Context: an optimization exercise on an open-source flow, tuned for small area. The choices shown serve that exercise and are no tape-out recipe.
In this exercise RTL edits were held to simulation tests only and were not proved equivalent to the original.
The series may have gaps, and a smaller design here may also do less where the tests do not look.
Power is estimated from default activity; no workload was simulated.

<file path="flow/constraint.sdc">
create_clock -name core_clock -period 10.0 [get_ports {clk}]
set_input_delay 2.0000 -clock core_clock [delete_from_list [all_inputs] [get_ports {clk}]]
set_output_delay 2.0000 -clock core_clock [all_outputs]
set_load 0.01 [all_outputs]
</file>
<file path="flow/config.mk">
export PLATFORM = sky130hd
export DESIGN_NAME = basys3
export DESIGN_NICKNAME = basys3
export VERILOG_FILES = /design/flow/design.v
export SDC_FILE = /design/flow/constraint.sdc
export NUM_CORES = 4
export LEC_CHECK = 0
export CAP_MARGIN = 20
export CORE_MARGIN = 2
export CORE_UTILIZATION = 40
export SLEW_MARGIN = 20
</file>
<file path="flow/design.v">
module encoder16to4 (
    input  [15:0] in,
    output [3:0] out
    );
    assign out = (in[15]) ? 4'd15 :
                 (in[14]) ? 4'd14 :
                 (in[13]) ? 4'd13 :
                 (in[12]) ? 4'd12 :
                 (in[11]) ? 4'd11 :
                 (in[10]) ? 4'd10 :
                 (in[9])  ? 4'd9  :
                 (in[8])  ? 4'd8  :
                 (in[7])  ? 4'd7  :
                 (in[6])  ? 4'd6  :
                 (in[5])  ? 4'd5  :
                 (in[4])  ? 4'd4  :
                 (in[3])  ? 4'd3  :
                 (in[2])  ? 4'd2  :
                 (in[1])  ? 4'd1  :
                 (in[0])  ? 4'd0  : 4'd0;
endmodule
`timescale 1ns / 1ps
module inputs(
    input clk,
    input rst,
    input [15:0] sw,
    output reg [15:0] sw_posedge
    );
    reg [1:0] shift_reg [15:0];   
    reg [15:0] sw_debounced;
    reg [15:0] sw_debounced_prev;
    integer i;
    always @(posedge clk) begin
        if (rst) begin
            for (i = 0; i < 16; i = i + 1)
                shift_reg[i] <= 2'b00;
            sw_debounced <= 16'h0000;
            sw_debounced_prev <= 16'h0000;
            sw_posedge <= 16'h0000;
        end
        else begin
        shift_reg[0]  <= {shift_reg[0][0], sw[0]};
        shift_reg[1]  <= {shift_reg[1][0], sw[1]};
        shift_reg[2]  <= {shift_reg[2][0], sw[2]};
        shift_reg[3]  <= {shift_reg[3][0], sw[3]};
        shift_reg[4]  <= {shift_reg[4][0], sw[4]};
        shift_reg[5]  <= {shift_reg[5][0], sw[5]};
        shift_reg[6]  <= {shift_reg[6][0], sw[6]};
        shift_reg[7]  <= {shift_reg[7][0], sw[7]};
        shift_reg[8]  <= {shift_reg[8][0], sw[8]};
        shift_reg[9]  <= {shift_reg[9][0], sw[9]};
        shift_reg[10] <= {shift_reg[10][0], sw[10]};
        shift_reg[11] <= {shift_reg[11][0], sw[11]};
        shift_reg[12] <= {shift_reg[12][0], sw[12]};
        shift_reg[13] <= {shift_reg[13][0], sw[13]};
        shift_reg[14] <= {shift_reg[14][0], sw[14]};
        shift_reg[15] <= {shift_reg[15][0], sw[15]};
        sw_debounced[0]  <= (shift_reg[0]  == 2'b11) ? 1 : (shift_reg[0]  == 2'b00) ? 0 : sw_debounced[0];
        sw_debounced[1]  <= (shift_reg[1]  == 2'b11) ? 1 : (shift_reg[1]  == 2'b00) ? 0 : sw_debounced[1];
        sw_debounced[2]  <= (shift_reg[2]  == 2'b11) ? 1 : (shift_reg[2]  == 2'b00) ? 0 : sw_debounced[2];
        sw_debounced[3]  <= (shift_reg[3]  == 2'b11) ? 1 : (shift_reg[3]  == 2'b00) ? 0 : sw_debounced[3];
        sw_debounced[4]  <= (shift_reg[4]  == 2'b11) ? 1 : (shift_reg[4]  == 2'b00) ? 0 : sw_debounced[4];
        sw_debounced[5]  <= (shift_reg[5]  == 2'b11) ? 1 : (shift_reg[5]  == 2'b00) ? 0 : sw_debounced[5];
        sw_debounced[6]  <= (shift_reg[6]  == 2'b11) ? 1 : (shift_reg[6]  == 2'b00) ? 0 : sw_debounced[6];
        sw_debounced[7]  <= (shift_reg[7]  == 2'b11) ? 1 : (shift_reg[7]  == 2'b00) ? 0 : sw_debounced[7];
        sw_debounced[8]  <= (shift_reg[8]  == 2'b11) ? 1 : (shift_reg[8]  == 2'b00) ? 0 : sw_debounced[8];
        sw_debounced[9]  <= (shift_reg[9]  == 2'b11) ? 1 : (shift_reg[9]  == 2'b00) ? 0 : sw_debounced[9];
        sw_debounced[10] <= (shift_reg[10] == 2'b11) ? 1 : (shift_reg[10] == 2'b00) ? 0 : sw_debounced[10];
        sw_debounced[11] <= (shift_reg[11] == 2'b11) ? 1 : (shift_reg[11] == 2'b00) ? 0 : sw_debounced[11];
        sw_debounced[12] <= (shift_reg[12] == 2'b11) ? 1 : (shift_reg[12] == 2'b00) ? 0 : sw_debounced[12];
        sw_debounced[13] <= (shift_reg[13] == 2'b11) ? 1 : (shift_reg[13] == 2'b00) ? 0 : sw_debounced[13];
        sw_debounced[14] <= (shift_reg[14] == 2'b11) ? 1 : (shift_reg[14] == 2'b00) ? 0 : sw_debounced[14];
        sw_debounced[15] <= (shift_reg[15] == 2'b11) ? 1 : (shift_reg[15] == 2'b00) ? 0 : sw_debounced[15];
        sw_posedge <= sw_debounced & ~sw_debounced_prev;
        sw_debounced_prev <= sw_debounced;
        end
    end
endmodule
`timescale 1ns / 1ps
module clock(
    input clk,
    input rst,
    input reset,
    output reg clk_display,
    output reg clk_blink
    );
    reg [31:0] countDisplay;
    reg [31:0] countBlink;
    parameter DIV_DISPLAY  = 98;       
    parameter DIV_BLINK   = 48_828;   
    always @(posedge clk) begin
        if (rst || reset) begin
            countDisplay <= 0;
            clk_display  <= 0;
        end else begin
            if (countDisplay == DIV_DISPLAY - 1) begin
                countDisplay <= 0;
                clk_display <= 1;
            end else begin
                countDisplay <= countDisplay + 1;
                clk_display <= 0;
            end
        end
    end
    always @(posedge clk) begin
        if (rst || reset) begin
            countBlink <= 0;
            clk_blink  <= 0;
        end else begin
            if (countBlink == DIV_BLINK - 1) begin
                countBlink <= 0;
                clk_blink <= 1;
            end else begin
                countBlink <= countBlink + 1;
                clk_blink <= 0;
            end
        end
    end
endmodule
`timescale 1ns / 1ps
module counter(
    input clk,
    input rst,
    input reset,
    input inc_counter,
    output [3:0] w_ones,
    output [3:0] w_high_score
    );
    reg [3:0] ones;
    reg [3:0] high_score;
    always @(posedge clk) begin
        if (rst) begin
            ones <= 1;
            high_score <= 1;
        end
        else begin
        if (reset) begin
            ones <= 1;   
        end
        if (inc_counter) begin
            if (ones == 8)
                ones <= 1;
            else
                ones <= ones + 1;
        end
        if (ones > high_score) begin
            high_score <= ones;
        end
        end
    end
    assign w_ones = ones;
    assign w_high_score = high_score;
endmodule
`timescale 1ns / 1ps
module seq_gen(
    input clk,
    input rst,
    input clk_blink,
    input reset,
    input start_seq,
    input[3:0] level,
    output[15:0] led
    );
    reg[3:0] index;   
    reg[15:0] led_reg;
    reg playing_seq;
    function [31:0] sequences;
        input [3:0] lvl;
        case (lvl)
            4'd0: sequences = 32'h00000009;
            4'd1: sequences = 32'h000000a2;
            4'd2: sequences = 32'h00000f65;
            4'd3: sequences = 32'h000084a6;
            4'd4: sequences = 32'h000cc027;
            4'd5: sequences = 32'h0014b91a;
            4'd6: sequences = 32'h082ba092;
            4'd7: sequences = 32'h849ea746;
            default: sequences = 32'h00000000;
        endcase
    endfunction
    always @(posedge clk) begin
        if (rst) begin
            index <= 0;
            led_reg <= 0;
            playing_seq <= 0;
        end
        else if (reset) begin
            index <= 0;
            led_reg <= 0;
        end
        else if (start_seq) begin
            playing_seq <= 1;
        end
        else if (clk_blink && playing_seq) begin
            led_reg <= 0;
            if (index > level) begin
                playing_seq <= 0;
                index <= 0;
            end
            else begin
                led_reg[(sequences(level) >> (index * 4)) & 4'hF] <= 1'b1;
                index <= index + 1;
            end
        end
    end
    assign led = led_reg;
endmodule
module player_seq(
    input clk,
    input rst,
    input restart,
    input[15:0] sw,
    input [3:0] level,
    output reg correct,
    output reg incorrect
    );
    reg[3:0] index;  
    reg[31:0] player_input;
    wire[3:0] encoded_sw;
    function [31:0] sequences;
        input [3:0] lvl;
        case (lvl)
            4'd0: sequences = 32'h00000009;
            4'd1: sequences = 32'h000000a2;
            4'd2: sequences = 32'h00000f65;
            4'd3: sequences = 32'h000084a6;
            4'd4: sequences = 32'h000cc027;
            4'd5: sequences = 32'h0014b91a;
            4'd6: sequences = 32'h082ba092;
            4'd7: sequences = 32'h849ea746;
            default: sequences = 32'h00000000;
        endcase
    endfunction
    encoder16to4 encoder_(
        .in (sw),
        .out (encoded_sw)
    );
    always @(posedge clk) begin
        if (rst) begin
            player_input <= 32'h00000000;
            index <= 0;
            correct <= 0;
            incorrect <= 0;
        end
        else begin
        if (restart) begin
            player_input <= 32'h00000000;
            index <= 0;
        end
        else if (index > level) begin
            player_input <= 32'h00000000;
            index <= 0;
            correct <= ((player_input >> (32 - 4*(level+1))) == sequences(level));
            incorrect <= ((player_input >> (32 - 4*(level+1))) != sequences(level));
        end
        else if (sw) begin
            player_input <= (encoded_sw << 28) | (player_input >> 4);
            index <= index + 1;
        end
        if (correct) begin
            correct <= 0;
        end
        if (incorrect) begin
            incorrect <= 0;
        end
        end
    end
endmodule
module tone_generator(
    input clk,
    input rst,
    input correct,
    input incorrect,
    output sound
    );
    parameter DIV_CORRECT = (1 << 5);      
    parameter DIV_INCORRECT = (1 << 8);    
    parameter DIV_PLAYSOUND = 24_414;      
    reg [32:0] sound_counter;
    reg [32:0] play_counter;
    reg play_enable;
    reg sound_enable;
    reg sound_sel;   
    always @(posedge clk) begin
        if (rst) begin
            sound_counter <= 0;
            play_counter <= 0;
            play_enable <= 0;
            sound_enable <= 0;
            sound_sel <= 0;
        end
        else begin
        if (correct) begin
            play_enable <= 1;
            sound_sel <= 1;
        end
        if (incorrect) begin
            play_enable <= 1;
            sound_sel <= 0;
        end
        if (play_counter == DIV_PLAYSOUND - 1) begin
            play_counter <= 0;
            play_enable <= 0;
            sound_counter <= 0;
            sound_enable <= 0;
        end
        if (play_enable) begin
            if (sound_sel) begin
                if (sound_counter == DIV_CORRECT - 1) begin
                    sound_enable <= ~sound_enable;
                    sound_counter <= 0;
                end
                else begin
                    sound_counter <= sound_counter + 1;
                end
            end
            else begin
                if (sound_counter == DIV_INCORRECT - 1) begin
                    sound_enable <= ~sound_enable;
                    sound_counter <= 0;
                end
                else begin
                    sound_counter <= sound_counter + 1;
                end
            end
            play_counter <= play_counter + 1;
        end
        else begin
            sound_counter <= 0;
            play_counter <= 0;
        end
        end
    end
    assign sound = (play_enable & sound_enable);
endmodule
`timescale 1ns / 1ps
`timescale 1ns / 1ps
module seg7_control(
    input clk,
    input rst,
    input clk_display,
    input reset,
    input [3:0] ones,
    output reg [0:6] seg,        
    output reg [3:0] digit       
    );
    parameter CLEAR = 7'b111_1111;   
    parameter ZERO  = 7'b000_0001;   
    parameter ONE   = 7'b100_1111;   
    parameter TWO   = 7'b001_0010;   
    parameter THREE = 7'b000_0110;   
    parameter FOUR  = 7'b100_1100;   
    parameter FIVE  = 7'b010_0100;   
    parameter SIX   = 7'b010_0000;   
    parameter SEVEN = 7'b000_1111;   
    parameter EIGHT = 7'b000_0000;   
    parameter NINE  = 7'b000_0100;   
    parameter L     = 7'b111_0001;
    parameter V     = 7'b100_0001;
    reg [1:0] digit_select;      
    always @(posedge clk) begin
        if(rst || reset) begin
            digit_select <= 0;
        end
        else if (clk_display)
            digit_select <=  digit_select + 1;
    end
    always @(digit_select) begin
        case(digit_select) 
            2'b00 : digit = 4'b1110;    
            2'b01 : digit = 4'b1101;    
            2'b10 : digit = 4'b1011;    
            2'b11 : digit = 4'b0111;    
        endcase
    end
    always @*
        case(digit_select)
            2'b00 : begin        
                case(ones)
                    4'b0000 : seg = ZERO;
                    4'b0001 : seg = ONE;
                    4'b0010 : seg = TWO;
                    4'b0011 : seg = THREE;
                    4'b0100 : seg = FOUR;
                    4'b0101 : seg = FIVE;
                    4'b0110 : seg = SIX;
                    4'b0111 : seg = SEVEN;
                    4'b1000 : seg = EIGHT;
                    4'b1001 : seg = NINE;
                    default : seg = CLEAR;
                endcase
            end
            2'b01 : begin        
                seg = L;
            end
            2'b10 : begin        
                seg = V;
            end
            2'b11 : begin        
                seg = L;
            end
        endcase
endmodule
`timescale 1ns / 1ps
`timescale 1ns / 1ps
module seg7_2_control(
    input [3:0] ones,
    output reg [0:6] seg        
    );
    parameter CLEAR = 7'b111_1111;    
    parameter ZERO  = ~7'b000_0001;   
    parameter ONE   = ~7'b100_1111;   
    parameter TWO   = ~7'b001_0010;   
    parameter THREE = ~7'b000_0110;   
    parameter FOUR  = ~7'b100_1100;   
    parameter FIVE  = ~7'b010_0100;   
    parameter SIX   = ~7'b010_0000;   
    parameter SEVEN = ~7'b000_1111;   
    parameter EIGHT = ~7'b000_0000;   
    parameter NINE  = ~7'b000_0100;   
    always @*
        case(ones)
            4'b0000 : seg = ZERO;
            4'b0001 : seg = ONE;
            4'b0010 : seg = TWO;
            4'b0011 : seg = THREE;
            4'b0100 : seg = FOUR;
            4'b0101 : seg = FIVE;
            4'b0110 : seg = SIX;
            4'b0111 : seg = SEVEN;
            4'b1000 : seg = EIGHT;
            4'b1001 : seg = NINE;
            default : seg = ~CLEAR;
        endcase
endmodule
`timescale 1ns / 1ps
module basys3(
    input clk,
    input rst,
    input [15:0] sw,
    input btn0,
    output [15:0] led,
    output [0:6] seg,
    output [3:0] digit,
    output sound,
    output [0:6] seg2,
    output seg2_sel
    );
    wire [15:0] sw_posedge;
    wire w_display;
    wire w_blink;
    wire [3:0] w_ones;
    wire [3:0] level;
    wire [3:0] w_high_score;
    reg start_seq;
    wire restart_input;
    wire reset_game;
    wire next_level;
    assign level = w_ones - 1;
    assign restart_input = btn0;
    always @(posedge clk) begin
        if (rst) begin
            start_seq <= 1;
        end
        else begin
            if (reset_game || next_level) begin
                start_seq <= 1;
            end
            if (start_seq) begin
                start_seq <= 0;
            end
        end
    end
    inputs inputs_(
        .clk (clk),
        .rst (rst),
        .sw (sw),
        .sw_posedge (sw_posedge)
    );
    clock clock_(
        .clk (clk),
        .rst (rst),
        .reset (reset_game),
        .clk_display (w_display),
        .clk_blink (w_blink)
    );
    seq_gen seq_gen_(
        .clk (clk),
        .rst (rst),
        .clk_blink (w_blink),
        .reset (reset_game),
        .start_seq (start_seq),
        .level (level),
        .led (led)
    );
    player_seq player_seq_(
        .clk (clk),
        .rst (rst),
        .restart (restart_input),
        .sw (sw_posedge),
        .level (level),
        .correct (next_level),
        .incorrect (reset_game)
    );
    tone_generator buzzer(
      .clk (clk),
      .rst (rst),
      .correct (next_level),
      .incorrect (reset_game),
      .sound (sound)
    );
    counter counter_ (
        .clk            (clk),
        .rst            (rst),
        .reset          (reset_game),
        .inc_counter    (next_level),
        .w_ones         (w_ones),
        .w_high_score   (w_high_score)
    );
    seg7_control seg7_(
        .clk (clk),
        .rst (rst),
        .clk_display (w_display),
        .reset (reset_game),
        .ones (w_ones),
        .seg (seg),
        .digit (digit)
    );
    seg7_2_control seg7_2(
        .ones (w_high_score),
        .seg (seg2)
    );
    assign seg2_sel = 0;
endmodule
</file>
<file path="flow/run.sh">
#!/bin/bash
# synth_recipe.tcl (not shown) runs the flow's synth.tcl, then flattens the netlist and writes it again
# the make line also repeats each setting of config.mk as NAME=value (left out here)
make -C /OpenROAD-flow-scripts/flow DESIGN_CONFIG=/design/flow/config.mk WORK_HOME=/design/flow/orfs CLKGATE_MAP_FILE= SYNTH_SCRIPT=/design/flow/synth_recipe.tcl finish
</file>
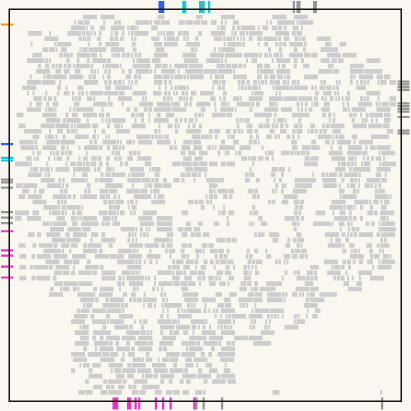
Figure 1: run 1, pin placement.
Scale: 2 px per µm. Pins as bars across the die edge, other pins in gray.
Key: magenta = `sw` [pins 16, direction input, edge 11 bottom, 5 left]; orange = `clk` [pins 1, direction input, edge left]; cyan = `seg` [pins 7, direction output, edge 5 top, 2 left]; blue = `digit` [pins 4, direction output, edge 3 top, 1 left]

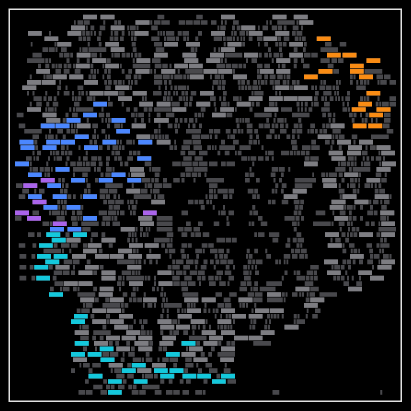
Figure 2: run 1, register map, names as in the netlist.
Scale: 2 px per µm. Other sequential cells in the stronger gray, the rest of the logic in the fainter gray.
Key: purple = `seg2` [flops 7, where middle left]; orange = `seq_gen_.led_reg` [flops 16, where upper right]; blue = `buzzer.play_counter` [flops 33]; cyan = `inputs_.shift_reg` [flops 32]
Another 211 sequential cells are not colored.

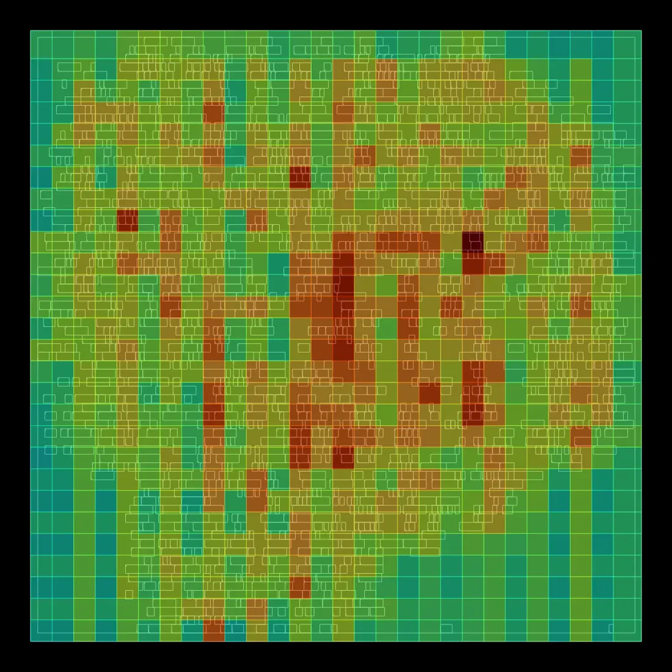
Figure 3: run 1, congestion heat map.
routing layer with the top usage in global route: met2
Global Route met1 Usage: 24.7%
routing usage on met3: 3.07%

==> run 1: critical path: cells and delay by family (launching register included) <==
family | cells | cell delay, ns
buffers and inverters | 5 | 1.74
and+or+nand+nor | 3 | 0.98
adders and majority gates | 3 | 1.39
muxes | 1 | 0.25
DFF | 1 | 0.31
AOI/OAI and AO/OA | 4 | 1.17
==> run 1: cells in the mapped netlist, types with 9 or more instances <==
cell,count,area (µm²)
sky130_fd_sc_hd__dfxtp_1,299,5990
sky130_fd_sc_hd__nor2_1,204,766
sky130_fd_sc_hd__nand2_1,169,634
sky130_fd_sc_hd__a21oi_1,101,505
sky130_fd_sc_hd__nor2b_1,76,475
sky130_fd_sc_hd__ha_1,69,863
sky130_fd_sc_hd__o21ai_0,69,345
sky130_fd_sc_hd__nand3_1,64,320
sky130_fd_sc_hd__xor2_1,64,561
sky130_fd_sc_hd__clkbuf_1,54,203
sky130_fd_sc_hd__inv_1,51,191
sky130_fd_sc_hd__mux2i_1,43,430
sky130_fd_sc_hd__xnor2_1,42,368
sky130_fd_sc_hd__or3_1,39,244
sky130_fd_sc_hd__nand4_1,35,219
sky130_fd_sc_hd__nor3_1,29,145
sky130_fd_sc_hd__nor4_1,23,144
sky130_fd_sc_hd__and3_1,21,131
sky130_fd_sc_hd__nand2b_1,14,87.6
sky130_fd_sc_hd__buf_2,12,60.1
sky130_fd_sc_hd__mux2_2,11,124
sky130_fd_sc_hd__o22ai_1,11,68.8
sky130_fd_sc_hd__a211oi_1,10,75.1
sky130_fd_sc_hd__and2_1,10,62.6
sky130_fd_sc_hd__or2_2,10,62.6
sky130_fd_sc_hd__a31oi_1,9,56.3
sky130_fd_sc_hd__o211ai_1,9,67.6
==> run 1: logic make-up after synthesis <==
kind of cell / Yosys count / synth area share (%)
mux: 65 / 5.33
flops: 299 / 40.9
fa+ha+maj: 69 / 5.90
buf+inv: 129 / 3.67
xor+xnor: 107 / 6.45
other cells: 1 / 0.0256
simple gates: 738 / 25.0
compound gates: 290 / 12.7
==> run 1: cell usage in the layout (no fill, tap or decap), drive strengths merged, types with 25 or more instances in the layout <==
cell             n
clkdlybuf4s50   52
a21oi          101
mux2i           44
xnor2           43
nand3           64
nor4            25
ha              69
clkbuf          55
nor2b           77
nor3            30
inv             54
nand2          169
nor2           206
dfxtp          299
o21ai           76
xor2            64
nand4           35
or3             39
==> run 1: through the flow <==
step           hold WS [ns]  power [W]
2_1_floorplan         0.367    0.00128
3_3_place_gp          0.372    0.00130
3_5_place_dp          0.372    0.00130
4_1_cts               0.382    0.00252
5_1_grt               0.390    0.00258
6_report              0.380    0.00248
==> run 1: final timing paths <==
| kind | endpoint | depth (start not counted) |
|---|---|---|
| worst max-delay path | player_seq_.correct$_SDFF_PP0_ | 16 |
| worst min register to register | inputs_.sw_posedge[9]$_SDFF_PP0_ | 1 |
| worst max register to register | player_seq_.correct$_SDFF_PP0_ | 16 |
| worst min-delay path | inputs_.sw_posedge[9]$_SDFF_PP0_ | 1 |
==> run 1: power groups by stage <==
stage / clock, W / sequential (W) / combinational, W
after floorplan: 0 / 0.00123 / 0.0000434
after global placement: 0 / 0.00124 / 0.0000602
after detailed placement: 0 / 0.00124 / 0.0000606
after CTS: 0.00125 / 0.00121 / 0.0000611
after global routing: 0.00130 / 0.00121 / 0.0000693
final: 0.00121 / 0.00121 / 0.0000606
==> run 1: cell type report <==
class	count	area [µm²]
Tap cell	468	586
Sequential cell	299	5990
Timing Repair Buffer	63	608
Multi-Input combinational cell	1270	8120
Inverter	53	199
Fill cell	3571	19700
Clock buffer	55	1040
Clock inverter	6	73.8
==> run 1: per-layer routing <==
| layer | share of wire (%) | global-route usage (%) |
|---|---|---|
| met1 | 48 | 24.7 |
| met2 | 45 | 29.1 |
| met3 | 4.4 | 3.07 |
| met4 | 1.9 | 4.75 |
| met5 | 0 | 0 |
==> parameters.txt, run 1 <==
Parameter                              Value

Clock network
  Cell at the root of the clock tree    sky130_fd_sc_hd__clkbuf_16
  Clock-pin slew on the worst setup and hold paths    roughly 0.06 ns
  Post-cts hold buffer count    0
  TritonCTS clock tree    done
  Number of sinks driven by the clock tree    roughly 300
  Number of buffers between clock root and the deepest sink    3
  Number of buffers added by the clock tree synthesis step    35
  Latest clock arrival within the worst-skew pair    between 0.5 and 0.6 ns
  H-tree depth reported by CTS    2
  Post-CTS repair timing setup buffer count    0
  Post-cts gate resize count    0

Power and ir drop
  Switch share    a little over a fifth
  Leakage power figure    a little under 6 nW
  Power density of the placed cells    around 150 mW/mm²
  Worst vdd rail ir drop    between 0.0001 and 0.00015 V
  Internal    roughly 0.002 W
  Reported net switching power    roughly 0.00054 W
  Sequential fraction of design power    48.8%
  Share of total power in the clock network    48.8%

Drt
  First-iteration detailed-routing DRC count    between 500 and 600
  Mean routed wirelength per cell    roughly 15 µm
  Drt total wl    ~34 mm
  DRC viols    0
  Number of nets with antenna violations after detailed routing    0
  Via density    between 5 and 6
  Via count    11800
  Number of detailed-route iterations in the first pass    5

Place
  Cell area after placement    about 0.015 mm²
  Number of placed instances with taps included    2152
  Post-Place Worst Slack    4.14 ns
  Final weighted congestion in routability-driven placement    ~0.89
  Half-perimeter wire length after placement    between 20 and 25 mm
  Number of I/O port buffers    between 50 and 60

Floorplanning
  Die outline area    0.0381 mm²
  Ports    between 50 and 60
  Vertical die dimension    195 µm
  Die extent in x    195 µm
  Standard cell core area    ~0.036 mm²
  Starting density of the core    around two fifths

Finish
  Area of all placed cells without fillers    approximately 0.017 mm²
  Regs by FF count    buzzer.play_counter: 33 flops, buzzer.sound_counter: 33 flops
  Share of the core filled with cells in the final layout    a little under half
  Diodes inserted    0
  Layout area overhead    13.5%
  Layout net count    1810
  Non-filler cells in the finished layout    2214
  Fraction of layout cells with a size suffix above 1    6.53%

STA
  Max-slew violation count    0
  Final min period    5.92 ns
  Final Hold Violating Endpoints    0
  Achievable Freq    ~0.17 GHz
  Worst setup slack after layout    4.08 ns
  Final Setup Violations    0
  Share of the clock period used by the worst path after layout    between 50% and 60%
  RSZ-0062 raised after global routing    no
  Worst slew pin tran    ~0.8 ns
  Setup TNS Final    0 ns
  Worst slew margin relative to its limit    46.8%

Synth
  Main flop type after synthesis    sky130_fd_sc_hd__dfxtp_1
  Count of flip-flops with a built-in enable after synthesis    0
  Post-synth ARST share    0%
  Sequential share of the synthesized area    40.9%
  Count of synthesis-stage warnings from yosys    10
  Post-Synthesis Mean Instance Area    roughly 8.6 µm²
  Post-Syn Instances    about 1700
  Number of synthesized register bits    299
  Cell area after synthesis    between 0.01 and 0.015 mm²
  Synthesized net count    1786
  Post-synth cell types    ~90

Job
  Number of maximum-capacitance violations    0

Setup path
  Critical Path Most Common Cell    sky130_fd_sc_hd__ha_1
  Endpoint arrival time on the critical path    6.38 ns
  Max incr delay on CP    0.70 ns
  Worst-case register-to-register setup slack    4.08 ns
  Worst Setup End Kind    register
  Worst setup path startpoint    counter_.ones[0]$_SDFFE_PP1N_
  Worst flop-to-flop path startpoint    counter_.ones[0]$_SDFFE_PP1N_
  Worst EP required    between 10 and 15 ns
  Slowest stage cell on the critical path    sky130_fd_sc_hd__ha_1
  Highest net fanout along the worst path    between 50 and 60
  Critical Path, Cell by Cell    buf_4 -> inv_2 -> ha_1 -> inv_1 -> ha_1 -> buf_4 -> inv_1 -> ha_1 -> nor4_2 -> nand3_1 -> mux2i_4 -> o21ai_2 -> o311ai_0 -> o2111ai_1 -> a2111oi_2 -> and4_1
  Class of the most critical setup path    register to register
  CP Launch Type    register

Global routing
  Total congestion overflow after global routing    0
  Largest net degree at the start of global routing    64
  Wire length of the first global-routing pass    56.7 mm
  Antenna violations before repair    0
  Via count of the first global-routing pass    11100
  Total global-route track usage    between 15 and 20%

Hold path
  Min-delay src    inputs_.sw_debounced_prev[9]$_SDFF_PP0_

Outcome
  Result of the run    finished clean
==> run 2: a larger rewrite; changed files in full <==
==> flow/design.v <==
module encoder16to4 (
    input  [15:0] in,
    output [3:0] out
    );
    assign out = (in[15]) ? 4'd15 :
                 (in[14]) ? 4'd14 :
                 (in[13]) ? 4'd13 :
                 (in[12]) ? 4'd12 :
                 (in[11]) ? 4'd11 :
                 (in[10]) ? 4'd10 :
                 (in[9])  ? 4'd9  :
                 (in[8])  ? 4'd8  :
                 (in[7])  ? 4'd7  :
                 (in[6])  ? 4'd6  :
                 (in[5])  ? 4'd5  :
                 (in[4])  ? 4'd4  :
                 (in[3])  ? 4'd3  :
                 (in[2])  ? 4'd2  :
                 (in[1])  ? 4'd1  : 4'd0;
endmodule
`timescale 1ns / 1ps
module inputs(
    input clk,
    input rst,
    input [15:0] sw,
    output press,
    output [3:0] key
    );
    reg [15:0] s1;
    reg [15:0] d;
    reg [2:0] v;
    reg [3:0] k1, k2, k3;
    wire [15:0] rise = sw & s1 & ~d;
    wire [3:0] enc;
    encoder16to4 encoder_(
        .in (rise),
        .out (enc)
    );
    always @(posedge clk) begin
        if (rst) begin
            s1 <= 16'h0000;
            d <= 16'h0000;
            v <= 3'b000;
        end
        else begin
            s1 <= sw;
            d <= (sw & s1) | (d & (sw | s1));
            v <= {v[1:0], |rise};
        end
        k1 <= enc;
        k2 <= k1;
        k3 <= k2;
    end
    assign press = v[2];
    assign key = k3;
endmodule
`timescale 1ns / 1ps
module clock(
    input clk,
    input rst,
    input reset,
    output clk_display,
    output clk_blink
    );
    reg [6:0]  cd;
    reg [15:0] cb;
    localparam [6:0]  D_PULSE = 7'b1111101,  D_MASK = 7'b1101111;
    localparam [15:0] B_PULSE = 16'b0100111010101111, B_MASK = 16'b1111111110110111;
    assign clk_display = (cd & D_MASK) == (D_PULSE & D_MASK);
    assign clk_blink   = (cb & B_MASK) == (B_PULSE & B_MASK);
    always @(posedge clk) begin
        if (rst || reset)
            cd <= 7'd0;
        else if (clk_display)
            cd <= 7'd1;
        else
            cd <= {cd[5:0], ~(cd[6] ^ cd[2])};
    end
    always @(posedge clk) begin
        if (rst || reset)
            cb <= 16'd0;
        else if (clk_blink)
            cb <= 16'd1;
        else
            cb <= {cb[14:0], ~(cb[15] ^ cb[8])};
    end
endmodule
`timescale 1ns / 1ps
module counter(
    input clk,
    input rst,
    input judged,
    input miss,
    output reg [2:0] level,
    output [2:0] level_next,
    output reg [2:0] high
    );
    assign level_next = judged ? (miss ? 3'd0 : level + 3'd1) : level;
    always @(posedge clk) begin
        if (rst) begin
            level <= 0;
            high <= 0;
        end
        else begin
            level <= level_next;
            if (level > high)
                high <= level;
        end
    end
endmodule
`timescale 1ns / 1ps
module seq_table(
    input [2:0] lvl,
    input [2:0] idx,
    output reg [3:0] step
    );
    always @* begin
        case ({lvl, idx})
            6'o00: step = 4'h9;
            6'o10: step = 4'h2;  6'o11: step = 4'ha;
            6'o20: step = 4'h5;  6'o21: step = 4'h6;  6'o22: step = 4'hf;
            6'o30: step = 4'h6;  6'o31: step = 4'ha;  6'o32: step = 4'h4;  6'o33: step = 4'h8;
            6'o40: step = 4'h7;  6'o41: step = 4'h2;  6'o42: step = 4'h0;  6'o43: step = 4'hc;
            6'o44: step = 4'hc;
            6'o50: step = 4'ha;  6'o51: step = 4'h1;  6'o52: step = 4'h9;  6'o53: step = 4'hb;
            6'o54: step = 4'h4;  6'o55: step = 4'h1;
            6'o60: step = 4'h2;  6'o61: step = 4'h9;  6'o62: step = 4'h0;  6'o63: step = 4'ha;
            6'o64: step = 4'hb;  6'o65: step = 4'h2;  6'o66: step = 4'h8;
            6'o70: step = 4'h6;  6'o71: step = 4'h4;  6'o72: step = 4'h7;  6'o73: step = 4'ha;
            6'o74: step = 4'he;  6'o75: step = 4'h9;  6'o76: step = 4'h4;  6'o77: step = 4'h8;
            default: step = 4'h0;
        endcase
    end
endmodule
module seq_gen(
    input clk,
    input rst,
    input clk_blink,
    input reset,
    input start_seq,
    input [2:0] level,
    output [15:0] led
    );
    reg [3:0] index;   
    reg [3:0] num;
    reg lit;
    reg playing_seq;
    wire [3:0] step;
    seq_table table_(
        .lvl (level),
        .idx (index[2:0]),
        .step (step)
    );
    always @(posedge clk) begin
        if (rst) begin
            index <= 0;
            lit <= 0;
            playing_seq <= 0;
        end
        else if (reset) begin
            index <= 0;
            lit <= 0;
        end
        else if (start_seq) begin
            playing_seq <= 1;
        end
        else if (clk_blink && playing_seq) begin
            if (index > {1'b0, level}) begin
                lit <= 0;
                playing_seq <= 0;
                index <= 0;
            end
            else begin
                lit <= 1;
                num <= step;
                index <= index + 1;
            end
        end
    end
    assign led = {15'd0, lit} << num;
endmodule
module player_seq(
    input clk,
    input rst,
    input restart,
    input press,
    input [3:0] key,
    input [2:0] level,
    input [2:0] level_next,
    output reg judged,
    output reg miss
    );
    reg [3:0] index;  
    wire [3:0] step;
    seq_table table_(
        .lvl (level_next),
        .idx (index[2:0]),
        .step (step)
    );
    always @(posedge clk) begin
        if (rst || restart) begin
            index <= 0;
            judged <= 0;
            miss <= 0;
        end
        else if (index > {1'b0, level}) begin
            index <= 0;
            judged <= 1;
        end
        else begin
            judged <= 0;
            if (press) begin
                index <= index + 1;
                miss <= (miss & ~judged) | (key != step);
            end
            else if (judged) begin
                miss <= 0;
            end
        end
    end
endmodule
module tone_generator(
    input clk,
    input rst,
    input correct,
    input incorrect,
    output sound
    );
    localparam [14:0] P_END = 15'b101000100100010, P_MASK = 15'b110111011111111;
    localparam [8:0]  S_HI  = 9'b001001000,        S_HI_MASK = 9'b101110111;
    localparam [8:0]  S_LO  = 9'b111110011,        S_LO_MASK = 9'b100110111;
    reg [8:0]  sound_counter;
    reg [14:0] play_counter;
    reg play_enable;
    reg sound_enable;
    reg sound_sel;   
    wire s_hi = (sound_counter & S_HI_MASK) == (S_HI & S_HI_MASK);
    wire s_lo = (sound_counter & S_LO_MASK) == (S_LO & S_LO_MASK);
    wire hit = sound_sel ? s_hi : s_lo;
    wire play_end = play_enable && ((play_counter & P_MASK) == (P_END & P_MASK));
    always @(posedge clk) begin
        if (!play_enable || hit)
            sound_counter <= 9'd0;
        else if (s_lo)
            sound_counter <= 9'h1ff;
        else
            sound_counter <= {sound_counter[7:0], ~(sound_counter[8] ^ sound_counter[3])};
        if (!play_enable)
            play_counter <= 15'd0;
        else
            play_counter <= {play_counter[13:0], ~(play_counter[14] ^ play_counter[13])};
    end
    always @(posedge clk) begin
        if (rst) begin
            play_enable <= 0;
            sound_enable <= 0;
            sound_sel <= 0;
        end
        else begin
            if (correct) begin
                play_enable <= 1;
                sound_sel <= 1;
            end
            if (incorrect) begin
                play_enable <= 1;
                sound_sel <= 0;
            end
            if (play_end) begin
                play_enable <= 0;
                sound_enable <= 0;
            end
            if (play_enable && hit)
                sound_enable <= ~sound_enable;
        end
    end
    assign sound = play_enable & sound_enable;
endmodule
`timescale 1ns / 1ps
module seg7_control(
    input clk,
    input rst,
    input clk_display,
    input reset,
    input [2:0] level,
    output reg [0:6] seg,        
    output reg [3:0] digit       
    );
    parameter L     = 7'b111_0001;
    parameter V     = 7'b100_0001;
    reg [1:0] digit_select;
    always @(posedge clk) begin
        if (rst || reset)
            digit_select <= 0;
        else if (clk_display)
            digit_select <= digit_select + 1;
    end
    always @* begin
        case (digit_select)
            2'b00 : digit = 4'b1110;
            2'b01 : digit = 4'b1101;
            2'b10 : digit = 4'b1011;
            2'b11 : digit = 4'b0111;
        endcase
    end
    always @* begin
        case (digit_select)
            2'b00 : begin
                case (level)
                    3'd0 : seg = 7'b100_1111;   
                    3'd1 : seg = 7'b001_0010;   
                    3'd2 : seg = 7'b000_0110;   
                    3'd3 : seg = 7'b100_1100;   
                    3'd4 : seg = 7'b010_0100;   
                    3'd5 : seg = 7'b010_0000;   
                    3'd6 : seg = 7'b000_1111;   
                    3'd7 : seg = 7'b000_0000;   
                endcase
            end
            2'b01 : seg = L;
            2'b10 : seg = V;
            2'b11 : seg = L;
        endcase
    end
endmodule
`timescale 1ns / 1ps
module seg7_2_control(
    input [2:0] level,
    output reg [0:6] seg
    );
    always @* begin
        case (level)
            3'd0 : seg = ~7'b100_1111;   
            3'd1 : seg = ~7'b001_0010;   
            3'd2 : seg = ~7'b000_0110;   
            3'd3 : seg = ~7'b100_1100;   
            3'd4 : seg = ~7'b010_0100;   
            3'd5 : seg = ~7'b010_0000;   
            3'd6 : seg = ~7'b000_1111;   
            3'd7 : seg = ~7'b000_0000;   
        endcase
    end
endmodule
`timescale 1ns / 1ps
module basys3(
    input clk,
    input rst,
    input [15:0] sw,
    input btn0,
    output [15:0] led,
    output [0:6] seg,
    output [3:0] digit,
    output sound,
    output [0:6] seg2,
    output seg2_sel
    );
    wire       press;
    wire [3:0] key;
    wire       w_display;
    wire       w_blink;
    wire [2:0] level;
    wire [2:0] level_next;
    wire [2:0] high;
    wire       judged;
    wire       miss;
    wire       next_level = judged & ~miss;
    wire       reset_game = judged & miss;
    reg start_seq;
    always @(posedge clk)
        start_seq <= rst | judged;
    inputs inputs_(
        .clk (clk),
        .rst (rst),
        .sw (sw),
        .press (press),
        .key (key)
    );
    clock clock_(
        .clk (clk),
        .rst (rst),
        .reset (reset_game),
        .clk_display (w_display),
        .clk_blink (w_blink)
    );
    seq_gen seq_gen_(
        .clk (clk),
        .rst (rst),
        .clk_blink (w_blink),
        .reset (reset_game),
        .start_seq (start_seq),
        .level (level),
        .led (led)
    );
    player_seq player_seq_(
        .clk (clk),
        .rst (rst),
        .restart (btn0),
        .press (press),
        .key (key),
        .level (level),
        .level_next (level_next),
        .judged (judged),
        .miss (miss)
    );
    tone_generator buzzer(
        .clk (clk),
        .rst (rst),
        .correct (next_level),
        .incorrect (reset_game),
        .sound (sound)
    );
    counter counter_(
        .clk (clk),
        .rst (rst),
        .judged (judged),
        .miss (miss),
        .level (level),
        .level_next (level_next),
        .high (high)
    );
    seg7_control seg7_(
        .clk (clk),
        .rst (rst),
        .clk_display (w_display),
        .reset (reset_game),
        .level (level),
        .seg (seg),
        .digit (digit)
    );
    seg7_2_control seg7_2(
        .level (high),
        .seg (seg2)
    );
    assign seg2_sel = 0;
endmodule
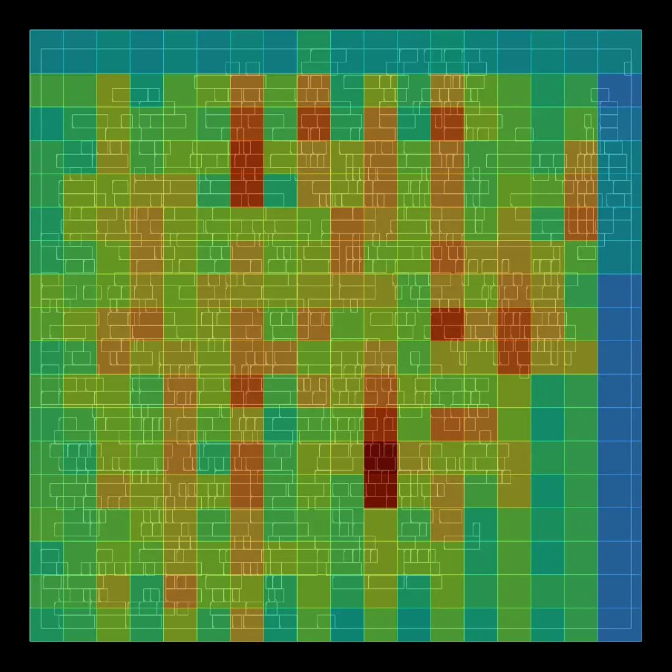
Figure 4: run 2, congestion heat map.
met2 demand-to-capacity share in global routing: 24.7%
Global Route met1 Usage: 18.4%

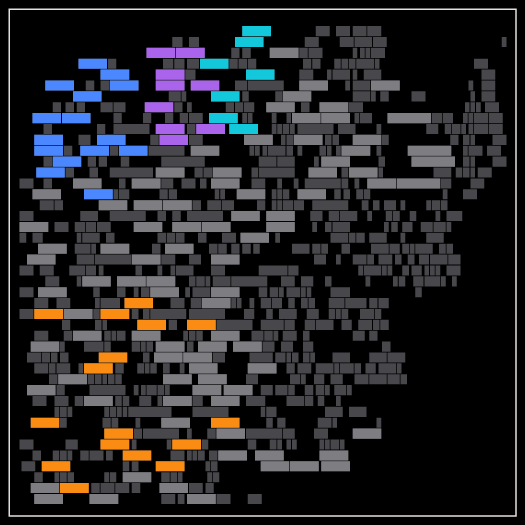
Figure 5: run 2, register map, names as in the netlist.
Scale: 4 px per µm. Other sequential cells in the stronger gray, the rest of the logic in the fainter gray.
total area of sequential cells: 0.00276 mm²
sequential cell area share: 38.1%
sequential logic power: 0.000570 W
share of the core filled with cells in the final layout: 49.7%

==> parameters.txt, run 2 <==
Parameter                              Value

Finish
  Layout net count    753 (-58%)
  Most frequent cells in the layout    sky130_fd_sc_hd__dfxtp_1 (132), sky130_fd_sc_hd__nor2_1 (68), sky130_fd_sc_hd__clkdlybuf4s50_1 (52)
  Area of the multi-input gates    0.00297 mm² (-63%)
  Most common cell after layout, fill and taps aside    sky130_fd_sc_hd__dfxtp_1
  Fraction of layout cells with a size suffix above 1    7.33% (+0.81 points)
  Layout area overhead    21.3%
  Regs by FF count    clock_.cb: 16 flops, inputs_.d: 16 flops, inputs_.s1: 16 flops
  Diodes inserted    0 (unchanged)
  Number of fill cells in the layout    1315 (-63%)

Setup path
  Class of the most critical setup path    register to output port
  Endpoint arrival time on the critical path    2.07 ns (-4.31 ns)
  Critical Path, Cell by Cell    or3b_2 -> nor3_1 -> clkdlybuf4s50_1
  Family with the most delay on the worst path    simple AND/OR/NAND/NOR gates
  Worst Setup End Kind    output port
  CP Launch Type    register
  Worst EP required    8.00 ns (-2.46 ns)
  Highest net fanout along the worst path    4 (-93%)
  Buffers and inverters on the worst path    1 (-4)
  Max incr delay on CP    0.56 ns (-0.14 ns)
  Slowest stage cell on the critical path    sky130_fd_sc_hd__clkdlybuf4s50_1

STA
  Share of the clock period used by the worst path after layout    40.7% (-19 points)
  Final min period    4.07 ns (-1.86 ns)
  Worst slew pin tran    0.765 ns (-0.0332 ns)
  Setup TNS Final    0 ns (unchanged)
  RSZ-0062 raised after global routing    no
  Final Hold Violating Endpoints    0 (unchanged)
  Worst hold slack    0.316 ns (-0.0641 ns)
  Final Setup Violations    0 (unchanged)
  Achievable Freq    0.246 GHz (+46%)
  Max-slew violation count    0 (unchanged)
  Worst setup slack after layout    5.93 ns (+1.86 ns)
  Worst slew margin relative to its limit    48.9% (+2.1 points)

Clock network
  H-tree depth reported by CTS    4 (+2)
  Latest clock arrival within the worst-skew pair    0.41 ns (-0.12 ns)
  Clock-pin slew on the worst setup and hold paths    0.06 ns (about the same)
  Number of buffers added by the clock tree synthesis step    17 (-51%)
  TritonCTS clock tree    done
  Number of sinks driven by the clock tree    136 (-55%)
  Number of buffers between clock root and the deepest sink    2 (-1)
  Post-cts hold buffer count    0 (unchanged)
  Post-cts gate resize count    0 (unchanged)
  Post-CTS repair timing setup buffer count    0 (unchanged)

Place
  Post-Place Worst Slack    6.16 ns (+2.02 ns)
  Number of I/O port buffers    53 (unchanged)
  Final weighted congestion in routability-driven placement    0.823 (-7.3%)
  Half-perimeter wire length after placement    8.07 mm (-66%)

Drt
  Mean routed wirelength per cell    12.8 µm (-16%)
  Drt total wl    11.5 mm (-66%)
  Top Metal Used    met4
  Via density    5.11 (-3.7%)
  Via count    4567 (-61%)
  DRC viols    0 (unchanged)
  Wire length on met2    5.42 mm (-65%)
  Number of nets with antenna violations after detailed routing    0 (unchanged)
  First-iteration detailed-routing DRC count    228 (-59%)
  Post-route met1 wirelength    5.48 mm (-67%)
  Number of detailed-route iterations in the first pass    4 (-1)
  Sum of met3 wire segment lengths after detailed routing    435 µm (-71%)

Synth
  Main flop type after synthesis    sky130_fd_sc_hd__dfxtp_1
  Commonest cells in the netlist    sky130_fd_sc_hd__dfxtp_1 (132), sky130_fd_sc_hd__nor2_1 (68), sky130_fd_sc_hd__and2_1 (42)
  Cell type contributing the most total cell area after synthesis    sky130_fd_sc_hd__dfxtp_1
  Post-synth cell types    71 (-20%)
  Post-Synthesis Mean Instance Area    9.22 µm² (+7.0%)
  Post-synth ARST share    0% (unchanged)
  Portion of synthesized cell area occupied by the leading cell type    44.2% (+3.3 points)
  Synthesized net count    706 (-60%)
  Sequential share of the synthesized area    46.2% (+5.3 points)
  Count of synthesis-stage warnings from yosys    10 (unchanged)
  Most instantiated library cell after synthesis    sky130_fd_sc_hd__dfxtp_1
  Count of flip-flops with a built-in enable after synthesis    4 (+4)
  Cell area after synthesis    0.00598 mm² (-59%)

Global routing
  Total global-route track usage    14.8% (-3.1 points)
  Antenna violations before repair    0 (unchanged)
  Via count of the first global-routing pass    4312 (-61%)
  Largest net degree at the start of global routing    53 (-17%)
  Total congestion overflow after global routing    0 (unchanged)

Power and ir drop
  Power density of the placed cells    174 mW/mm² (+17%)
  Leakage power figure    2.80 nW (-53%)
  Worst vdd rail ir drop    0.0000926 V (-18%)

Job
  Number of maximum-capacitance violations    0 (unchanged)

Outcome
  Result of the run    finished clean

Floorplanning
  Starting density of the core    41.0% (+0.76 points)
  Standard cell core area    0.0146 mm² (-60%)
  Die outline area    0.0160 mm² (-58%)
  Die extent in x    126 µm (-35%)
  Ports    55 (unchanged)
  Vertical die dimension    126 µm (-35%)
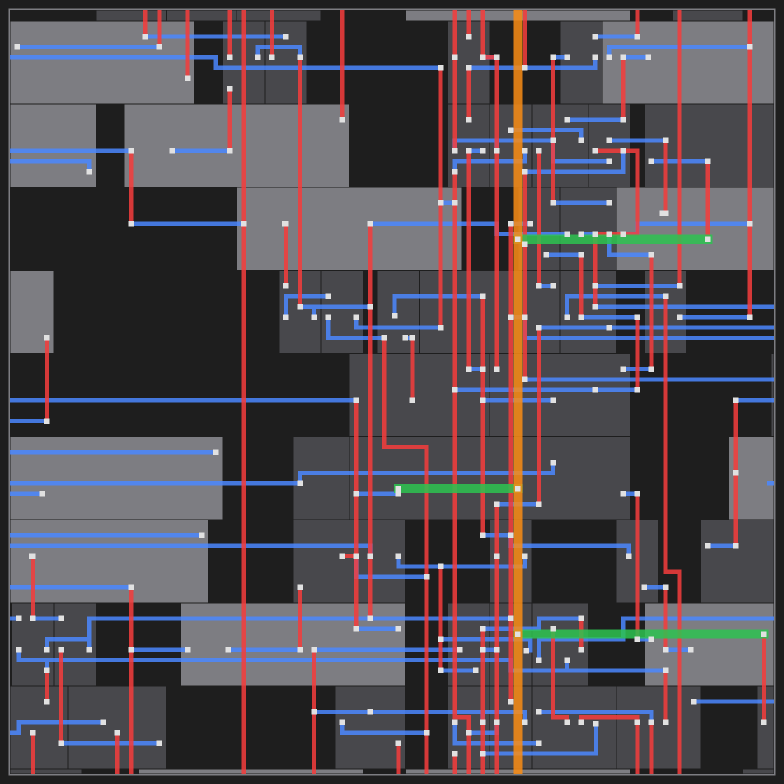
Figure 6: run 2, zoomed window.
Window x 51 to 76, y 76 to 101 µm. Cells in gray, sequential cells in the stronger gray; small squares are vias.
Key: green = M3; blue = M1; red = M2; orange = M4
Most frequent: nor2_1 (10), dfxtp_1 (9), nand2_1 (5). Netlist names of flops here include `clock_.cb` (2), `clock_.cd` (2), `counter_.level` (2). 44 logic cells have their middle in the window. Sequential cells in the window: 9.

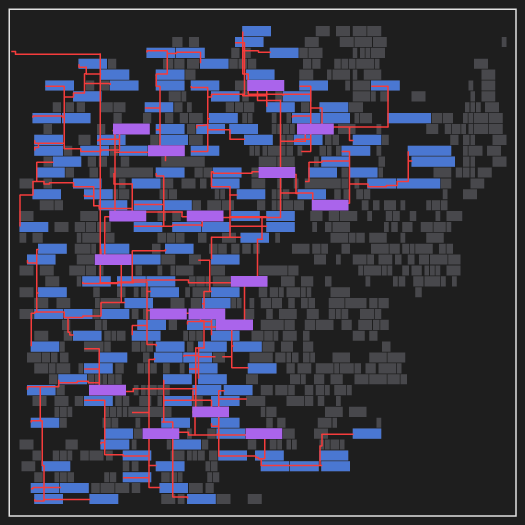
Figure 7: run 2, clock distribution.
Scale: 4 px per µm.
Key: red = clock wires [length 1550 µm]; blue = flip-flops [count 136]; purple = clock-net drivers [count 17]
There are 18 routed clock nets.

[run 2: final timing paths]
check / start / end / slack [ns] / cells after the start
worst min-delay path: inputs_.k2[2]$_DFF_P_ / inputs_.k3[2]$_DFF_P_ / 0.32 / 0
worst min register to register: inputs_.k2[2]$_DFF_P_ / inputs_.k3[2]$_DFF_P_ / 0.32 / 0
worst max register to register: counter_.level[1]$_SDFF_PP0_ / seg2[3]$_DFF_P_ / 7.10 / 8
worst max-delay path: seq_gen_.num[2]$_DFFE_PP_ / led[0] / 5.93 / 3
[run 2: layout make-up]
type / count / share of cell area (%)
inverters: 31 / 1.60
flip-flops and latches: 136 / 38.1
clock inverters: 10 / 1.91
repair buffers: 56 / 7.55
clock buffers: 22 / 6.83
multi-input cells: 454 / 40.9
well taps: 184 / 3.17
[run 2: cells by family after synthesis]
group	share of synthesized area, %
flip-flops	46.2
AO/OA/AOI/OAI	14.6
adder cells (fa/ha/maj)	7.94
AND/OR/NAND/NOR	21.6
multiplexers	3.78
buffers and inverters	4.29
other	0.0627
XOR/XNOR	1.61
[run 2: per-stage QoR]
| stage | power [W] | cells | area [µm²] | util (%) |
|---|---|---|---|---|
| after floorplan | 0.000611 | 649 | 5980 | - |
| after global placement | 0.000626 | 861 | 6620 | 45.4 |
| after detailed placement | 0.000627 | 861 | 6620 | 45.4 |
| after CTS | 0.00128 | 893 | 7260 | 49.7 |
| after global routing | 0.00131 | 893 | 7260 | 49.7 |
| final | 0.00127 | 893 | 7260 | 49.7 |
[run 2: routing by layer]
metal	GRT usage, %	up-vias
met5	0	-
met4	5.24	0
met3	4.18	15
met2	24.7	87
met1	18.4	2129
li1	-	2336
[run 2: power by group]
group	internal, W	switching [W]
Clock	0.000427	0.000223
Combinational	0.0000217	0.0000232
Sequential	0.000562	0.00000795
Total	0.00101	0.000254
[run 2: worst reg2reg max path, delay by kind of cell (launching register included)]
kind	cells	cell delay, ns
flip-flops	1	0.77
AND/OR/NAND/NOR	1	0.28
AO/OA/AOI/OAI	3	0.75
adder cells (fa/ha/maj)	2	0.67
multiplexers	1	0.21
buffers and inverters	1	0.10
==> inputs of run 3 (changes only) <==
==> flow/flow/run.sh (new file) <==
#!/bin/bash
# Standard layout, with port buffers of the smallest buffer and a clock tree
# of small buffers without dummy loads.
set -euo pipefail
export BUFFER_PORTS_ARGS="-buffer_cell sky130_fd_sc_hd__buf_1"
export CTS_ARGS="-sink_clustering_enable -repair_clock_nets -dont_use_dummy_load -buf_list sky130_fd_sc_hd__clkbuf_2 sky130_fd_sc_hd__clkbuf_4 -sink_clustering_size 16"
bash standard.sh > standard_flow.log 2>&1
==> flow/standard.sh (new file) <==
#!/bin/bash
# synth_recipe.tcl (not shown) runs the flow's synth.tcl, then flattens the netlist and writes it again
# the make line also repeats each setting of config.mk as NAME=value (left out here)
make -C /OpenROAD-flow-scripts/flow DESIGN_CONFIG=/design/flow/config.mk WORK_HOME=/design/flow/orfs CLKGATE_MAP_FILE= SYNTH_SCRIPT=/design/flow/synth_recipe.tcl "${@:-finish}"
--- a/flow/config.mk
+++ b/flow/config.mk
@@ -7,5 +7,5 @@
 export LEC_CHECK = 0
 export CAP_MARGIN = 20
 export CORE_MARGIN = 2
-export CORE_UTILIZATION = 40
+export CORE_UTILIZATION = 60
 export SLEW_MARGIN = 20
removed: flow/run.sh
==> parameters.txt, run 3 <==
Parameter                              Value

Outcome
  Result of the run    aborted with a tool error
  Last flow stage reached    4_1_cts
  Stop Error    [ERROR STA-0564] clock_tree_synthesis positional arguments not supported.

Floorplanning
  Die extent in x    104 µm (-18%)
  Vertical die dimension    104 µm (-18%)
  Row Count    36
  Ports    55 (unchanged)
  Starting density of the core    61.5% (+20 points)

Synth
  Cell type contributing the most total cell area after synthesis    sky130_fd_sc_hd__dfxtp_1
  Post-synthesis mux area share    3.78% (unchanged)
  Post-Synthesis Mean Instance Area    9.22 µm² (unchanged)
  Portion of synthesized cell area occupied by the leading cell type    44.2% (unchanged)
  Adder and majority gate portion of the synthesized area    7.94% (unchanged)
  Main combinational cell family by area after synthesis    simple AND/OR/NAND/NOR gates
  Post-Syn Instances    around 650
  Post-synth cell types    71 (unchanged)
  Fraction of the mapped netlist area in simple logic gates    21.6% (unchanged)
  Main flop type after synthesis    sky130_fd_sc_hd__dfxtp_1
  Sequential share of the synthesized area    46.2% (unchanged)
  XOR/XNOR Fraction of Synth Area    1.61% (unchanged)
  Cell area after synthesis    0.00598 mm² (unchanged)
  Count of flip-flops with a built-in enable after synthesis    4 (unchanged)
  Count of synthesis-stage warnings from yosys    10 (unchanged)
  Post-synthesis compound-gate area fraction    14.6% (unchanged)
  Post-synth ARST share    0% (unchanged)
  Synthesized net count    706 (unchanged)
  Commonest cells in the netlist    sky130_fd_sc_hd__dfxtp_1 (132), sky130_fd_sc_hd__nor2_1 (68), sky130_fd_sc_hd__and2_1 (42)
  Most instantiated library cell after synthesis    sky130_fd_sc_hd__dfxtp_1
  Number of synthesized register bits    about 140
  Cells taking the most area after synthesis    sky130_fd_sc_hd__dfxtp_1 (44%), sky130_fd_sc_hd__ha_1 (7.9%), sky130_fd_sc_hd__and2_1 (4.4%)

Place
  Number of I/O port buffers    53 (unchanged)
  Half-perimeter wire length after placement    8.04 mm (-0.41%)
  Final weighted congestion in routability-driven placement    0.875 (+6.3%)
  Number of placed instances with taps included    809 (-6.0%)
  Post-Place Worst Slack    6.16 ns (+0.00586 ns)
run 3: cell counts after synthesis:
Identical to the previous run, type by type.
run 3: logic make-up after synthesis:
family                     Yosys count
muxes                               22
DFF                                136
buffers and inverters               59
AOI/OAI and AO/OA                  137
adders and majority gates           38
and+or+nand+nor                    245
other                                1
xor gates and xnor gates            11
run 3: worst max-delay path by stage:
stage                                      endpoint                      start
after floorplan                              led[0]  seq_gen_.num[2]$_DFFE_PP_
after global placement    seq_gen_.num[2]$_DFFE_PP_                        rst
after detailed placement  seq_gen_.num[3]$_DFFE_PP_                        rst
run 3: power by group through the flow:
stage	Clock, W	Sequential (W)	Combinational [W]
2_1_floorplan	0	0.000579	0.0000315
3_3_place_gp	0	0.000582	0.0000390
3_5_place_dp	0	0.000582	0.0000404
run 3: per-stage QoR:
step | utilization [%] | area (µm²)
floorplan | - | 5980
global placement | 64.0 | 6230
detailed placement | 64.0 | 6230
==> inputs of run 4 (changes only) <==
==> flow/flow/run.sh (replaced) <==
#!/bin/bash
# Standard layout, with port buffers of the smallest buffer and a clock tree
# of small buffers without dummy loads.
set -euo pipefail
export BUFFER_PORTS_ARGS="-buffer_cell sky130_fd_sc_hd__buf_1"
export CTS_ARGS="-sink_clustering_enable -repair_clock_nets -dont_use_dummy_load -buf_list {sky130_fd_sc_hd__clkbuf_2 sky130_fd_sc_hd__clkbuf_4} -sink_clustering_size 16"
bash standard.sh > standard_flow.log 2>&1
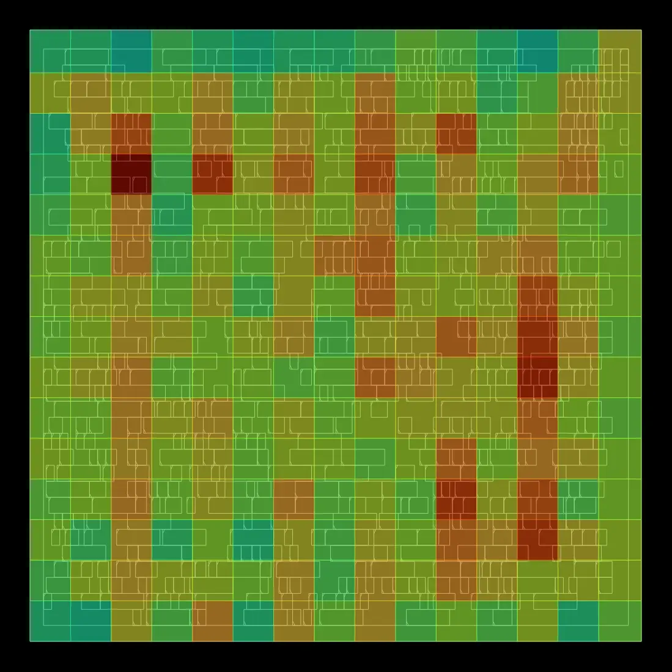
Figure 8: run 4, congestion heat map.
mean routed wirelength per cell: 13.5 µm
met2 demand-to-capacity share in global routing: 35.5%
share of the core filled with cells in the final layout: 65.3%
total global-route track usage: 21.8%
routing usage on met3: 5.70%

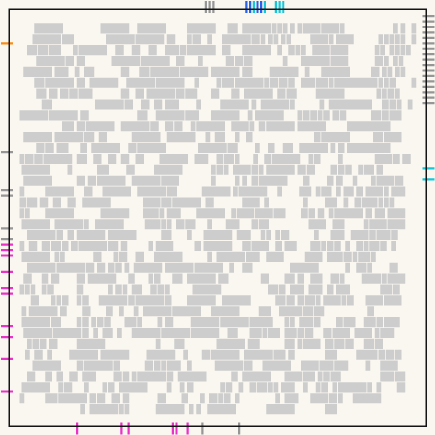
Figure 9: run 4, pin placement.
Scale: 4 px per µm. Pins as bars across the die edge, other pins in gray.
Key: cyan = `seg` [pins 7, direction output, edge 5 top, 2 right]; magenta = `sw` [pins 16, direction input, edge 10 left, 6 bottom]; blue = `digit` [pins 4, direction output, edge top]; orange = `clk` [pins 1, direction input, edge left]
number of I/O port buffers: 53
die extent in x: 104 µm

==> parameters.txt, run 4 <==
Parameter                              Value

Outcome
  Result of the run    finished clean

Drt
  First-iteration detailed-routing DRC count    243
  DRC viols    0
  Via count    around 4500
  Drt total wl    between 10 and 15 mm

Finish
  Fraction of layout cells with a size suffix above 1    under 10%
  Layout net count    between 700 and 800
  Layout area overhead    6.17%
  Diodes inserted    0

Clock network
  Post-CTS repair timing setup buffer count    0
  Number of buffers added by the clock tree synthesis step    17
  Number of buffers between clock root and the deepest sink    2
  Number of sinks driven by the clock tree    between 100 and 150
  Clock-pin slew on the worst setup and hold paths    between 0.1 and 0.15 ns

Power and ir drop
  Reported net switching power    roughly 0.00018 W
  Share of total power in the clock network    between 20% and 30%
  Switch share    a little over a fifth
  Leakage power figure    ~2.4 nW
  Power density of the placed cells    around 130 mW/mm²
  Total power of the final layout    ~0.00084 W
  Worst vdd rail ir drop    ~0.000097 V
  Combinational power share    under 10%

Synth
  Post-Syn Instances    649 (unchanged)
  Post-synth cell types    71 (unchanged)
  Synthesized net count    706 (unchanged)
  Count of synthesis-stage warnings from yosys    10 (unchanged)
  Cells taking the most area after synthesis    sky130_fd_sc_hd__dfxtp_1 (44%), sky130_fd_sc_hd__ha_1 (7.9%), sky130_fd_sc_hd__and2_1 (4.4%)
  Sequential share of the synthesized area    46.2% (unchanged)
  Post-synth ARST share    0% (unchanged)
  Portion of synthesized cell area occupied by the leading cell type    44.2% (unchanged)
  Cell type contributing the most total cell area after synthesis    sky130_fd_sc_hd__dfxtp_1
  Main flop type after synthesis    sky130_fd_sc_hd__dfxtp_1
  Commonest cells in the netlist    sky130_fd_sc_hd__dfxtp_1 (132), sky130_fd_sc_hd__nor2_1 (68), sky130_fd_sc_hd__and2_1 (42)
  Cell area after synthesis    0.00598 mm² (unchanged)
  Post-Synthesis Mean Instance Area    9.22 µm² (unchanged)
  Number of synthesized register bits    136 (unchanged)
  Count of flip-flops with a built-in enable after synthesis    4 (unchanged)
  Most instantiated library cell after synthesis    sky130_fd_sc_hd__dfxtp_1

Global routing
  Wire length of the first global-routing pass    19.3 mm
  Antenna violations before repair    0

Hold path
  Terminating pin of the worst hold path    inputs_.k3[3]$_DFF_P_
  Min-delay src    inputs_.k2[3]$_DFF_P_

Setup path
  Endpoint arrival time on the critical path    approximately 1.9 ns
  Max incr delay on CP    0.45 ns
  Worst-case register-to-register setup slack    about 7.0 ns
  Number of cells traversed by the worst register-to-register path    13
  Critical Path, Cell by Cell    inv_1 -> ha_1 -> nor3_1 -> a21oi_1 -> buf_1
  Class of the most critical setup path    register to output port
  Worst flop-to-flop path startpoint    counter_.level[0]$_SDFF_PP0_
  Highest net fanout along the worst path    8
  Critical R2R Capture    seg2[3]$_DFF_P_
  Worst Setup End Kind    output port
  Family with the most delay on the worst path    flip-flops
  Buffers and inverters on the worst path    2
  Worst EP required    about 8.0 ns
  CP Launch Type    register

STA
  Share of the clock period used by the worst path after layout    39.3%
  Worst setup slack after layout    6.07 ns
  Setup TNS Final    0 ns
  Final Hold Violating Endpoints    0
  Worst slew margin relative to its limit    between 30% and 40%

Floorplanning
  Standard cell core area    0.00973 mm²
  Starting density of the core    61.5% (unchanged)
  Ports    55 (unchanged)
  Row Count    36 (unchanged)
  Die outline area    0.0108 mm²

Place
  Half-perimeter wire length after placement    8.04 mm (unchanged)
  Final weighted congestion in routability-driven placement    0.875 (unchanged)
  Number of placed instances with taps included    809 (unchanged)
  Post-Place Worst Slack    6.16 ns (unchanged)
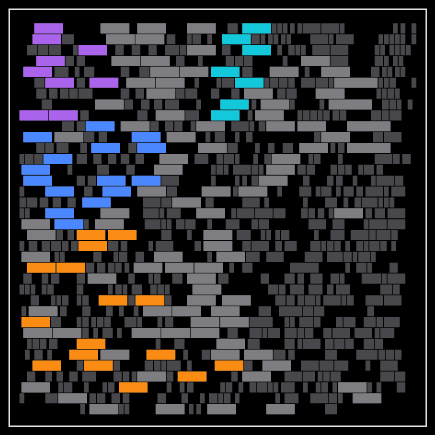
Figure 10: run 4, register map, names as in the netlist.
Scale: 4 px per µm. Other sequential cells in the stronger gray, the rest of the logic in the fainter gray.
Key: cyan = `clock_.cd` [flops 7, where top center]; blue = `buzzer.play_counter` [flops 15, where middle left]; orange = `inputs_.d` [flops 16, where lower left]; purple = `buzzer.sound_counter` [flops 9, where upper left]
sequential cell area share: 43.5%

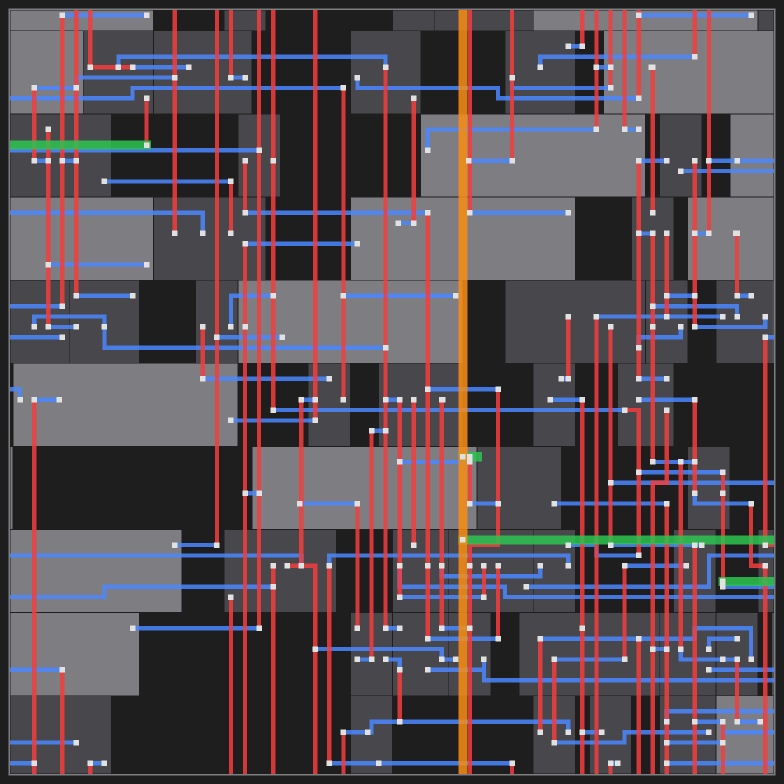
Figure 11: run 4, zoomed window.
Window x 39 to 64, y 60 to 85 µm. Cells in gray, sequential cells in the stronger gray; small squares are vias.
Key: blue = M1; green = M3; red = M2; orange = M4
Sequential cells in the window: 9. Most frequent: dfxtp_1 (9), nor2_1 (7). 46 logic cells have their middle in the window. Netlist names of flops here include `seg2` (3), `clock_.cd` (2).

run 4: cell counts after synthesis:
No cell type changed its count.
run 4: power groups by stage:
stage | clock, W | combinational (W) | sequential [W]
final | 0.000228 | 0.0000401 | 0.000570
after global routing | 0.000263 | 0.0000459 | 0.000572
after CTS | 0.000240 | 0.0000407 | 0.000570
after detailed placement | 0 | 0.0000404 | 0.000582
after global placement | 0 | 0.0000390 | 0.000582
after floorplan | 0 | 0.0000315 | 0.000579
run 4: through the flow:
stage / hold slack, ns / instance area (µm²)
4_1_cts: 0.282 / 6350
3_5_place_dp: 0.312 / 6230
3_3_place_gp: 0.310 / 6230
2_1_floorplan: 0.310 / 5980
6_report: 0.284 / 6350
5_1_grt: 0.275 / 6350
run 4: layout make-up:
| cell class | count | area (µm²) | area share, % |
|---|---|---|---|
| inverter | 31 | 116 | 1.83 |
| timing repair buffer | 55 | 215 | 3.39 |
| multi-input combinational | 454 | 2970 | 46.7 |
| tap | 133 | 166 | 2.62 |
| sequential | 136 | 2760 | 43.5 |
| clock buffer | 17 | 128 | 2.01 |
run 4: worst max-delay path by stage:
stage / slack (ns) / to / cells past startpoint / startpoint
3_3_place_gp: 6.28 / seq_gen_.num[2]$_DFFE_PP_ / 5 / rst
2_1_floorplan: 6.83 / led[0] / 2 / seq_gen_.num[2]$_DFFE_PP_
5_1_grt: 5.91 / seg[1] / 5 / seg7_.digit_select[0]$_SDFFE_PP0P_
6_report: 6.07 / seg[1] / 5 / seg7_.digit_select[0]$_SDFFE_PP0P_
4_1_cts: 6.03 / seg[1] / 5 / seg7_.digit_select[0]$_SDFFE_PP0P_
3_5_place_dp: 6.16 / seq_gen_.num[3]$_DFFE_PP_ / 5 / rst
run 4: metal layers:
metal / part of all wire (%) / track usage (%) / wire length [µm] / vias up
met5: 0 / 0 / 0 / -
met4: 1.4 / 7.53 / 156 / 0
met3: 4.7 / 5.70 / 530 / 12
met2: 47 / 35.5 / 5290 / 92
met1: 47 / 28.0 / 5200 / 2093
li1: - / - / - / 2324
run 4: logic make-up (layout without fill, tap and decap cells):
logic type / after synthesis / count (layout) / synth area share, %
buffers and inverters: 59 / 103 / 4.29
flip-flops: 136 / 136 / 46.2
AO/OA/AOI/OAI: 137 / 137 / 14.6
XOR/XNOR: 11 / 11 / 1.61
multiplexers: 22 / 22 / 3.78
AND/OR/NAND/NOR: 245 / 245 / 21.6
other: 1 / 1 / 0.0627
adder cells (fa/ha/maj): 38 / 38 / 7.94
==> inputs of run 5 (changes only) <==
==> flow/flow/run.sh (replaced) <==
#!/bin/bash
# Standard layout, with port buffers of the smallest buffer and a clock tree
# of small buffers without dummy loads.
set -euo pipefail
export BUFFER_PORTS_ARGS="-buffer_cell sky130_fd_sc_hd__buf_1"
export CTS_ARGS="-sink_clustering_enable -repair_clock_nets -dont_use_dummy_load -buf_list {sky130_fd_sc_hd__clkbuf_8} -sink_clustering_size 40"
bash standard.sh > standard_flow.log 2>&1
--- a/flow/config.mk
+++ b/flow/config.mk
@@ -7,5 +7,5 @@
 export LEC_CHECK = 0
 export CAP_MARGIN = 20
 export CORE_MARGIN = 2
-export CORE_UTILIZATION = 60
+export CORE_UTILIZATION = 40
 export SLEW_MARGIN = 20
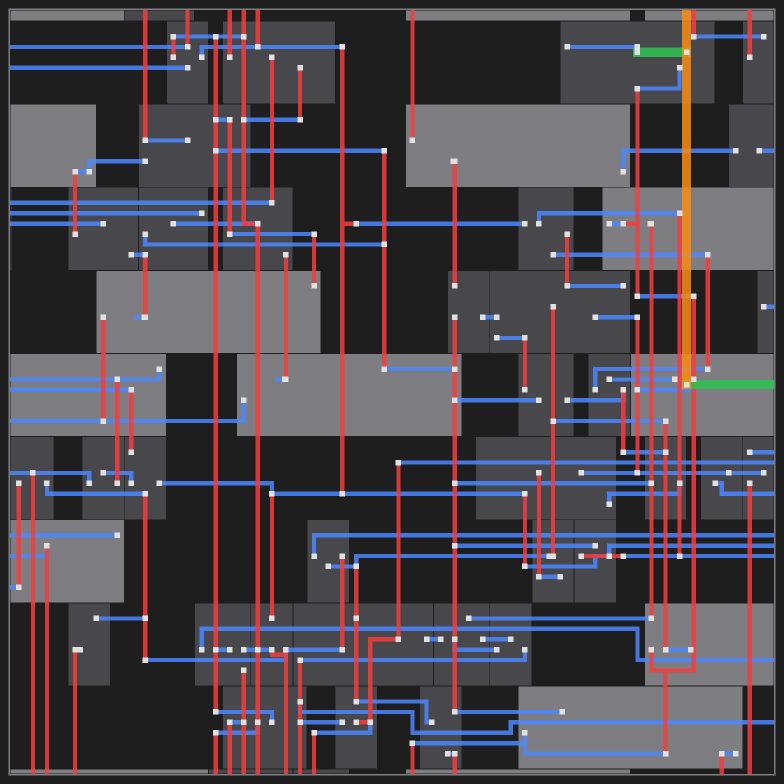
Figure 12: run 5, zoomed window.
Window x 51 to 76, y 76 to 101 µm. Cells in gray, sequential cells in the stronger gray; small squares are vias.

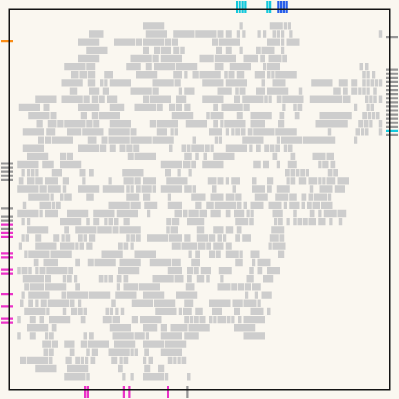
Figure 13: run 5, pin placement.
Scale: 3 px per µm. Pins as bars across the die edge, other pins in gray.
Key: orange = `clk` [pins 1, direction input, edge left]; blue = `digit` [pins 4, direction output, edge top]; cyan = `seg` [pins 7, direction output, edge 6 top, 1 right]; magenta = `sw` [pins 16, direction input, edge 11 left, 5 bottom]
All pins by edge: 21 left, 18 right, 10 top, 6 bottom.

==> parameters.txt, run 5 <==
Parameter                              Value

Outcome
  Result of the run    finished clean

Global routing
  Total global-route track usage    15.1% (-6.6 points)
  Total congestion overflow after global routing    0
  Via count of the first global-routing pass    4373
  Antenna violations before repair    0 (unchanged)
  Largest net degree at the start of global routing    between 50 and 60
  Wire length of the first global-routing pass    19.8 mm (+2.8%)

Job
  Number of maximum-capacitance violations    0

Drt
  Via count    4458 (-1.4%)
  Number of detailed-route iterations in the first pass    4
  Drt total wl    11.2 mm (-0.11%)
  Via density    approximately 5.1
  DRC viols    0 (unchanged)
  First-iteration detailed-routing DRC count    209 (-14%)
  Number of nets with antenna violations after detailed routing    0

Floorplanning
  Standard cell core area    0.0146 mm² (+50%)
  Starting density of the core    41.0% (-20 points)
  Row Count    44 (+22%)
  Die outline area    0.0160 mm² (+48%)
  Ports    55 (unchanged)
  Vertical die dimension    about 130 µm
  Die extent in x    126 µm (+22%)

Power and ir drop
  Total power of the final layout    0.000925 W (+10%)
  Worst vdd rail ir drop    0.000112 V (+16%)
  Power density of the placed cells    142 mW/mm² (+7.6%)
  Leakage power figure    2.47 nW (+1.8%)

Setup path
  Slowest stage cell on the critical path    sky130_fd_sc_hd__dfxtp_1
  Critical Path, Cell by Cell    inv_1 -> ha_1 -> nor3_1 -> a21oi_1 -> buf_1
  Highest net fanout along the worst path    8 (unchanged)
  Worst Setup End Kind    output port
  Max incr delay on CP    0.46 ns (about the same)
  Worst EP required    8.00 ns (about the same)
  Class of the most critical setup path    register to output port
  Endpoint arrival time on the critical path    1.77 ns (-0.16 ns)
  CP Launch Type    register

STA
  Max-slew violation count    0
  Achievable Freq    about 0.27 GHz
  Final Hold Violating Endpoints    0 (unchanged)
  Share of the clock period used by the worst path after layout    37.7% (-1.6 points)
  Setup TNS Final    0 ns (unchanged)
  Final Setup Violations    0
  Final min period    between 3 and 4 ns
  Worst slew margin relative to its limit    37.9% (+0.35 points)
  RSZ-0062 raised after global routing    no
  Worst slew pin tran    ~0.9 ns

Clock network
  Post-cts hold buffer count    0
  Cell at the root of the clock tree    sky130_fd_sc_hd__clkbuf_8
  TritonCTS clock tree    done
  Number of sinks driven by the clock tree    136 (unchanged)
  Number of buffers added by the clock tree synthesis step    17 (unchanged)
  Post-CTS repair timing setup buffer count    0 (unchanged)
  Post-cts gate resize count    0
  Clock-pin slew on the worst setup and hold paths    0.06 ns (-0.06 ns)
  H-tree depth reported by CTS    4
  Number of buffers between clock root and the deepest sink    2 (unchanged)

Finish
  Diodes inserted    0 (unchanged)
  Layout area overhead    9.01%
  Regs by FF count    clock_.cb: 16 flops, inputs_.d: 16 flops, inputs_.s1: 16 flops
  Fraction of layout cells with a size suffix above 1    5.34% (unchanged)
  Most frequent cells in the layout    sky130_fd_sc_hd__dfxtp_1 (132), sky130_fd_sc_hd__nor2_1 (68), sky130_fd_sc_hd__buf_1 (52)
  Layout net count    752 (unchanged)
  Most common cell after layout, fill and taps aside    sky130_fd_sc_hd__dfxtp_1

Synth
  Sequential share of the synthesized area    46.2% (unchanged)
  Post-Syn Instances    649 (unchanged)
  Number of synthesized register bits    136 (unchanged)
  Cell type contributing the most total cell area after synthesis    sky130_fd_sc_hd__dfxtp_1
  Count of synthesis-stage warnings from yosys    10 (unchanged)
  Synthesized net count    706 (unchanged)
  Post-Synthesis Mean Instance Area    9.22 µm² (unchanged)
  Cell area after synthesis    0.00598 mm² (unchanged)
  Post-synth cell types    71 (unchanged)
  Cells taking the most area after synthesis    sky130_fd_sc_hd__dfxtp_1 (44%), sky130_fd_sc_hd__ha_1 (7.9%), sky130_fd_sc_hd__and2_1 (4.4%)
  Main flop type after synthesis    sky130_fd_sc_hd__dfxtp_1
  Count of flip-flops with a built-in enable after synthesis    4 (unchanged)
  Most instantiated library cell after synthesis    sky130_fd_sc_hd__dfxtp_1
  Post-synth ARST share    0% (unchanged)
  Portion of synthesized cell area occupied by the leading cell type    44.2% (unchanged)
  Commonest cells in the netlist    sky130_fd_sc_hd__dfxtp_1 (132), sky130_fd_sc_hd__nor2_1 (68), sky130_fd_sc_hd__and2_1 (42)

Place
  Final weighted congestion in routability-driven placement    0.805 (-7.9%)
  Half-perimeter wire length after placement    8.01 mm (-0.34%)
  Number of I/O port buffers    53 (unchanged)

Hold path
  Min-Delay Path Class    register to register
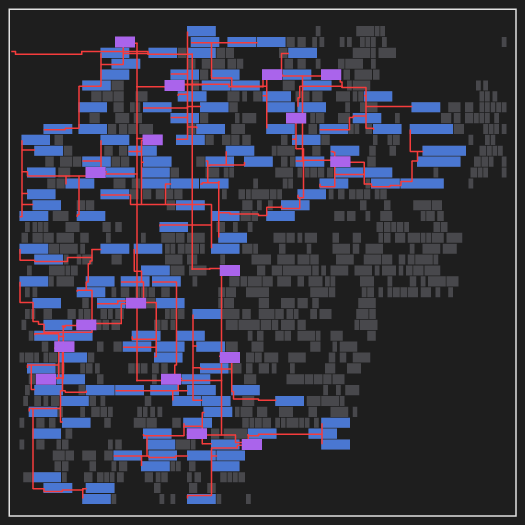
Figure 14: run 5, clock distribution.
Scale: 4 px per µm.
Key: red = clock wires [length 1470 µm]; purple = clock-net drivers [count 17]; blue = flip-flops [count 136]
There are 18 routed clock nets.
power in the clock group: 0.000314 W
share of total power in the clock network: 34.0%
Layout Skew: 0.0223 ns
latest clock arrival within the worst-skew pair: 0.43 ns

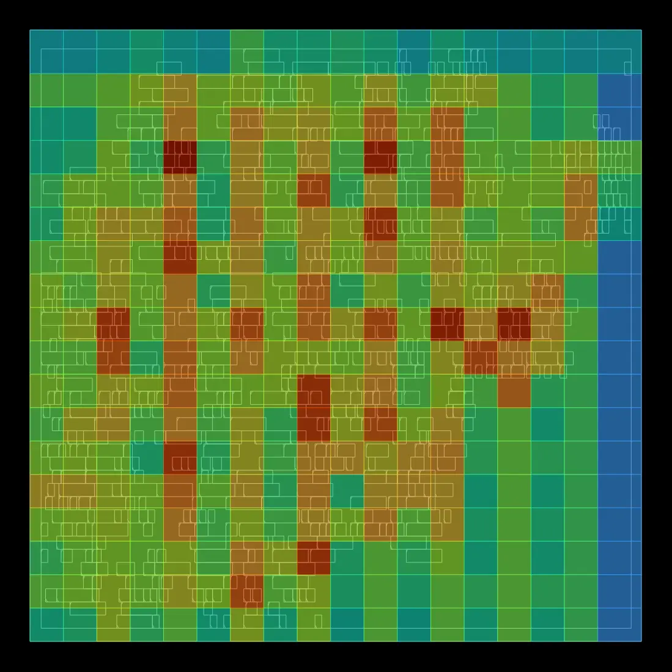
Figure 15: run 5, congestion heat map.
share of the core filled with cells in the final layout: 44.7%
Global Route met1 Usage: 18.9%
routing usage on met3: 3.80%
mean routed wirelength per cell: 12.7 µm
met2 demand-to-capacity share in global routing: 24.7%

-- run 5: cell count changes in the layout (fill, tap and decap cells not counted) --
| cell | delta |
|---|---|
| sky130_fd_sc_hd__clkbuf_8 | +17 |
| sky130_fd_sc_hd__clkbuf_4 | -17 |
-- run 5: layout make-up --
type	count	area [µm²]
fillers	1431	8070
multi-input cells	454	2970
repair buffers	55	215
inverters	31	116
flip-flops and latches	136	2760
well taps	184	230
clock buffers	17	234
-- run 5: final timing paths --
check	start	slack [ns]	cells past startpoint	to
max	seg7_.digit_select[0]$_SDFFE_PP0P_	6.23	5	seg[2]
min	inputs_.k2[3]$_DFF_P_	0.32	0	inputs_.k3[3]$_DFF_P_
max reg2reg	counter_.level[1]$_SDFF_PP0_	7.12	10	seg2[3]$_DFF_P_
min reg2reg	inputs_.k2[3]$_DFF_P_	0.32	0	inputs_.k3[3]$_DFF_P_
-- run 5: cell families (layout without fill, tap and decap cells) --
logic type / count (synthesis) / after routing / synth area share (%)
other cells: 1 / 1 / 0.0627
simple gates: 245 / 245 / 21.6
mux: 22 / 22 / 3.78
xor+xnor: 11 / 11 / 1.61
compound gates: 137 / 137 / 14.6
buf+inv: 59 / 103 / 4.29
fa+ha+maj: 38 / 38 / 7.94
flops: 136 / 136 / 46.2
-- run 5: metrics by stage --
stage	instances	hold WS, ns	utilization [%]	setup WS, ns	cell area (µm²)
floorplan	649	0.310	-	6.83	5980
CTS	877	0.328	44.7	6.18	6520
global route	877	0.331	44.7	6.01	6520
global placement	860	0.311	43.1	6.25	6290
detailed placement	860	0.312	43.1	6.14	6290
finish	877	0.322	44.7	6.23	6520
-- run 5: layer usage --
metal	part of all wire (%)	up-vias	GRT usage, %
li1	-	2312	-
met1	48	2047	18.9
met2	46	79	24.7
met3	3.6	20	3.80
met4	2.2	0	6.85
met5	0	-	0
-- run 5: power breakdown --
group / switching, W / internal, W
Combinational: 0.0000239 / 0.0000168
Clock: 0.000165 / 0.000149
Sequential: 0.00000794 / 0.000562
-- run 5: worst max-delay path: cells and delay by family, from the launching register on --
kind            cells  cell delay (ns)
flops               1             0.46
buf+inv             2             0.27
compound gates      1             0.07
fa+ha+maj           1             0.31
simple gates        1             0.24
==> inputs of run 6 (changes only) <==
==> flow/flow/run.sh (replaced) <==
#!/bin/bash
# Standard layout, with port buffers of the smallest buffer and a clock tree
# of small buffers without dummy loads.
set -euo pipefail
export BUFFER_PORTS_ARGS="-buffer_cell sky130_fd_sc_hd__buf_1"
export CTS_ARGS="-sink_clustering_enable -repair_clock_nets -dont_use_dummy_load -buf_list sky130_fd_sc_hd__clkbuf_4 -sink_clustering_size 20"
bash standard.sh > standard_flow.log 2>&1
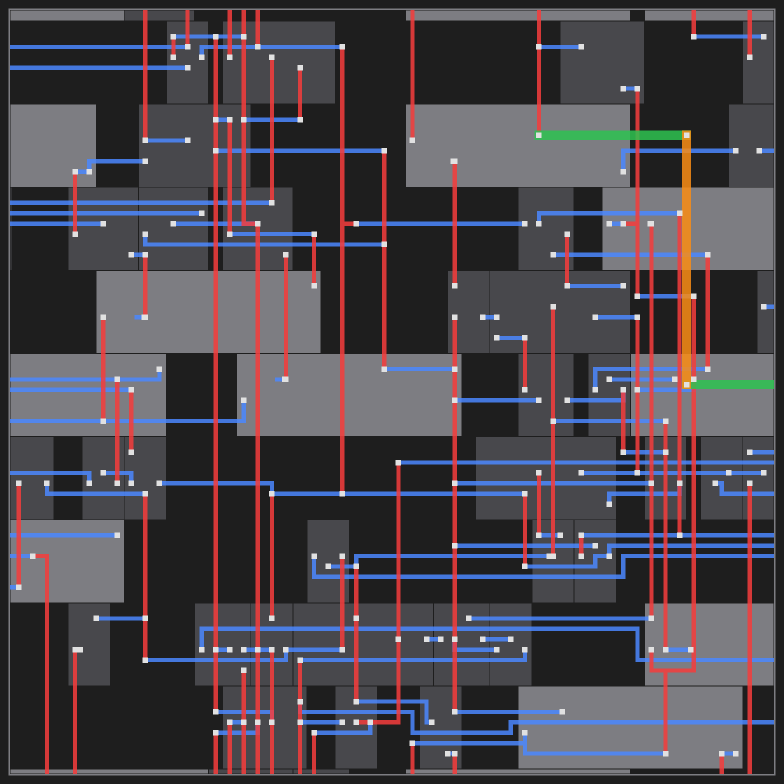
Figure 16: run 6, zoomed window.
Window x 51 to 76, y 76 to 101 µm. Cells in gray, sequential cells in the stronger gray; small squares are vias.
Key: red = M2; green = M3; blue = M1; orange = M4
Sequential cells in the window: 9. Netlist names of flops here include `clock_.cb` (2). 41 logic cells have their middle in the window. Most frequent: dfxtp_1 (9), nor2_1 (7), nand2_1 (5).

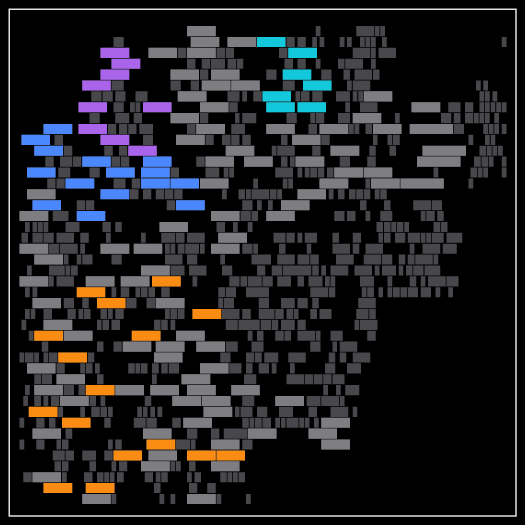
Figure 17: run 6, register map, names as in the netlist.
Scale: 4 px per µm. Other sequential cells in the stronger gray, the rest of the logic in the fainter gray.
Key: blue = `buzzer.play_counter` [flops 15]; cyan = `clock_.cd` [flops 7, where top center]; purple = `buzzer.sound_counter` [flops 9, where upper left]; orange = `inputs_.d` [flops 16, where lower left]
Another 89 sequential cells are not colored.

==> parameters.txt, run 6 <==
Parameter                              Value

Outcome
  Result of the run    finished clean

Clock network
  Post-cts gate resize count    0 (unchanged)
  TritonCTS clock tree    done
  Number of buffers between clock root and the deepest sink    2 (unchanged)
  H-tree depth reported by CTS    4 (unchanged)
  Post-cts hold buffer count    0 (unchanged)
  Cell at the root of the clock tree    sky130_fd_sc_hd__clkbuf_4
  Post-CTS repair timing setup buffer count    0 (unchanged)
  Latest clock arrival within the worst-skew pair    0.52 ns (+0.09 ns)
  Clock-pin slew on the worst setup and hold paths    0.09 ns (+0.03 ns)

Synth
  Post-synth cell types    71 (unchanged)
  Number of synthesized register bits    136 (unchanged)
  Post-synth ARST share    0% (unchanged)
  Cell type contributing the most total cell area after synthesis    sky130_fd_sc_hd__dfxtp_1
  Count of synthesis-stage warnings from yosys    10 (unchanged)
  Post-Syn Instances    649 (unchanged)
  Synthesized net count    706 (unchanged)
  Most instantiated library cell after synthesis    sky130_fd_sc_hd__dfxtp_1
  Main flop type after synthesis    sky130_fd_sc_hd__dfxtp_1
  Sequential share of the synthesized area    46.2% (unchanged)
  Post-Synthesis Mean Instance Area    9.22 µm² (unchanged)
  Commonest cells in the netlist    sky130_fd_sc_hd__dfxtp_1 (132), sky130_fd_sc_hd__nor2_1 (68), sky130_fd_sc_hd__and2_1 (42)
  Portion of synthesized cell area occupied by the leading cell type    44.2% (unchanged)
  Cell area after synthesis    0.00598 mm² (unchanged)
  Count of flip-flops with a built-in enable after synthesis    4 (unchanged)

Drt
  First-iteration detailed-routing DRC count    206 (-1.4%)
  Via density    5.09 (+0.13%)
  DRC viols    0 (unchanged)
  Via count    4469 (+0.25%)
  Number of nets with antenna violations after detailed routing    0 (unchanged)
  Mean routed wirelength per cell    12.7 µm (about the same)
  Number of detailed-route iterations in the first pass    4 (unchanged)

Floorplanning
  Vertical die dimension    126 µm (unchanged)
  Standard cell core area    0.0146 mm² (unchanged)
  Die extent in x    126 µm (unchanged)
  Ports    55 (unchanged)
  Starting density of the core    41.0% (unchanged)
  Row Count    44 (unchanged)

STA
  RSZ-0062 raised after global routing    no
  Final Setup Violations    0 (unchanged)
  Share of the clock period used by the worst path after layout    38.5% (+0.81 points)
  Achievable Freq    0.259 GHz (-2.1%)
  Worst slew pin tran    0.919 ns (-0.00540 ns)
  Final min period    3.85 ns (+0.0811 ns)
  Final Hold Violating Endpoints    0 (unchanged)
  Max-slew violation count    0 (unchanged)
  Worst slew margin relative to its limit    38.3% (+0.36 points)

Global routing
  Antenna violations before repair    1 (+1)
  Largest net degree at the start of global routing    53 (unchanged)
  Via count of the first global-routing pass    4394 (+0.48%)
  Total global-route track usage    15.0% (-0.090 points)
  Wire length of the first global-routing pass    19.8 mm (-0.28%)

Place
  Number of I/O port buffers    53 (unchanged)
  Half-perimeter wire length after placement    8.01 mm (unchanged)

Finish
  Layout net count    752 (unchanged)
  Layout area overhead    7.28%
  Fraction of layout cells with a size suffix above 1    5.34% (unchanged)
  Most common cell after layout, fill and taps aside    sky130_fd_sc_hd__dfxtp_1
  Most frequent cells in the layout    sky130_fd_sc_hd__dfxtp_1 (132), sky130_fd_sc_hd__nor2_1 (68), sky130_fd_sc_hd__buf_1 (52)
  Share of the core filled with cells in the final layout    44.0% (-0.71 points)
  Number of fill cells in the layout    1447 (+1.1%)
  Regs by FF count    clock_.cb: 16 flops, inputs_.d: 16 flops, inputs_.s1: 16 flops

Setup path
  Worst EP required    8.00 ns (about the same)
  Number of cells traversed by the worst register-to-register path    10 (unchanged)
  Worst flop-to-flop path startpoint    counter_.level[1]$_SDFF_PP0_
  Class of the most critical setup path    register to output port
  Worst Setup End Kind    output port
  Critical R2R Capture    seg2[3]$_DFF_P_
  Endpoint arrival time on the critical path    1.85 ns (+0.08 ns)
  CP Launch Type    register
  Highest net fanout along the worst path    8 (unchanged)
  Worst-case register-to-register setup slack    7.11 ns (about the same)

Hold path
  Worst hold stages    0 (unchanged)
  Min-Delay Path Class    register to register
  Terminating pin of the worst hold path    inputs_.k3[3]$_DFF_P_

Job
  Number of maximum-capacitance violations    0 (unchanged)

Power and ir drop
  Leakage power figure    2.43 nW (-1.8%)
  Worst vdd rail ir drop    0.000122 V (+9.4%)
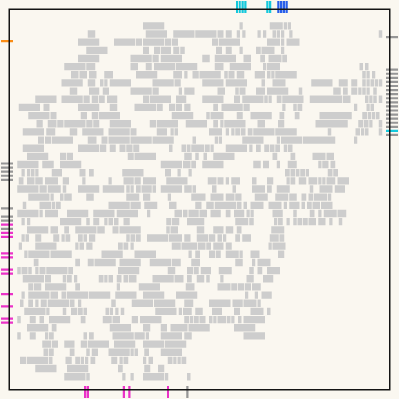
Figure 18: run 6, pin placement.
Scale: 3 px per µm. Pins as bars across the die edge, other pins in gray.
Key: blue = `digit` [pins 4, direction output, edge top]; magenta = `sw` [pins 16, direction input, edge 11 left, 5 bottom]; orange = `clk` [pins 1, direction input, edge left]; cyan = `seg` [pins 7, direction output, edge 6 top, 1 right]
All pins by edge: 21 left, 18 right, 10 top, 6 bottom.

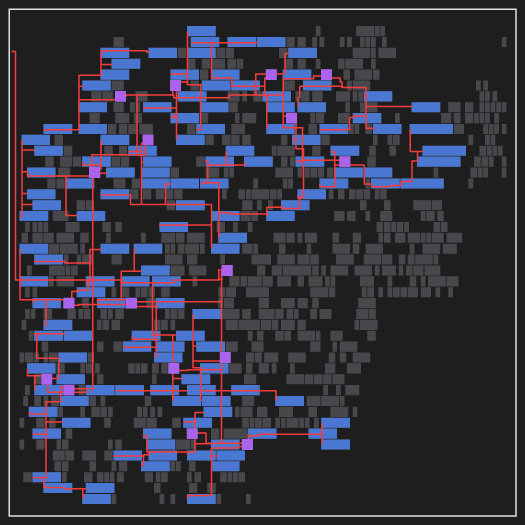
Figure 19: run 6, clock distribution.
Scale: 4 px per µm.
Key: red = clock wires [length 1440 µm]; blue = flip-flops [count 136]; purple = clock-net drivers [count 17]
There are 18 routed clock nets.
share of total power in the clock network: 27.5%
Layout Skew: 0.0324 ns

run 6: cell counts after synthesis:
No cell type changed its count.
run 6: kinds of logic (layout without fill, tap and decap cells):
kind of cell / after synthesis / in the layout / share of synthesized area [%]
and+or+nand+nor: 245 / 245 / 21.6
AOI/OAI and AO/OA: 137 / 137 / 14.6
DFF: 136 / 136 / 46.2
buffers and inverters: 59 / 103 / 4.29
adders and majority gates: 38 / 38 / 7.94
muxes: 22 / 22 / 3.78
xor gates and xnor gates: 11 / 11 / 1.61
other: 1 / 2 / 0.0627
run 6: power by group:
part           leakage, nW  internal (W)  switching (W)
logic                 1.24     0.0000168      0.0000239
registers             1.12      0.000561     0.00000788
clock network       0.0782     0.0000776       0.000154
run 6: cell type report:
| class | instances | area [µm²] | area share, % |
|---|---|---|---|
| multi-input cells | 454 | 2970 | 46.2 |
| flip-flops and latches | 136 | 2760 | 43.0 |
| clock buffers | 17 | 128 | 1.99 |
| well taps | 184 | 230 | 3.59 |
| repair buffers | 55 | 215 | 3.35 |
| inverters | 31 | 116 | 1.81 |
| diodes | 1 | 2.50 | 0.0390 |
run 6: per-stage QoR:
| stage | instance area, µm² | power, W | hold WS [ns] | setup WS [ns] | instances |
|---|---|---|---|---|---|
| 2_1_floorplan | 5980 | 0.000611 | 0.310 | 6.83 | 649 |
| 3_3_place_gp | 6290 | 0.000621 | 0.311 | 6.25 | 860 |
| 3_5_place_dp | 6290 | 0.000623 | 0.312 | 6.14 | 860 |
| 4_1_cts | 6420 | 0.000856 | 0.334 | 6.07 | 877 |
| 5_1_grt | 6420 | 0.000888 | 0.334 | 5.90 | 878 |
| 6_report | 6420 | 0.000842 | 0.323 | 6.15 | 878 |
run 6: worst max path at each step:
| stage | end | from | depth (start not counted) | slack [ns] |
|---|---|---|---|---|
| after floorplan | led[0] | seq_gen_.num[2]$_DFFE_PP_ | 2 | 6.83 |
| after global placement | seq_gen_.num[0]$_DFFE_PP_ | rst | 5 | 6.25 |
| after detailed placement | seq_gen_.num[0]$_DFFE_PP_ | rst | 5 | 6.14 |
| after CTS | seg[2] | seg7_.digit_select[0]$_SDFFE_PP0P_ | 5 | 6.07 |
| after global routing | seg[2] | seg7_.digit_select[0]$_SDFFE_PP0P_ | 5 | 5.90 |
| final | seg[2] | seg7_.digit_select[0]$_SDFFE_PP0P_ | 5 | 6.15 |
run 6: layer usage:
| layer | wire [µm] | GRT usage [%] | share of wire, % |
|---|---|---|---|
| met3 | 458 | 3.80 | 4.1 |
| met5 | 0 | 0 | 0 |
| met4 | 205 | 6.14 | 1.8 |
| met2 | 5130 | 24.9 | 46 |
| met1 | 5390 | 18.8 | 48 |
run 6: worst max-delay path, stage by stage (launching register included):
cell and delay, ns:
sky130_fd_sc_hd__dfxtp_1 0.47, sky130_fd_sc_hd__inv_1 0.13, sky130_fd_sc_hd__ha_1 0.31, sky130_fd_sc_hd__nor3_1 0.24, sky130_fd_sc_hd__a21oi_1 0.07, sky130_fd_sc_hd__buf_1 0.14
## Run 7: files that changed since run 6, shown whole
==> flow/design.v <==
module encoder16to4 (
    input  [15:0] in,
    output [3:0] out
    );
    assign out = (in[15]) ? 4'd15 :
                 (in[14]) ? 4'd14 :
                 (in[13]) ? 4'd13 :
                 (in[12]) ? 4'd12 :
                 (in[11]) ? 4'd11 :
                 (in[10]) ? 4'd10 :
                 (in[9])  ? 4'd9  :
                 (in[8])  ? 4'd8  :
                 (in[7])  ? 4'd7  :
                 (in[6])  ? 4'd6  :
                 (in[5])  ? 4'd5  :
                 (in[4])  ? 4'd4  :
                 (in[3])  ? 4'd3  :
                 (in[2])  ? 4'd2  :
                 (in[1])  ? 4'd1  : 4'd0;
endmodule
`timescale 1ns / 1ps
module inputs(
    input clk,
    input rst,
    input [15:0] sw,
    output press,
    output [3:0] key
    );
    reg [15:0] s1;
    reg [15:0] d;
    reg [2:0] v;
    reg r1;
    reg [3:0] k1, k2, k3;
    wire [15:0] rise = sw & s1 & ~d;
    wire [3:0] enc;
    encoder16to4 encoder_(
        .in (rise),
        .out (enc)
    );
    always @(posedge clk) begin
        r1 <= rst;
        if (rst || r1) begin
            d <= 16'h0000;
            v <= {v[1:0], 1'b0} & {3{~rst}};
        end
        else begin
            d <= (sw & s1) | (d & (sw | s1));
            v <= {v[1:0], |rise};
        end
        s1 <= sw;
        k1 <= enc;
        k2 <= k1;
        k3 <= k2;
    end
    assign press = v[2];
    assign key = k3;
endmodule
`timescale 1ns / 1ps
module clock(
    input clk,
    input rst,
    input reset,
    output clk_display,
    output clk_blink
    );
    reg [6:0]  cd;
    reg [15:0] cb;
    localparam [6:0]  D_PULSE = 7'b1111101,  D_MASK = 7'b1101111;
    localparam [15:0] B_PULSE = 16'b0100111010101111, B_MASK = 16'b1111111110110111;
    assign clk_display = (cd & D_MASK) == (D_PULSE & D_MASK);
    assign clk_blink   = (cb & B_MASK) == (B_PULSE & B_MASK);
    always @(posedge clk) begin
        if (rst || reset)
            cd <= 7'd0;
        else if (clk_display)
            cd <= 7'd1;
        else
            cd <= {cd[5:0], ~(cd[6] ^ cd[2])};
    end
    always @(posedge clk) begin
        if (rst || reset)
            cb <= 16'd0;
        else if (clk_blink)
            cb <= 16'd1;
        else
            cb <= {cb[14:0], ~(cb[15] ^ cb[8])};
    end
endmodule
`timescale 1ns / 1ps
module counter(
    input clk,
    input rst,
    input judged,
    input miss,
    output reg [2:0] level,
    output [2:0] level_next,
    output reg [2:0] high
    );
    assign level_next = judged ? (miss ? 3'd0 : level + 3'd1) : level;
    always @(posedge clk) begin
        if (rst) begin
            level <= 0;
            high <= 0;
        end
        else begin
            level <= level_next;
            if (level > high)
                high <= level;
        end
    end
endmodule
`timescale 1ns / 1ps
module seq_table(
    input [2:0] lvl,
    input [2:0] idx,
    output [3:0] step
    );
    assign step[0] = (~idx[0] & ~lvl[0] & ~lvl[2]) | (idx[0] & lvl[0] & ~lvl[1] & lvl[2]) | (~idx[0] & idx[1] & ~idx[2] & lvl[0] & lvl[2]) | (idx[0] & ~idx[1] & idx[2] & lvl[0]) | (~idx[0] & ~idx[1] & ~idx[2] & ~lvl[0] & ~lvl[1]) | (~idx[0] & ~idx[1] & idx[2] & ~lvl[0] & lvl[1]) | (idx[0] & ~idx[1] & ~idx[2] & ~lvl[0] & lvl[1] & lvl[2]);
    assign step[1] = (~idx[1] & lvl[0] & ~lvl[2]) | (~idx[0] & ~idx[1] & ~idx[2] & lvl[2]) | (~idx[0] & ~idx[1] & idx[2] & lvl[1]) | (idx[1] & ~idx[2] & lvl[0] & lvl[1] & lvl[2]) | (idx[0] & ~idx[1] & ~lvl[2]) | (idx[0] & idx[2] & ~lvl[0]) | (idx[1] & ~lvl[0] & ~lvl[2]) | (idx[0] & idx[1] & lvl[0] & ~lvl[1]) | (idx[0] & idx[1] & ~lvl[0] & lvl[1]) | (idx[0] & ~idx[1] & ~lvl[0] & ~lvl[1]);
    assign step[2] = (~idx[0] & lvl[0] & lvl[1]) | (~lvl[0] & lvl[1] & ~lvl[2]) | (~idx[0] & idx[2] & ~lvl[1]) | (idx[0] & idx[1] & ~lvl[0] & ~lvl[1]) | (~idx[1] & ~idx[2] & lvl[0] & lvl[1] & lvl[2]) | (~idx[0] & ~idx[1] & ~lvl[0] & ~lvl[1] & lvl[2]);
    assign step[3] = (idx[0] & idx[1]) | (~idx[0] & idx[2] & ~lvl[0]) | (idx[0] & lvl[0] & ~lvl[2]) | (~idx[1] & idx[2] & lvl[0] & lvl[1]) | (~idx[0] & ~idx[2] & lvl[0] & ~lvl[1] & lvl[2]) | (~lvl[0] & ~lvl[1] & ~lvl[2]) | (idx[1] & ~lvl[0] & ~lvl[2]) | (idx[0] & ~idx[2] & ~lvl[0] & lvl[1] & lvl[2]);
endmodule
module seq_gen(
    input clk,
    input rst,
    input clk_blink,
    input reset,
    input start_seq,
    input [2:0] level,
    output [15:0] led
    );
    reg [3:0] index;   
    reg [3:0] num;
    reg playing_seq;
    wire [3:0] step;
    seq_table table_(
        .lvl (level),
        .idx (index[2:0]),
        .step (step)
    );
    always @(posedge clk) begin
        if (rst) begin
            index <= 0;
            playing_seq <= 0;
        end
        else if (reset) begin
            index <= 0;
        end
        else if (start_seq) begin
            playing_seq <= 1;
        end
        else if (clk_blink && playing_seq) begin
            if (index > {1'b0, level}) begin
                playing_seq <= 0;
                index <= 0;
            end
            else begin
                num <= step;
                index <= index + 1;
            end
        end
    end
    assign led = {15'd0, |index} << num;
endmodule
module player_seq(
    input clk,
    input rst,
    input restart,
    input press,
    input [3:0] key,
    input [2:0] level,
    input [2:0] level_next,
    output reg judged,
    output reg miss
    );
    reg [3:0] index;  
    wire [3:0] step;
    seq_table table_(
        .lvl (level_next),
        .idx (index[2:0]),
        .step (step)
    );
    always @(posedge clk) begin
        if (rst || restart) begin
            index <= 0;
            judged <= 0;
            miss <= 0;
        end
        else if (index > {1'b0, level}) begin
            index <= 0;
            judged <= 1;
        end
        else begin
            judged <= 0;
            if (press) begin
                index <= index + 1;
                miss <= (miss & ~judged) | (key != step);
            end
            else if (judged) begin
                miss <= 0;
            end
        end
    end
endmodule
module tone_generator(
    input clk,
    input rst,
    input correct,
    input incorrect,
    output sound
    );
    localparam [14:0] P_END = 15'b101000100100010, P_MASK = 15'b110111011111111;
    localparam [8:0]  S_HI  = 9'b001001000,        S_HI_MASK = 9'b101110111;
    localparam [8:0]  S_LO  = 9'b111110011,        S_LO_MASK = 9'b100110111;
    reg [8:0]  sound_counter;
    reg [14:0] play_counter;
    reg play_enable;
    reg sound_enable;
    reg sound_sel;   
    wire s_hi = (sound_counter & S_HI_MASK) == (S_HI & S_HI_MASK);
    wire s_lo = (sound_counter & S_LO_MASK) == (S_LO & S_LO_MASK);
    wire hit = sound_sel ? s_hi : s_lo;
    wire play_end = play_enable && ((play_counter & P_MASK) == (P_END & P_MASK));
    always @(posedge clk) begin
        if (!play_enable || hit)
            sound_counter <= 9'd0;
        else if (s_lo)
            sound_counter <= 9'h1ff;
        else
            sound_counter <= {sound_counter[7:0], ~(sound_counter[8] ^ sound_counter[3])};
        if (!play_enable)
            play_counter <= 15'd0;
        else
            play_counter <= {play_counter[13:0], ~(play_counter[14] ^ play_counter[13])};
    end
    always @(posedge clk) begin
        if (rst) begin
            play_enable <= 0;
            sound_enable <= 0;
            sound_sel <= 0;
        end
        else begin
            if (correct) begin
                play_enable <= 1;
                sound_sel <= 1;
            end
            if (incorrect) begin
                play_enable <= 1;
                sound_sel <= 0;
            end
            if (play_end) begin
                play_enable <= 0;
                sound_enable <= 0;
            end
            if (play_enable && hit)
                sound_enable <= ~sound_enable;
        end
    end
    assign sound = play_enable & sound_enable;
endmodule
`timescale 1ns / 1ps
module seg7_control(
    input clk,
    input rst,
    input clk_display,
    input reset,
    input [2:0] level,
    output [0:6] seg,        
    output [3:0] digit       
    );
    reg [1:0] digit_select;
    always @(posedge clk) begin
        if (rst || reset)
            digit_select <= 0;
        else if (clk_display)
            digit_select <= digit_select + 1;
    end
    wire ones = ~digit_select[0] & ~digit_select[1];
    assign digit[0] = ~ones;
    assign digit[1] = ~(digit_select[0] & ~digit_select[1]);
    assign digit[2] = ~(~digit_select[0] & digit_select[1]);
    assign digit[3] = ~(digit_select[0] & digit_select[1]);
    wire p0 = (~level[0] & ~level[1] & ~level[2]) | (level[0] & level[1] & ~level[2]);
    wire p1 = (~level[1] & level[2]);
    wire p2 = (level[0] & ~level[1] & ~level[2]);
    wire p3 = (~level[0] & ~level[1] & ~level[2]) | (level[0] & level[1] & ~level[2]) | (~level[0] & level[1] & level[2]);
    wire p4 = (~level[0]) | (level[1] & ~level[2]);
    wire p5 = (~level[1] & ~level[2]) | (~level[0] & level[1]);
    wire p6 = (~level[0] & ~level[1] & ~level[2]) | (~level[0] & level[1] & level[2]);
    assign seg[0] = ones ? p0 : 1'b1;
    assign seg[1] = ones ? p1 : digit_select[0];
    assign seg[2] = ones ? p2 : digit_select[0];
    assign seg[3] = ones & p3;
    assign seg[4] = ones & p4;
    assign seg[5] = ones & p5;
    assign seg[6] = ones ? p6 : 1'b1;
endmodule
`timescale 1ns / 1ps
module seg7_2_control(
    input [2:0] level,
    output [0:6] seg
    );
    assign seg[0] = (level[2]) | (~level[0] & level[1]) | (level[0] & ~level[1]);
    assign seg[1] = (~level[2]) | (level[1]);
    assign seg[2] = (level[1]) | (~level[0]) | (level[2]);
    assign seg[3] = (level[0] & level[2]) | (level[0] & ~level[1]) | (~level[1] & level[2]) | (~level[0] & level[1] & ~level[2]);
    assign seg[4] = (level[0] & ~level[1]) | (level[0] & level[2]);
    assign seg[5] = (~level[1] & level[2]) | (level[0] & level[1]);
    assign seg[6] = (level[0]) | (~level[1] & level[2]) | (level[1] & ~level[2]);
endmodule
`timescale 1ns / 1ps
module basys3(
    input clk,
    input rst,
    input [15:0] sw,
    input btn0,
    output [15:0] led,
    output [0:6] seg,
    output [3:0] digit,
    output sound,
    output [0:6] seg2,
    output seg2_sel
    );
    wire       press;
    wire [3:0] key;
    wire       w_display;
    wire       w_blink;
    wire [2:0] level;
    wire [2:0] level_next;
    wire [2:0] high;
    wire       judged;
    wire       miss;
    wire       next_level = judged & ~miss;
    wire       reset_game = judged & miss;
    reg start_seq;
    always @(posedge clk)
        start_seq <= rst | judged;
    inputs inputs_(
        .clk (clk),
        .rst (rst),
        .sw (sw),
        .press (press),
        .key (key)
    );
    clock clock_(
        .clk (clk),
        .rst (rst),
        .reset (reset_game),
        .clk_display (w_display),
        .clk_blink (w_blink)
    );
    seq_gen seq_gen_(
        .clk (clk),
        .rst (rst),
        .clk_blink (w_blink),
        .reset (reset_game),
        .start_seq (start_seq),
        .level (level),
        .led (led)
    );
    player_seq player_seq_(
        .clk (clk),
        .rst (rst),
        .restart (btn0),
        .press (press),
        .key (key),
        .level (level),
        .level_next (level_next),
        .judged (judged),
        .miss (miss)
    );
    tone_generator buzzer(
        .clk (clk),
        .rst (rst),
        .correct (next_level),
        .incorrect (reset_game),
        .sound (sound)
    );
    counter counter_(
        .clk (clk),
        .rst (rst),
        .judged (judged),
        .miss (miss),
        .level (level),
        .level_next (level_next),
        .high (high)
    );
    seg7_control seg7_(
        .clk (clk),
        .rst (rst),
        .clk_display (w_display),
        .reset (reset_game),
        .level (level),
        .seg (seg),
        .digit (digit)
    );
    seg7_2_control seg7_2(
        .level (high),
        .seg (seg2)
    );
    assign seg2_sel = 0;
endmodule
==> flow/flow/run.sh <==
#!/bin/bash
# Standard layout, with port buffers of the smallest buffer and a clock tree
# of small buffers without dummy loads.
set -euo pipefail
export BUFFER_PORTS_ARGS="-buffer_cell sky130_fd_sc_hd__buf_1"
export CTS_ARGS="-sink_clustering_enable -repair_clock_nets -dont_use_dummy_load -buf_list {sky130_fd_sc_hd__clkbuf_8} -sink_clustering_size 35 -sink_clustering_max_diameter 200 -sink_clustering_levels 1"
bash standard.sh > standard_flow.log 2>&1
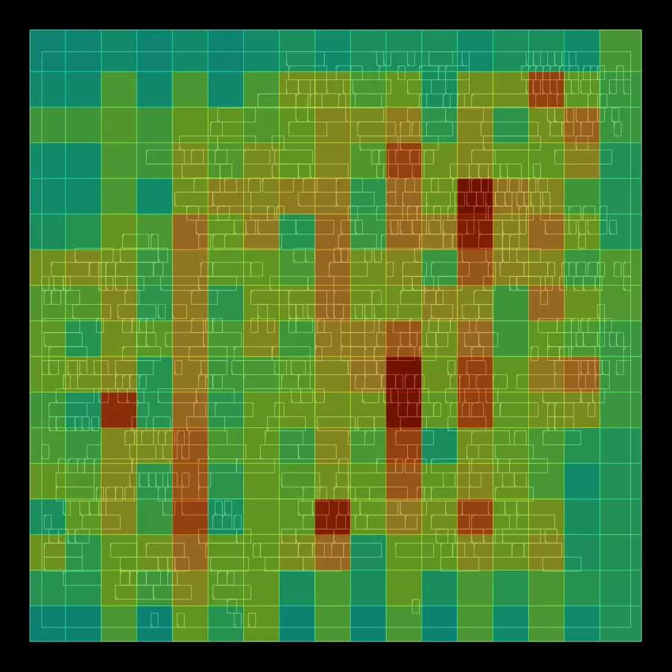
Figure 20: run 7, congestion heat map.
total global-route track usage: 14.9%
share of the core filled with cells in the final layout: 45.7%
Global Route met1 Usage: 19.4%

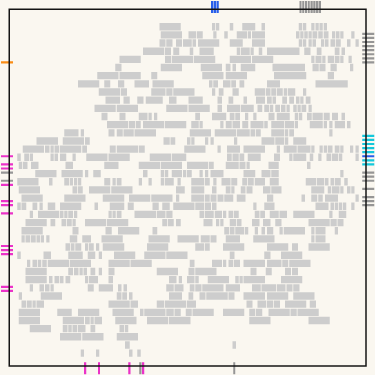
Figure 21: run 7, pin placement.
Scale: 3 px per µm. Pins as bars across the die edge, other pins in gray.
Key: cyan = `seg` [pins 7, direction output, edge right]; blue = `digit` [pins 4, direction output, edge 3 top, 1 right]; magenta = `sw` [pins 16, direction input, edge 12 left, 4 bottom]; orange = `clk` [pins 1, direction input, edge left]
vertical die dimension: 118 µm
die extent in x: 118 µm

==> parameters.txt, run 7 <==
Parameter                              Value

Finish
  Fraction of layout cells with a size suffix above 1    4.55% (-0.79 points)
  Non-filler cells in the finished layout    810 (-7.7%)
  Diodes inserted    0 (-1)
  Most frequent cells in the layout    sky130_fd_sc_hd__dfxtp_1 (118), sky130_fd_sc_hd__nand2_1 (64), sky130_fd_sc_hd__buf_1 (53)
  Regs by FF count    clock_.cb: 16 flops, inputs_.d: 16 flops, inputs_.s1: 16 flops
  Layout area overhead    11.0%
  Layout net count    687 (-8.6%)
  Most common cell after layout, fill and taps aside    sky130_fd_sc_hd__dfxtp_1
  Area of all placed cells without fillers    0.00582 mm² (-9.4%)

Floorplanning
  Starting density of the core    41.2% (+0.17 points)
  Row Count    41 (-6.8%)
  Die outline area    roughly 0.014 mm²
  Standard cell core area    0.0127 mm² (-13%)
  Ports    55 (unchanged)

STA
  Worst slew margin relative to its limit    40.3% (+2.0 points)
  RSZ-0062 raised after global routing    no
  Final min period    4.33 ns (+0.472 ns)
  Final Setup Violations    0 (unchanged)
  Final Hold Violating Endpoints    0 (unchanged)
  Worst hold slack    0.326 ns (+0.00252 ns)
  Worst slew pin tran    0.894 ns (-0.0255 ns)
  Setup TNS Final    0 ns
  Share of the clock period used by the worst path after layout    43.3% (+4.7 points)
  Layout Skew    0.0240 ns (-0.00841 ns)
  Max-slew violation count    0 (unchanged)
  Achievable Freq    0.231 GHz (-11%)

Clock network
  Post-cts gate resize count    0 (unchanged)
  Clock-pin slew on the worst setup and hold paths    0.07 ns (-0.02 ns)
  Number of sinks driven by the clock tree    approximately 120
  Latest clock arrival within the worst-skew pair    0.43 ns (-0.09 ns)
  Number of buffers between clock root and the deepest sink    2 (unchanged)
  TritonCTS clock tree    done
  Cell at the root of the clock tree    sky130_fd_sc_hd__clkbuf_8
  Number of buffers added by the clock tree synthesis step    17
  Post-cts hold buffer count    0 (unchanged)
  Post-CTS repair timing setup buffer count    0 (unchanged)
  H-tree depth reported by CTS    4 (unchanged)

Synth
  Post-synth ARST share    0% (unchanged)
  Portion of synthesized cell area occupied by the leading cell type    45.1% (+0.92 points)
  Most instantiated library cell after synthesis    sky130_fd_sc_hd__dfxtp_1
  Synthesized net count    632 (-10%)
  Cell type contributing the most total cell area after synthesis    sky130_fd_sc_hd__dfxtp_1
  Number of synthesized register bits    122 (-10%)
  Sequential share of the synthesized area    47.4% (+1.2 points)
  Post-Syn Instances    585 (-9.9%)
  Count of synthesis-stage warnings from yosys    8 (-2)
  Main flop type after synthesis    sky130_fd_sc_hd__dfxtp_1
  Cell area after synthesis    0.00524 mm² (-12%)
  Post-Synthesis Mean Instance Area    8.96 µm² (-2.9%)
  Count of flip-flops with a built-in enable after synthesis    4 (unchanged)
  Post-synth cell types    60 (-15%)
  Commonest cells in the netlist    sky130_fd_sc_hd__dfxtp_1 (118), sky130_fd_sc_hd__nand2_1 (64), sky130_fd_sc_hd__nor2_1 (48)

Hold path
  Min-Delay Path Class    register to register

Global routing
  Wire length of the first global-routing pass    17.1 mm (-14%)
  Via count of the first global-routing pass    3804 (-13%)
  Largest net degree at the start of global routing    30 (-43%)
  Antenna violations before repair    0 (-1)

Drt
  Number of nets with antenna violations after detailed routing    0 (unchanged)
  DRC viols    0 (unchanged)
  Via density    5.05 (-0.70%)
  Via count    4094 (-8.4%)
  Mean routed wirelength per cell    12.2 µm (-4.4%)
  Number of detailed-route iterations in the first pass    4 (unchanged)
  First-iteration detailed-routing DRC count    174 (-16%)

Outcome
  Result of the run    finished clean

Power and ir drop
  Leakage power figure    2.23 nW (-8.2%)
  Worst vdd rail ir drop    0.000115 V (-6.1%)
  Total power of the final layout    0.000843 W (+0.12%)

Setup path
  Class of the most critical setup path    register to output port
  Endpoint arrival time on the critical path    2.33 ns (+0.48 ns)
  Worst EP required    8.00 ns (about the same)
  Worst Setup End Kind    output port
  Highest net fanout along the worst path    10 (+2)
  CP Launch Type    register

Job
  Number of maximum-capacitance violations    0 (unchanged)

Place
  Cell area after placement    0.00558 mm² (-11%)
  Half-perimeter wire length after placement    7.17 mm (-11%)
  Number of placed instances with taps included    793 (-7.8%)
  Number of I/O port buffers    53 (unchanged)
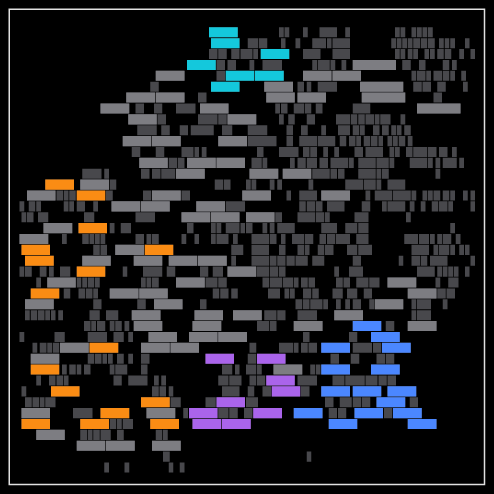
Figure 22: run 7, register map, names as in the netlist.
Scale: 4 px per µm. Other sequential cells in the stronger gray, the rest of the logic in the fainter gray.
Key: orange = `inputs_.d` [flops 16]; blue = `buzzer.play_counter` [flops 15, where lower right]; purple = `buzzer.sound_counter` [flops 9, where bottom center]; cyan = `clock_.cd` [flops 7, where top center]
total area of sequential cells: 0.00248 mm²
sequential cell area share: 42.7%
sequential logic power: 0.000510 W

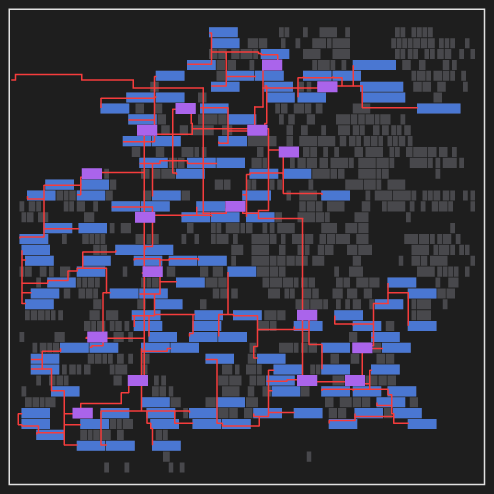
Figure 23: run 7, clock distribution.
Scale: 4 px per µm.
Key: red = clock wires [length 1320 µm]; blue = flip-flops [count 122]; purple = clock-net drivers [count 17]
There are 18 routed clock nets. Position of the flops: widely spread.

run 7: cell count changes in the layout (fill, tap and decap cells not counted), moves of 4 or more:
| cell | previous run | this run |
|---|---|---|
| sky130_fd_sc_hd__o211ai_1 | 4 | 0 |
| sky130_fd_sc_hd__nor2b_1 | 25 | 8 |
| sky130_fd_sc_hd__inv_1 | 30 | 26 |
| sky130_fd_sc_hd__dfxtp_1 | 132 | 118 |
| sky130_fd_sc_hd__ha_1 | 38 | 28 |
| sky130_fd_sc_hd__clkbuf_4 | 17 | 0 |
| sky130_fd_sc_hd__clkbuf_8 | 0 | 17 |
| sky130_fd_sc_hd__mux2i_1 | 17 | 8 |
| sky130_fd_sc_hd__mux2_2 | 4 | 0 |
| sky130_fd_sc_hd__nand2_1 | 39 | 64 |
| sky130_fd_sc_hd__a31oi_1 | 3 | 9 |
| sky130_fd_sc_hd__nand3b_1 | 3 | 9 |
| sky130_fd_sc_hd__nor2_1 | 68 | 48 |
| sky130_fd_sc_hd__a21oi_1 | 41 | 36 |
run 7: worst paths after layout:
kind,startpoint,end,slack [ns],cells after the start
hold reg to reg,inputs_.k2[0]$_DFF_P_,inputs_.k3[0]$_DFF_P_,0.33,0
setup reg to reg,counter_.level[0]$_SDFF_PP0_,player_seq_.miss$_SDFFE_PP0P_,6.85,8
setup / recovery,seq_gen_.index[0]$_SDFFE_PP0P_,led[0],5.67,6
hold / removal,inputs_.k2[0]$_DFF_P_,inputs_.k3[0]$_DFF_P_,0.33,0
run 7: kinds of logic (layout without fill, tap and decap cells):
kind of cell,after synthesis,in the layout,share of synthesized area (%)
AO/OA/AOI/OAI,121,121,13.7
flip-flops,122,122,47.4
multiplexers,8,8,1.53
XOR/XNOR,10,10,1.67
AND/OR/NAND/NOR,251,251,25.5
adder cells (fa/ha/maj),28,28,6.69
buffers and inverters,44,97,3.39
other,1,1,0.0716
run 7: cell type report:
cell class | instances | area, µm²
sequential | 122 | 2480
clock buffer | 17 | 234
timing repair buffer | 54 | 206
multi-input combinational | 419 | 2580
tap | 172 | 215
inverter | 26 | 97.6
fill | 1284 | 6910
run 7: through the flow:
step / setup WS [ns] / util, %
finish: 5.67 / 45.7
global placement: 6.20 / 43.9
floorplan: 6.33 / -
CTS: 5.66 / 45.7
global route: 5.46 / 45.7
detailed placement: 6.12 / 43.9
run 7: worst max-delay path, cell delays in order (launching register included):
cell	delay, ns
sky130_fd_sc_hd__dfxtp_1	0.52
sky130_fd_sc_hd__inv_1	0.20
sky130_fd_sc_hd__ha_1	0.29
sky130_fd_sc_hd__nor3b_1	0.18
sky130_fd_sc_hd__or2_2	0.34
sky130_fd_sc_hd__nor4_1	0.20
sky130_fd_sc_hd__buf_1	0.19
run 7: layer usage:
metal	vias up	track usage [%]	part of all wire [%]
li1	2125	-	-
met1	1837	19.4	48
met2	115	22.5	44
met3	17	4.54	6.1
met4	0	6.77	1.7
met5	-	0	0
run 7: where the power goes:
group	switching, W	internal [W]
Clock	0.000151	0.000149
Sequential	0.00000689	0.000504
Combinational	0.0000191	0.0000135
Total	0.000177	0.000666
==> inputs of run 8 (changes only) <==
==> flow/flow/run.sh (replaced) <==
#!/bin/bash
# Standard layout, with port buffers of the smallest buffer and a clock tree
# of small buffers without dummy loads.
set -euo pipefail
export BUFFER_PORTS_ARGS="-buffer_cell sky130_fd_sc_hd__buf_1"
export CTS_ARGS="-repair_clock_nets -dont_use_dummy_load -buf_list {sky130_fd_sc_hd__clkbuf_8 sky130_fd_sc_hd__clkbuf_16} -distance_between_buffers 500"
bash standard.sh > standard_flow.log 2>&1
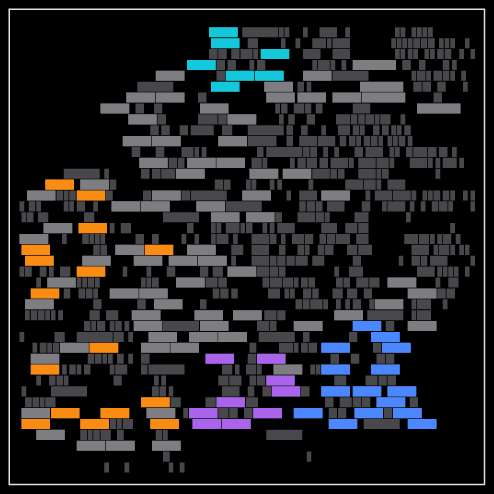
Figure 24: run 8, register map, names as in the netlist.
Scale: 4 px per µm. Other sequential cells in the stronger gray, the rest of the logic in the fainter gray.
Key: purple = `buzzer.sound_counter` [flops 9, where bottom center]; orange = `inputs_.d` [flops 16]; blue = `buzzer.play_counter` [flops 15, where lower right]; cyan = `clock_.cd` [flops 7, where top center]

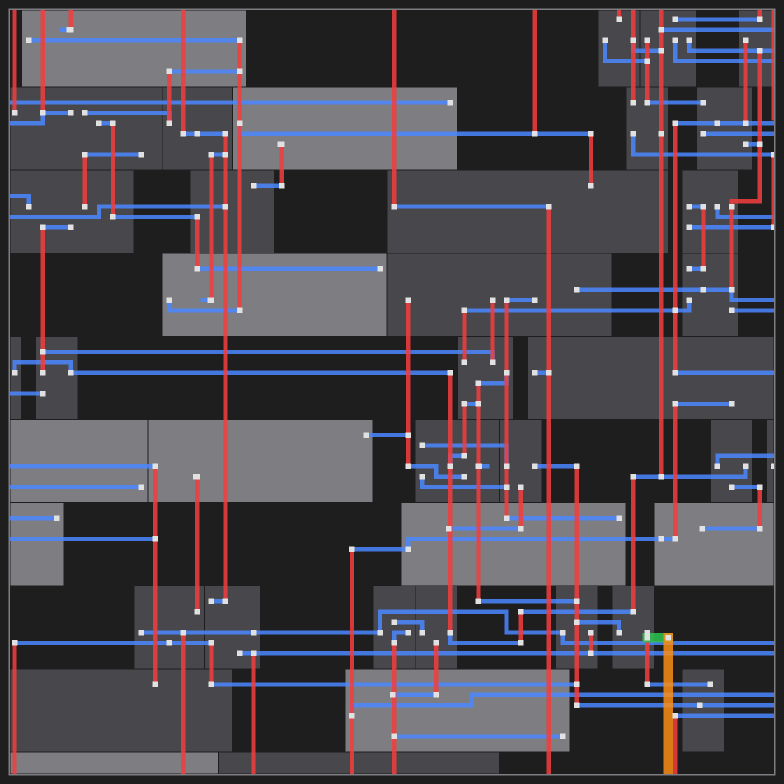
Figure 25: run 8, zoomed window.
Window x 47 to 72, y 70 to 95 µm. Cells in gray, sequential cells in the stronger gray; small squares are vias.
Key: orange = M4; red = M2; green = M3; blue = M1
34 logic cells have their middle in the window. Netlist names of flops here include `clock_.cb` (4). Sequential cells in the window: 8. Most frequent: dfxtp_1 (8), nor2_1 (7).

==> parameters.txt, run 8 <==
Parameter                              Value

Power and ir drop
  Leakage power figure    2.32 nW (+3.9%)
  Worst vdd rail ir drop    0.0000999 V (-13%)

STA
  Worst slew pin tran    0.894 ns (+0.000325 ns)
  Setup TNS Final    0 ns (unchanged)
  Achievable Freq    0.232 GHz (+0.59%)
  Final Hold Violating Endpoints    0 (unchanged)
  Final min period    4.30 ns (-0.0252 ns)
  Final Setup Violations    0 (unchanged)
  Share of the clock period used by the worst path after layout    43.0% (-0.25 points)
  RSZ-0062 raised after global routing    no

Clock network
  Cell at the root of the clock tree    sky130_fd_sc_hd__clkbuf_16
  Post-cts gate resize count    0 (unchanged)
  Number of buffers added by the clock tree synthesis step    17 (unchanged)
  Post-cts hold buffer count    0 (unchanged)
  Clock-pin slew on the worst setup and hold paths    0.05 ns (-0.02 ns)
  Number of sinks driven by the clock tree    122 (unchanged)

Drt
  Via count    4074 (-0.49%)
  Number of nets with antenna violations after detailed routing    0 (unchanged)
  First-iteration detailed-routing DRC count    186 (+6.9%)
  Via density    5.03 (-0.49%)

Synth
  Number of synthesized register bits    122 (unchanged)
  Post-synth cell types    60 (unchanged)
  Post-synthesis compound-gate area fraction    13.7% (unchanged)
  Most instantiated library cell after synthesis    sky130_fd_sc_hd__dfxtp_1
  Post-Synthesis Mean Instance Area    8.96 µm² (unchanged)
  Synthesized net count    632 (unchanged)
  Count of flip-flops with a built-in enable after synthesis    4 (unchanged)
  Cell type contributing the most total cell area after synthesis    sky130_fd_sc_hd__dfxtp_1
  Adder and majority gate portion of the synthesized area    6.69% (unchanged)
  Post-synthesis mux area share    1.53% (unchanged)
  Portion of synthesized cell area occupied by the leading cell type    45.1% (unchanged)
  Commonest cells in the netlist    sky130_fd_sc_hd__dfxtp_1 (118), sky130_fd_sc_hd__nand2_1 (64), sky130_fd_sc_hd__nor2_1 (48)
  Count of synthesis-stage warnings from yosys    8 (unchanged)

Job
  Number of maximum-capacitance violations    0 (unchanged)

Floorplanning
  Standard cell core area    0.0127 mm² (unchanged)
  Vertical die dimension    118 µm (unchanged)

Global routing
  Largest net degree at the start of global routing    30 (unchanged)
  Via count of the first global-routing pass    3792 (-0.32%)
  Total global-route track usage    15.0% (+0.17 points)
  Wire length of the first global-routing pass    17.0 mm (-0.20%)

Finish
  Number of fill cells in the layout    1261 (-1.8%)
  Most frequent cells in the layout    sky130_fd_sc_hd__dfxtp_1 (118), sky130_fd_sc_hd__nand2_1 (64), sky130_fd_sc_hd__buf_1 (53)
  Regs by FF count    clock_.cb: 16 flops, inputs_.d: 16 flops, inputs_.s1: 16 flops
  Diodes inserted    0 (unchanged)

Setup path
  Worst EP required    8.00 ns (about the same)
  CP Launch Type    register

Outcome
  Result of the run    finished clean

Place
  Number of placed instances with taps included    793 (unchanged)
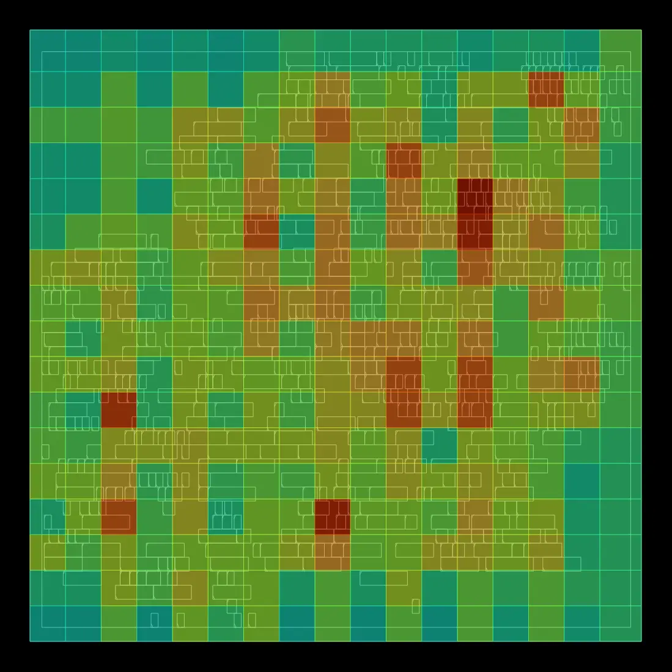
Figure 26: run 8, congestion heat map.
met2 demand-to-capacity share in global routing: 22.5%
mean routed wirelength per cell: 12.2 µm
share of the core filled with cells in the final layout: 47.2%

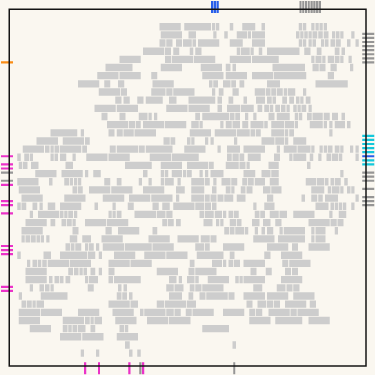
Figure 27: run 8, pin placement.
Scale: 3 px per µm. Pins as bars across the die edge, other pins in gray.

-- run 8: worst paths after layout --
check,from,end,slack [ns],cells after the start
worst max-delay path,seq_gen_.index[0]$_SDFFE_PP0P_,led[0],5.70,6
worst max register to register,counter_.level[0]$_SDFF_PP0_,player_seq_.miss$_SDFFE_PP0P_,6.87,8
worst min register to register,inputs_.k1[1]$_SDFF_PP1_,inputs_.k2[1]$_DFF_P_,0.32,0
worst min-delay path,inputs_.k1[1]$_SDFF_PP1_,inputs_.k2[1]$_DFF_P_,0.32,0
-- run 8: where the power goes --
group / switching [W] / total (W) / internal, W
clock: 0.000170 / 0.000461 / 0.000291
combinational: 0.0000191 / 0.0000325 / 0.0000135
sequential: 0.00000695 / 0.000512 / 0.000505
total: 0.000196 / 0.00101 / 0.000810
-- run 8: per-stage QoR --
step	area, µm²	total power (W)	util, %	setup slack (ns)	hold slack [ns]
after CTS	6010	0.00102	47.2	5.68	0.325
after global routing	6010	0.00105	47.2	5.48	0.336
final	6010	0.00101	47.2	5.70	0.324
after detailed placement	5580	0.000554	43.9	6.12	0.312
after floorplan	5240	0.000542	-	6.33	0.310
after global placement	5580	0.000552	43.9	6.20	0.313
-- run 8: kinds of logic (layout without fill, tap and decap cells) --
family / after synthesis / count (layout)
and+or+nand+nor: 251 / 251
other: 1 / 1
DFF: 122 / 122
adders and majority gates: 28 / 28
buffers and inverters: 44 / 97
xor gates and xnor gates: 10 / 10
AOI/OAI and AO/OA: 121 / 121
muxes: 8 / 8
-- run 8: worst max-delay path, delay by kind of cell, from the launching register on --
kind | cells | cell delay, ns
adder cells (fa/ha/maj) | 1 | 0.29
buffers and inverters | 2 | 0.39
flip-flops | 1 | 0.51
AND/OR/NAND/NOR | 3 | 0.73
-- run 8: layout make-up --
cell class	instances	area, µm²	area share [%]
Clock buffer	17	425	7.08
Inverter	26	97.6	1.62
Multi-Input combinational cell	419	2580	42.9
Sequential cell	122	2480	41.3
Tap cell	172	215	3.58
Timing Repair Buffer	54	206	3.44
-- run 8: per-layer routing --
metal | part of all wire [%] | up-vias | track usage, %
li1 | - | 2127 | -
met2 | 45 | 97 | 22.5
met1 | 49 | 1841 | 19.2
met3 | 5.6 | 9 | 5.98
met5 | 0 | - | 0
met4 | 1.2 | 0 | 6.32

==> separate check: timing with driven ports <==
Ports are ideal in the flow. The routed layouts listed here were re-timed in OpenROAD. Step 1, drivers: a clkbuf_16 drives clk and a buf_2 each remaining input, both assumed. Step 2 adds t to the input delays and takes it off the output delays; t is the mean of the earliest and latest rising clock arrival at the registers after step 1. Input paths then give back, and output paths get back, about the clock's delay inside the block. Three values: ideal, step 1, step 2; two values: the first two.
run | t, ns | setup slack, ns | latest minus earliest clock arrival (ns) | worst slew at a driven data input, ns
run 1 | 0.569 | 4.077 / 4.077 / 4.077 | 0.019 / 0.019 | 0.04
run 2 | 0.445 | 5.933 / 5.892 / 6.153 | 0.011 / 0.012 | 0.03
run 4 | 0.518 | 6.071 / 6.040 / 6.178 | 0.042 / 0.041 | 0.04
run 5 | 0.458 | 6.226 / 6.192 / 6.154 | 0.022 / 0.023 | 0.04
run 6 | 0.536 | 6.145 / 6.112 / 6.153 | 0.034 / 0.034 | 0.04
run 7 | 0.444 | 5.674 / 5.643 / 6.087 | 0.025 / 0.024 | 0.05
run 8 | 0.432 | 5.699 / 5.663 / 6.095 | 0.023 / 0.024 | 0.05
After both steps every run listed still meets setup and hold. The setup slack of run 5, which loses most, moves by -0.034 ns with the drivers and by -0.072 ns with both steps.
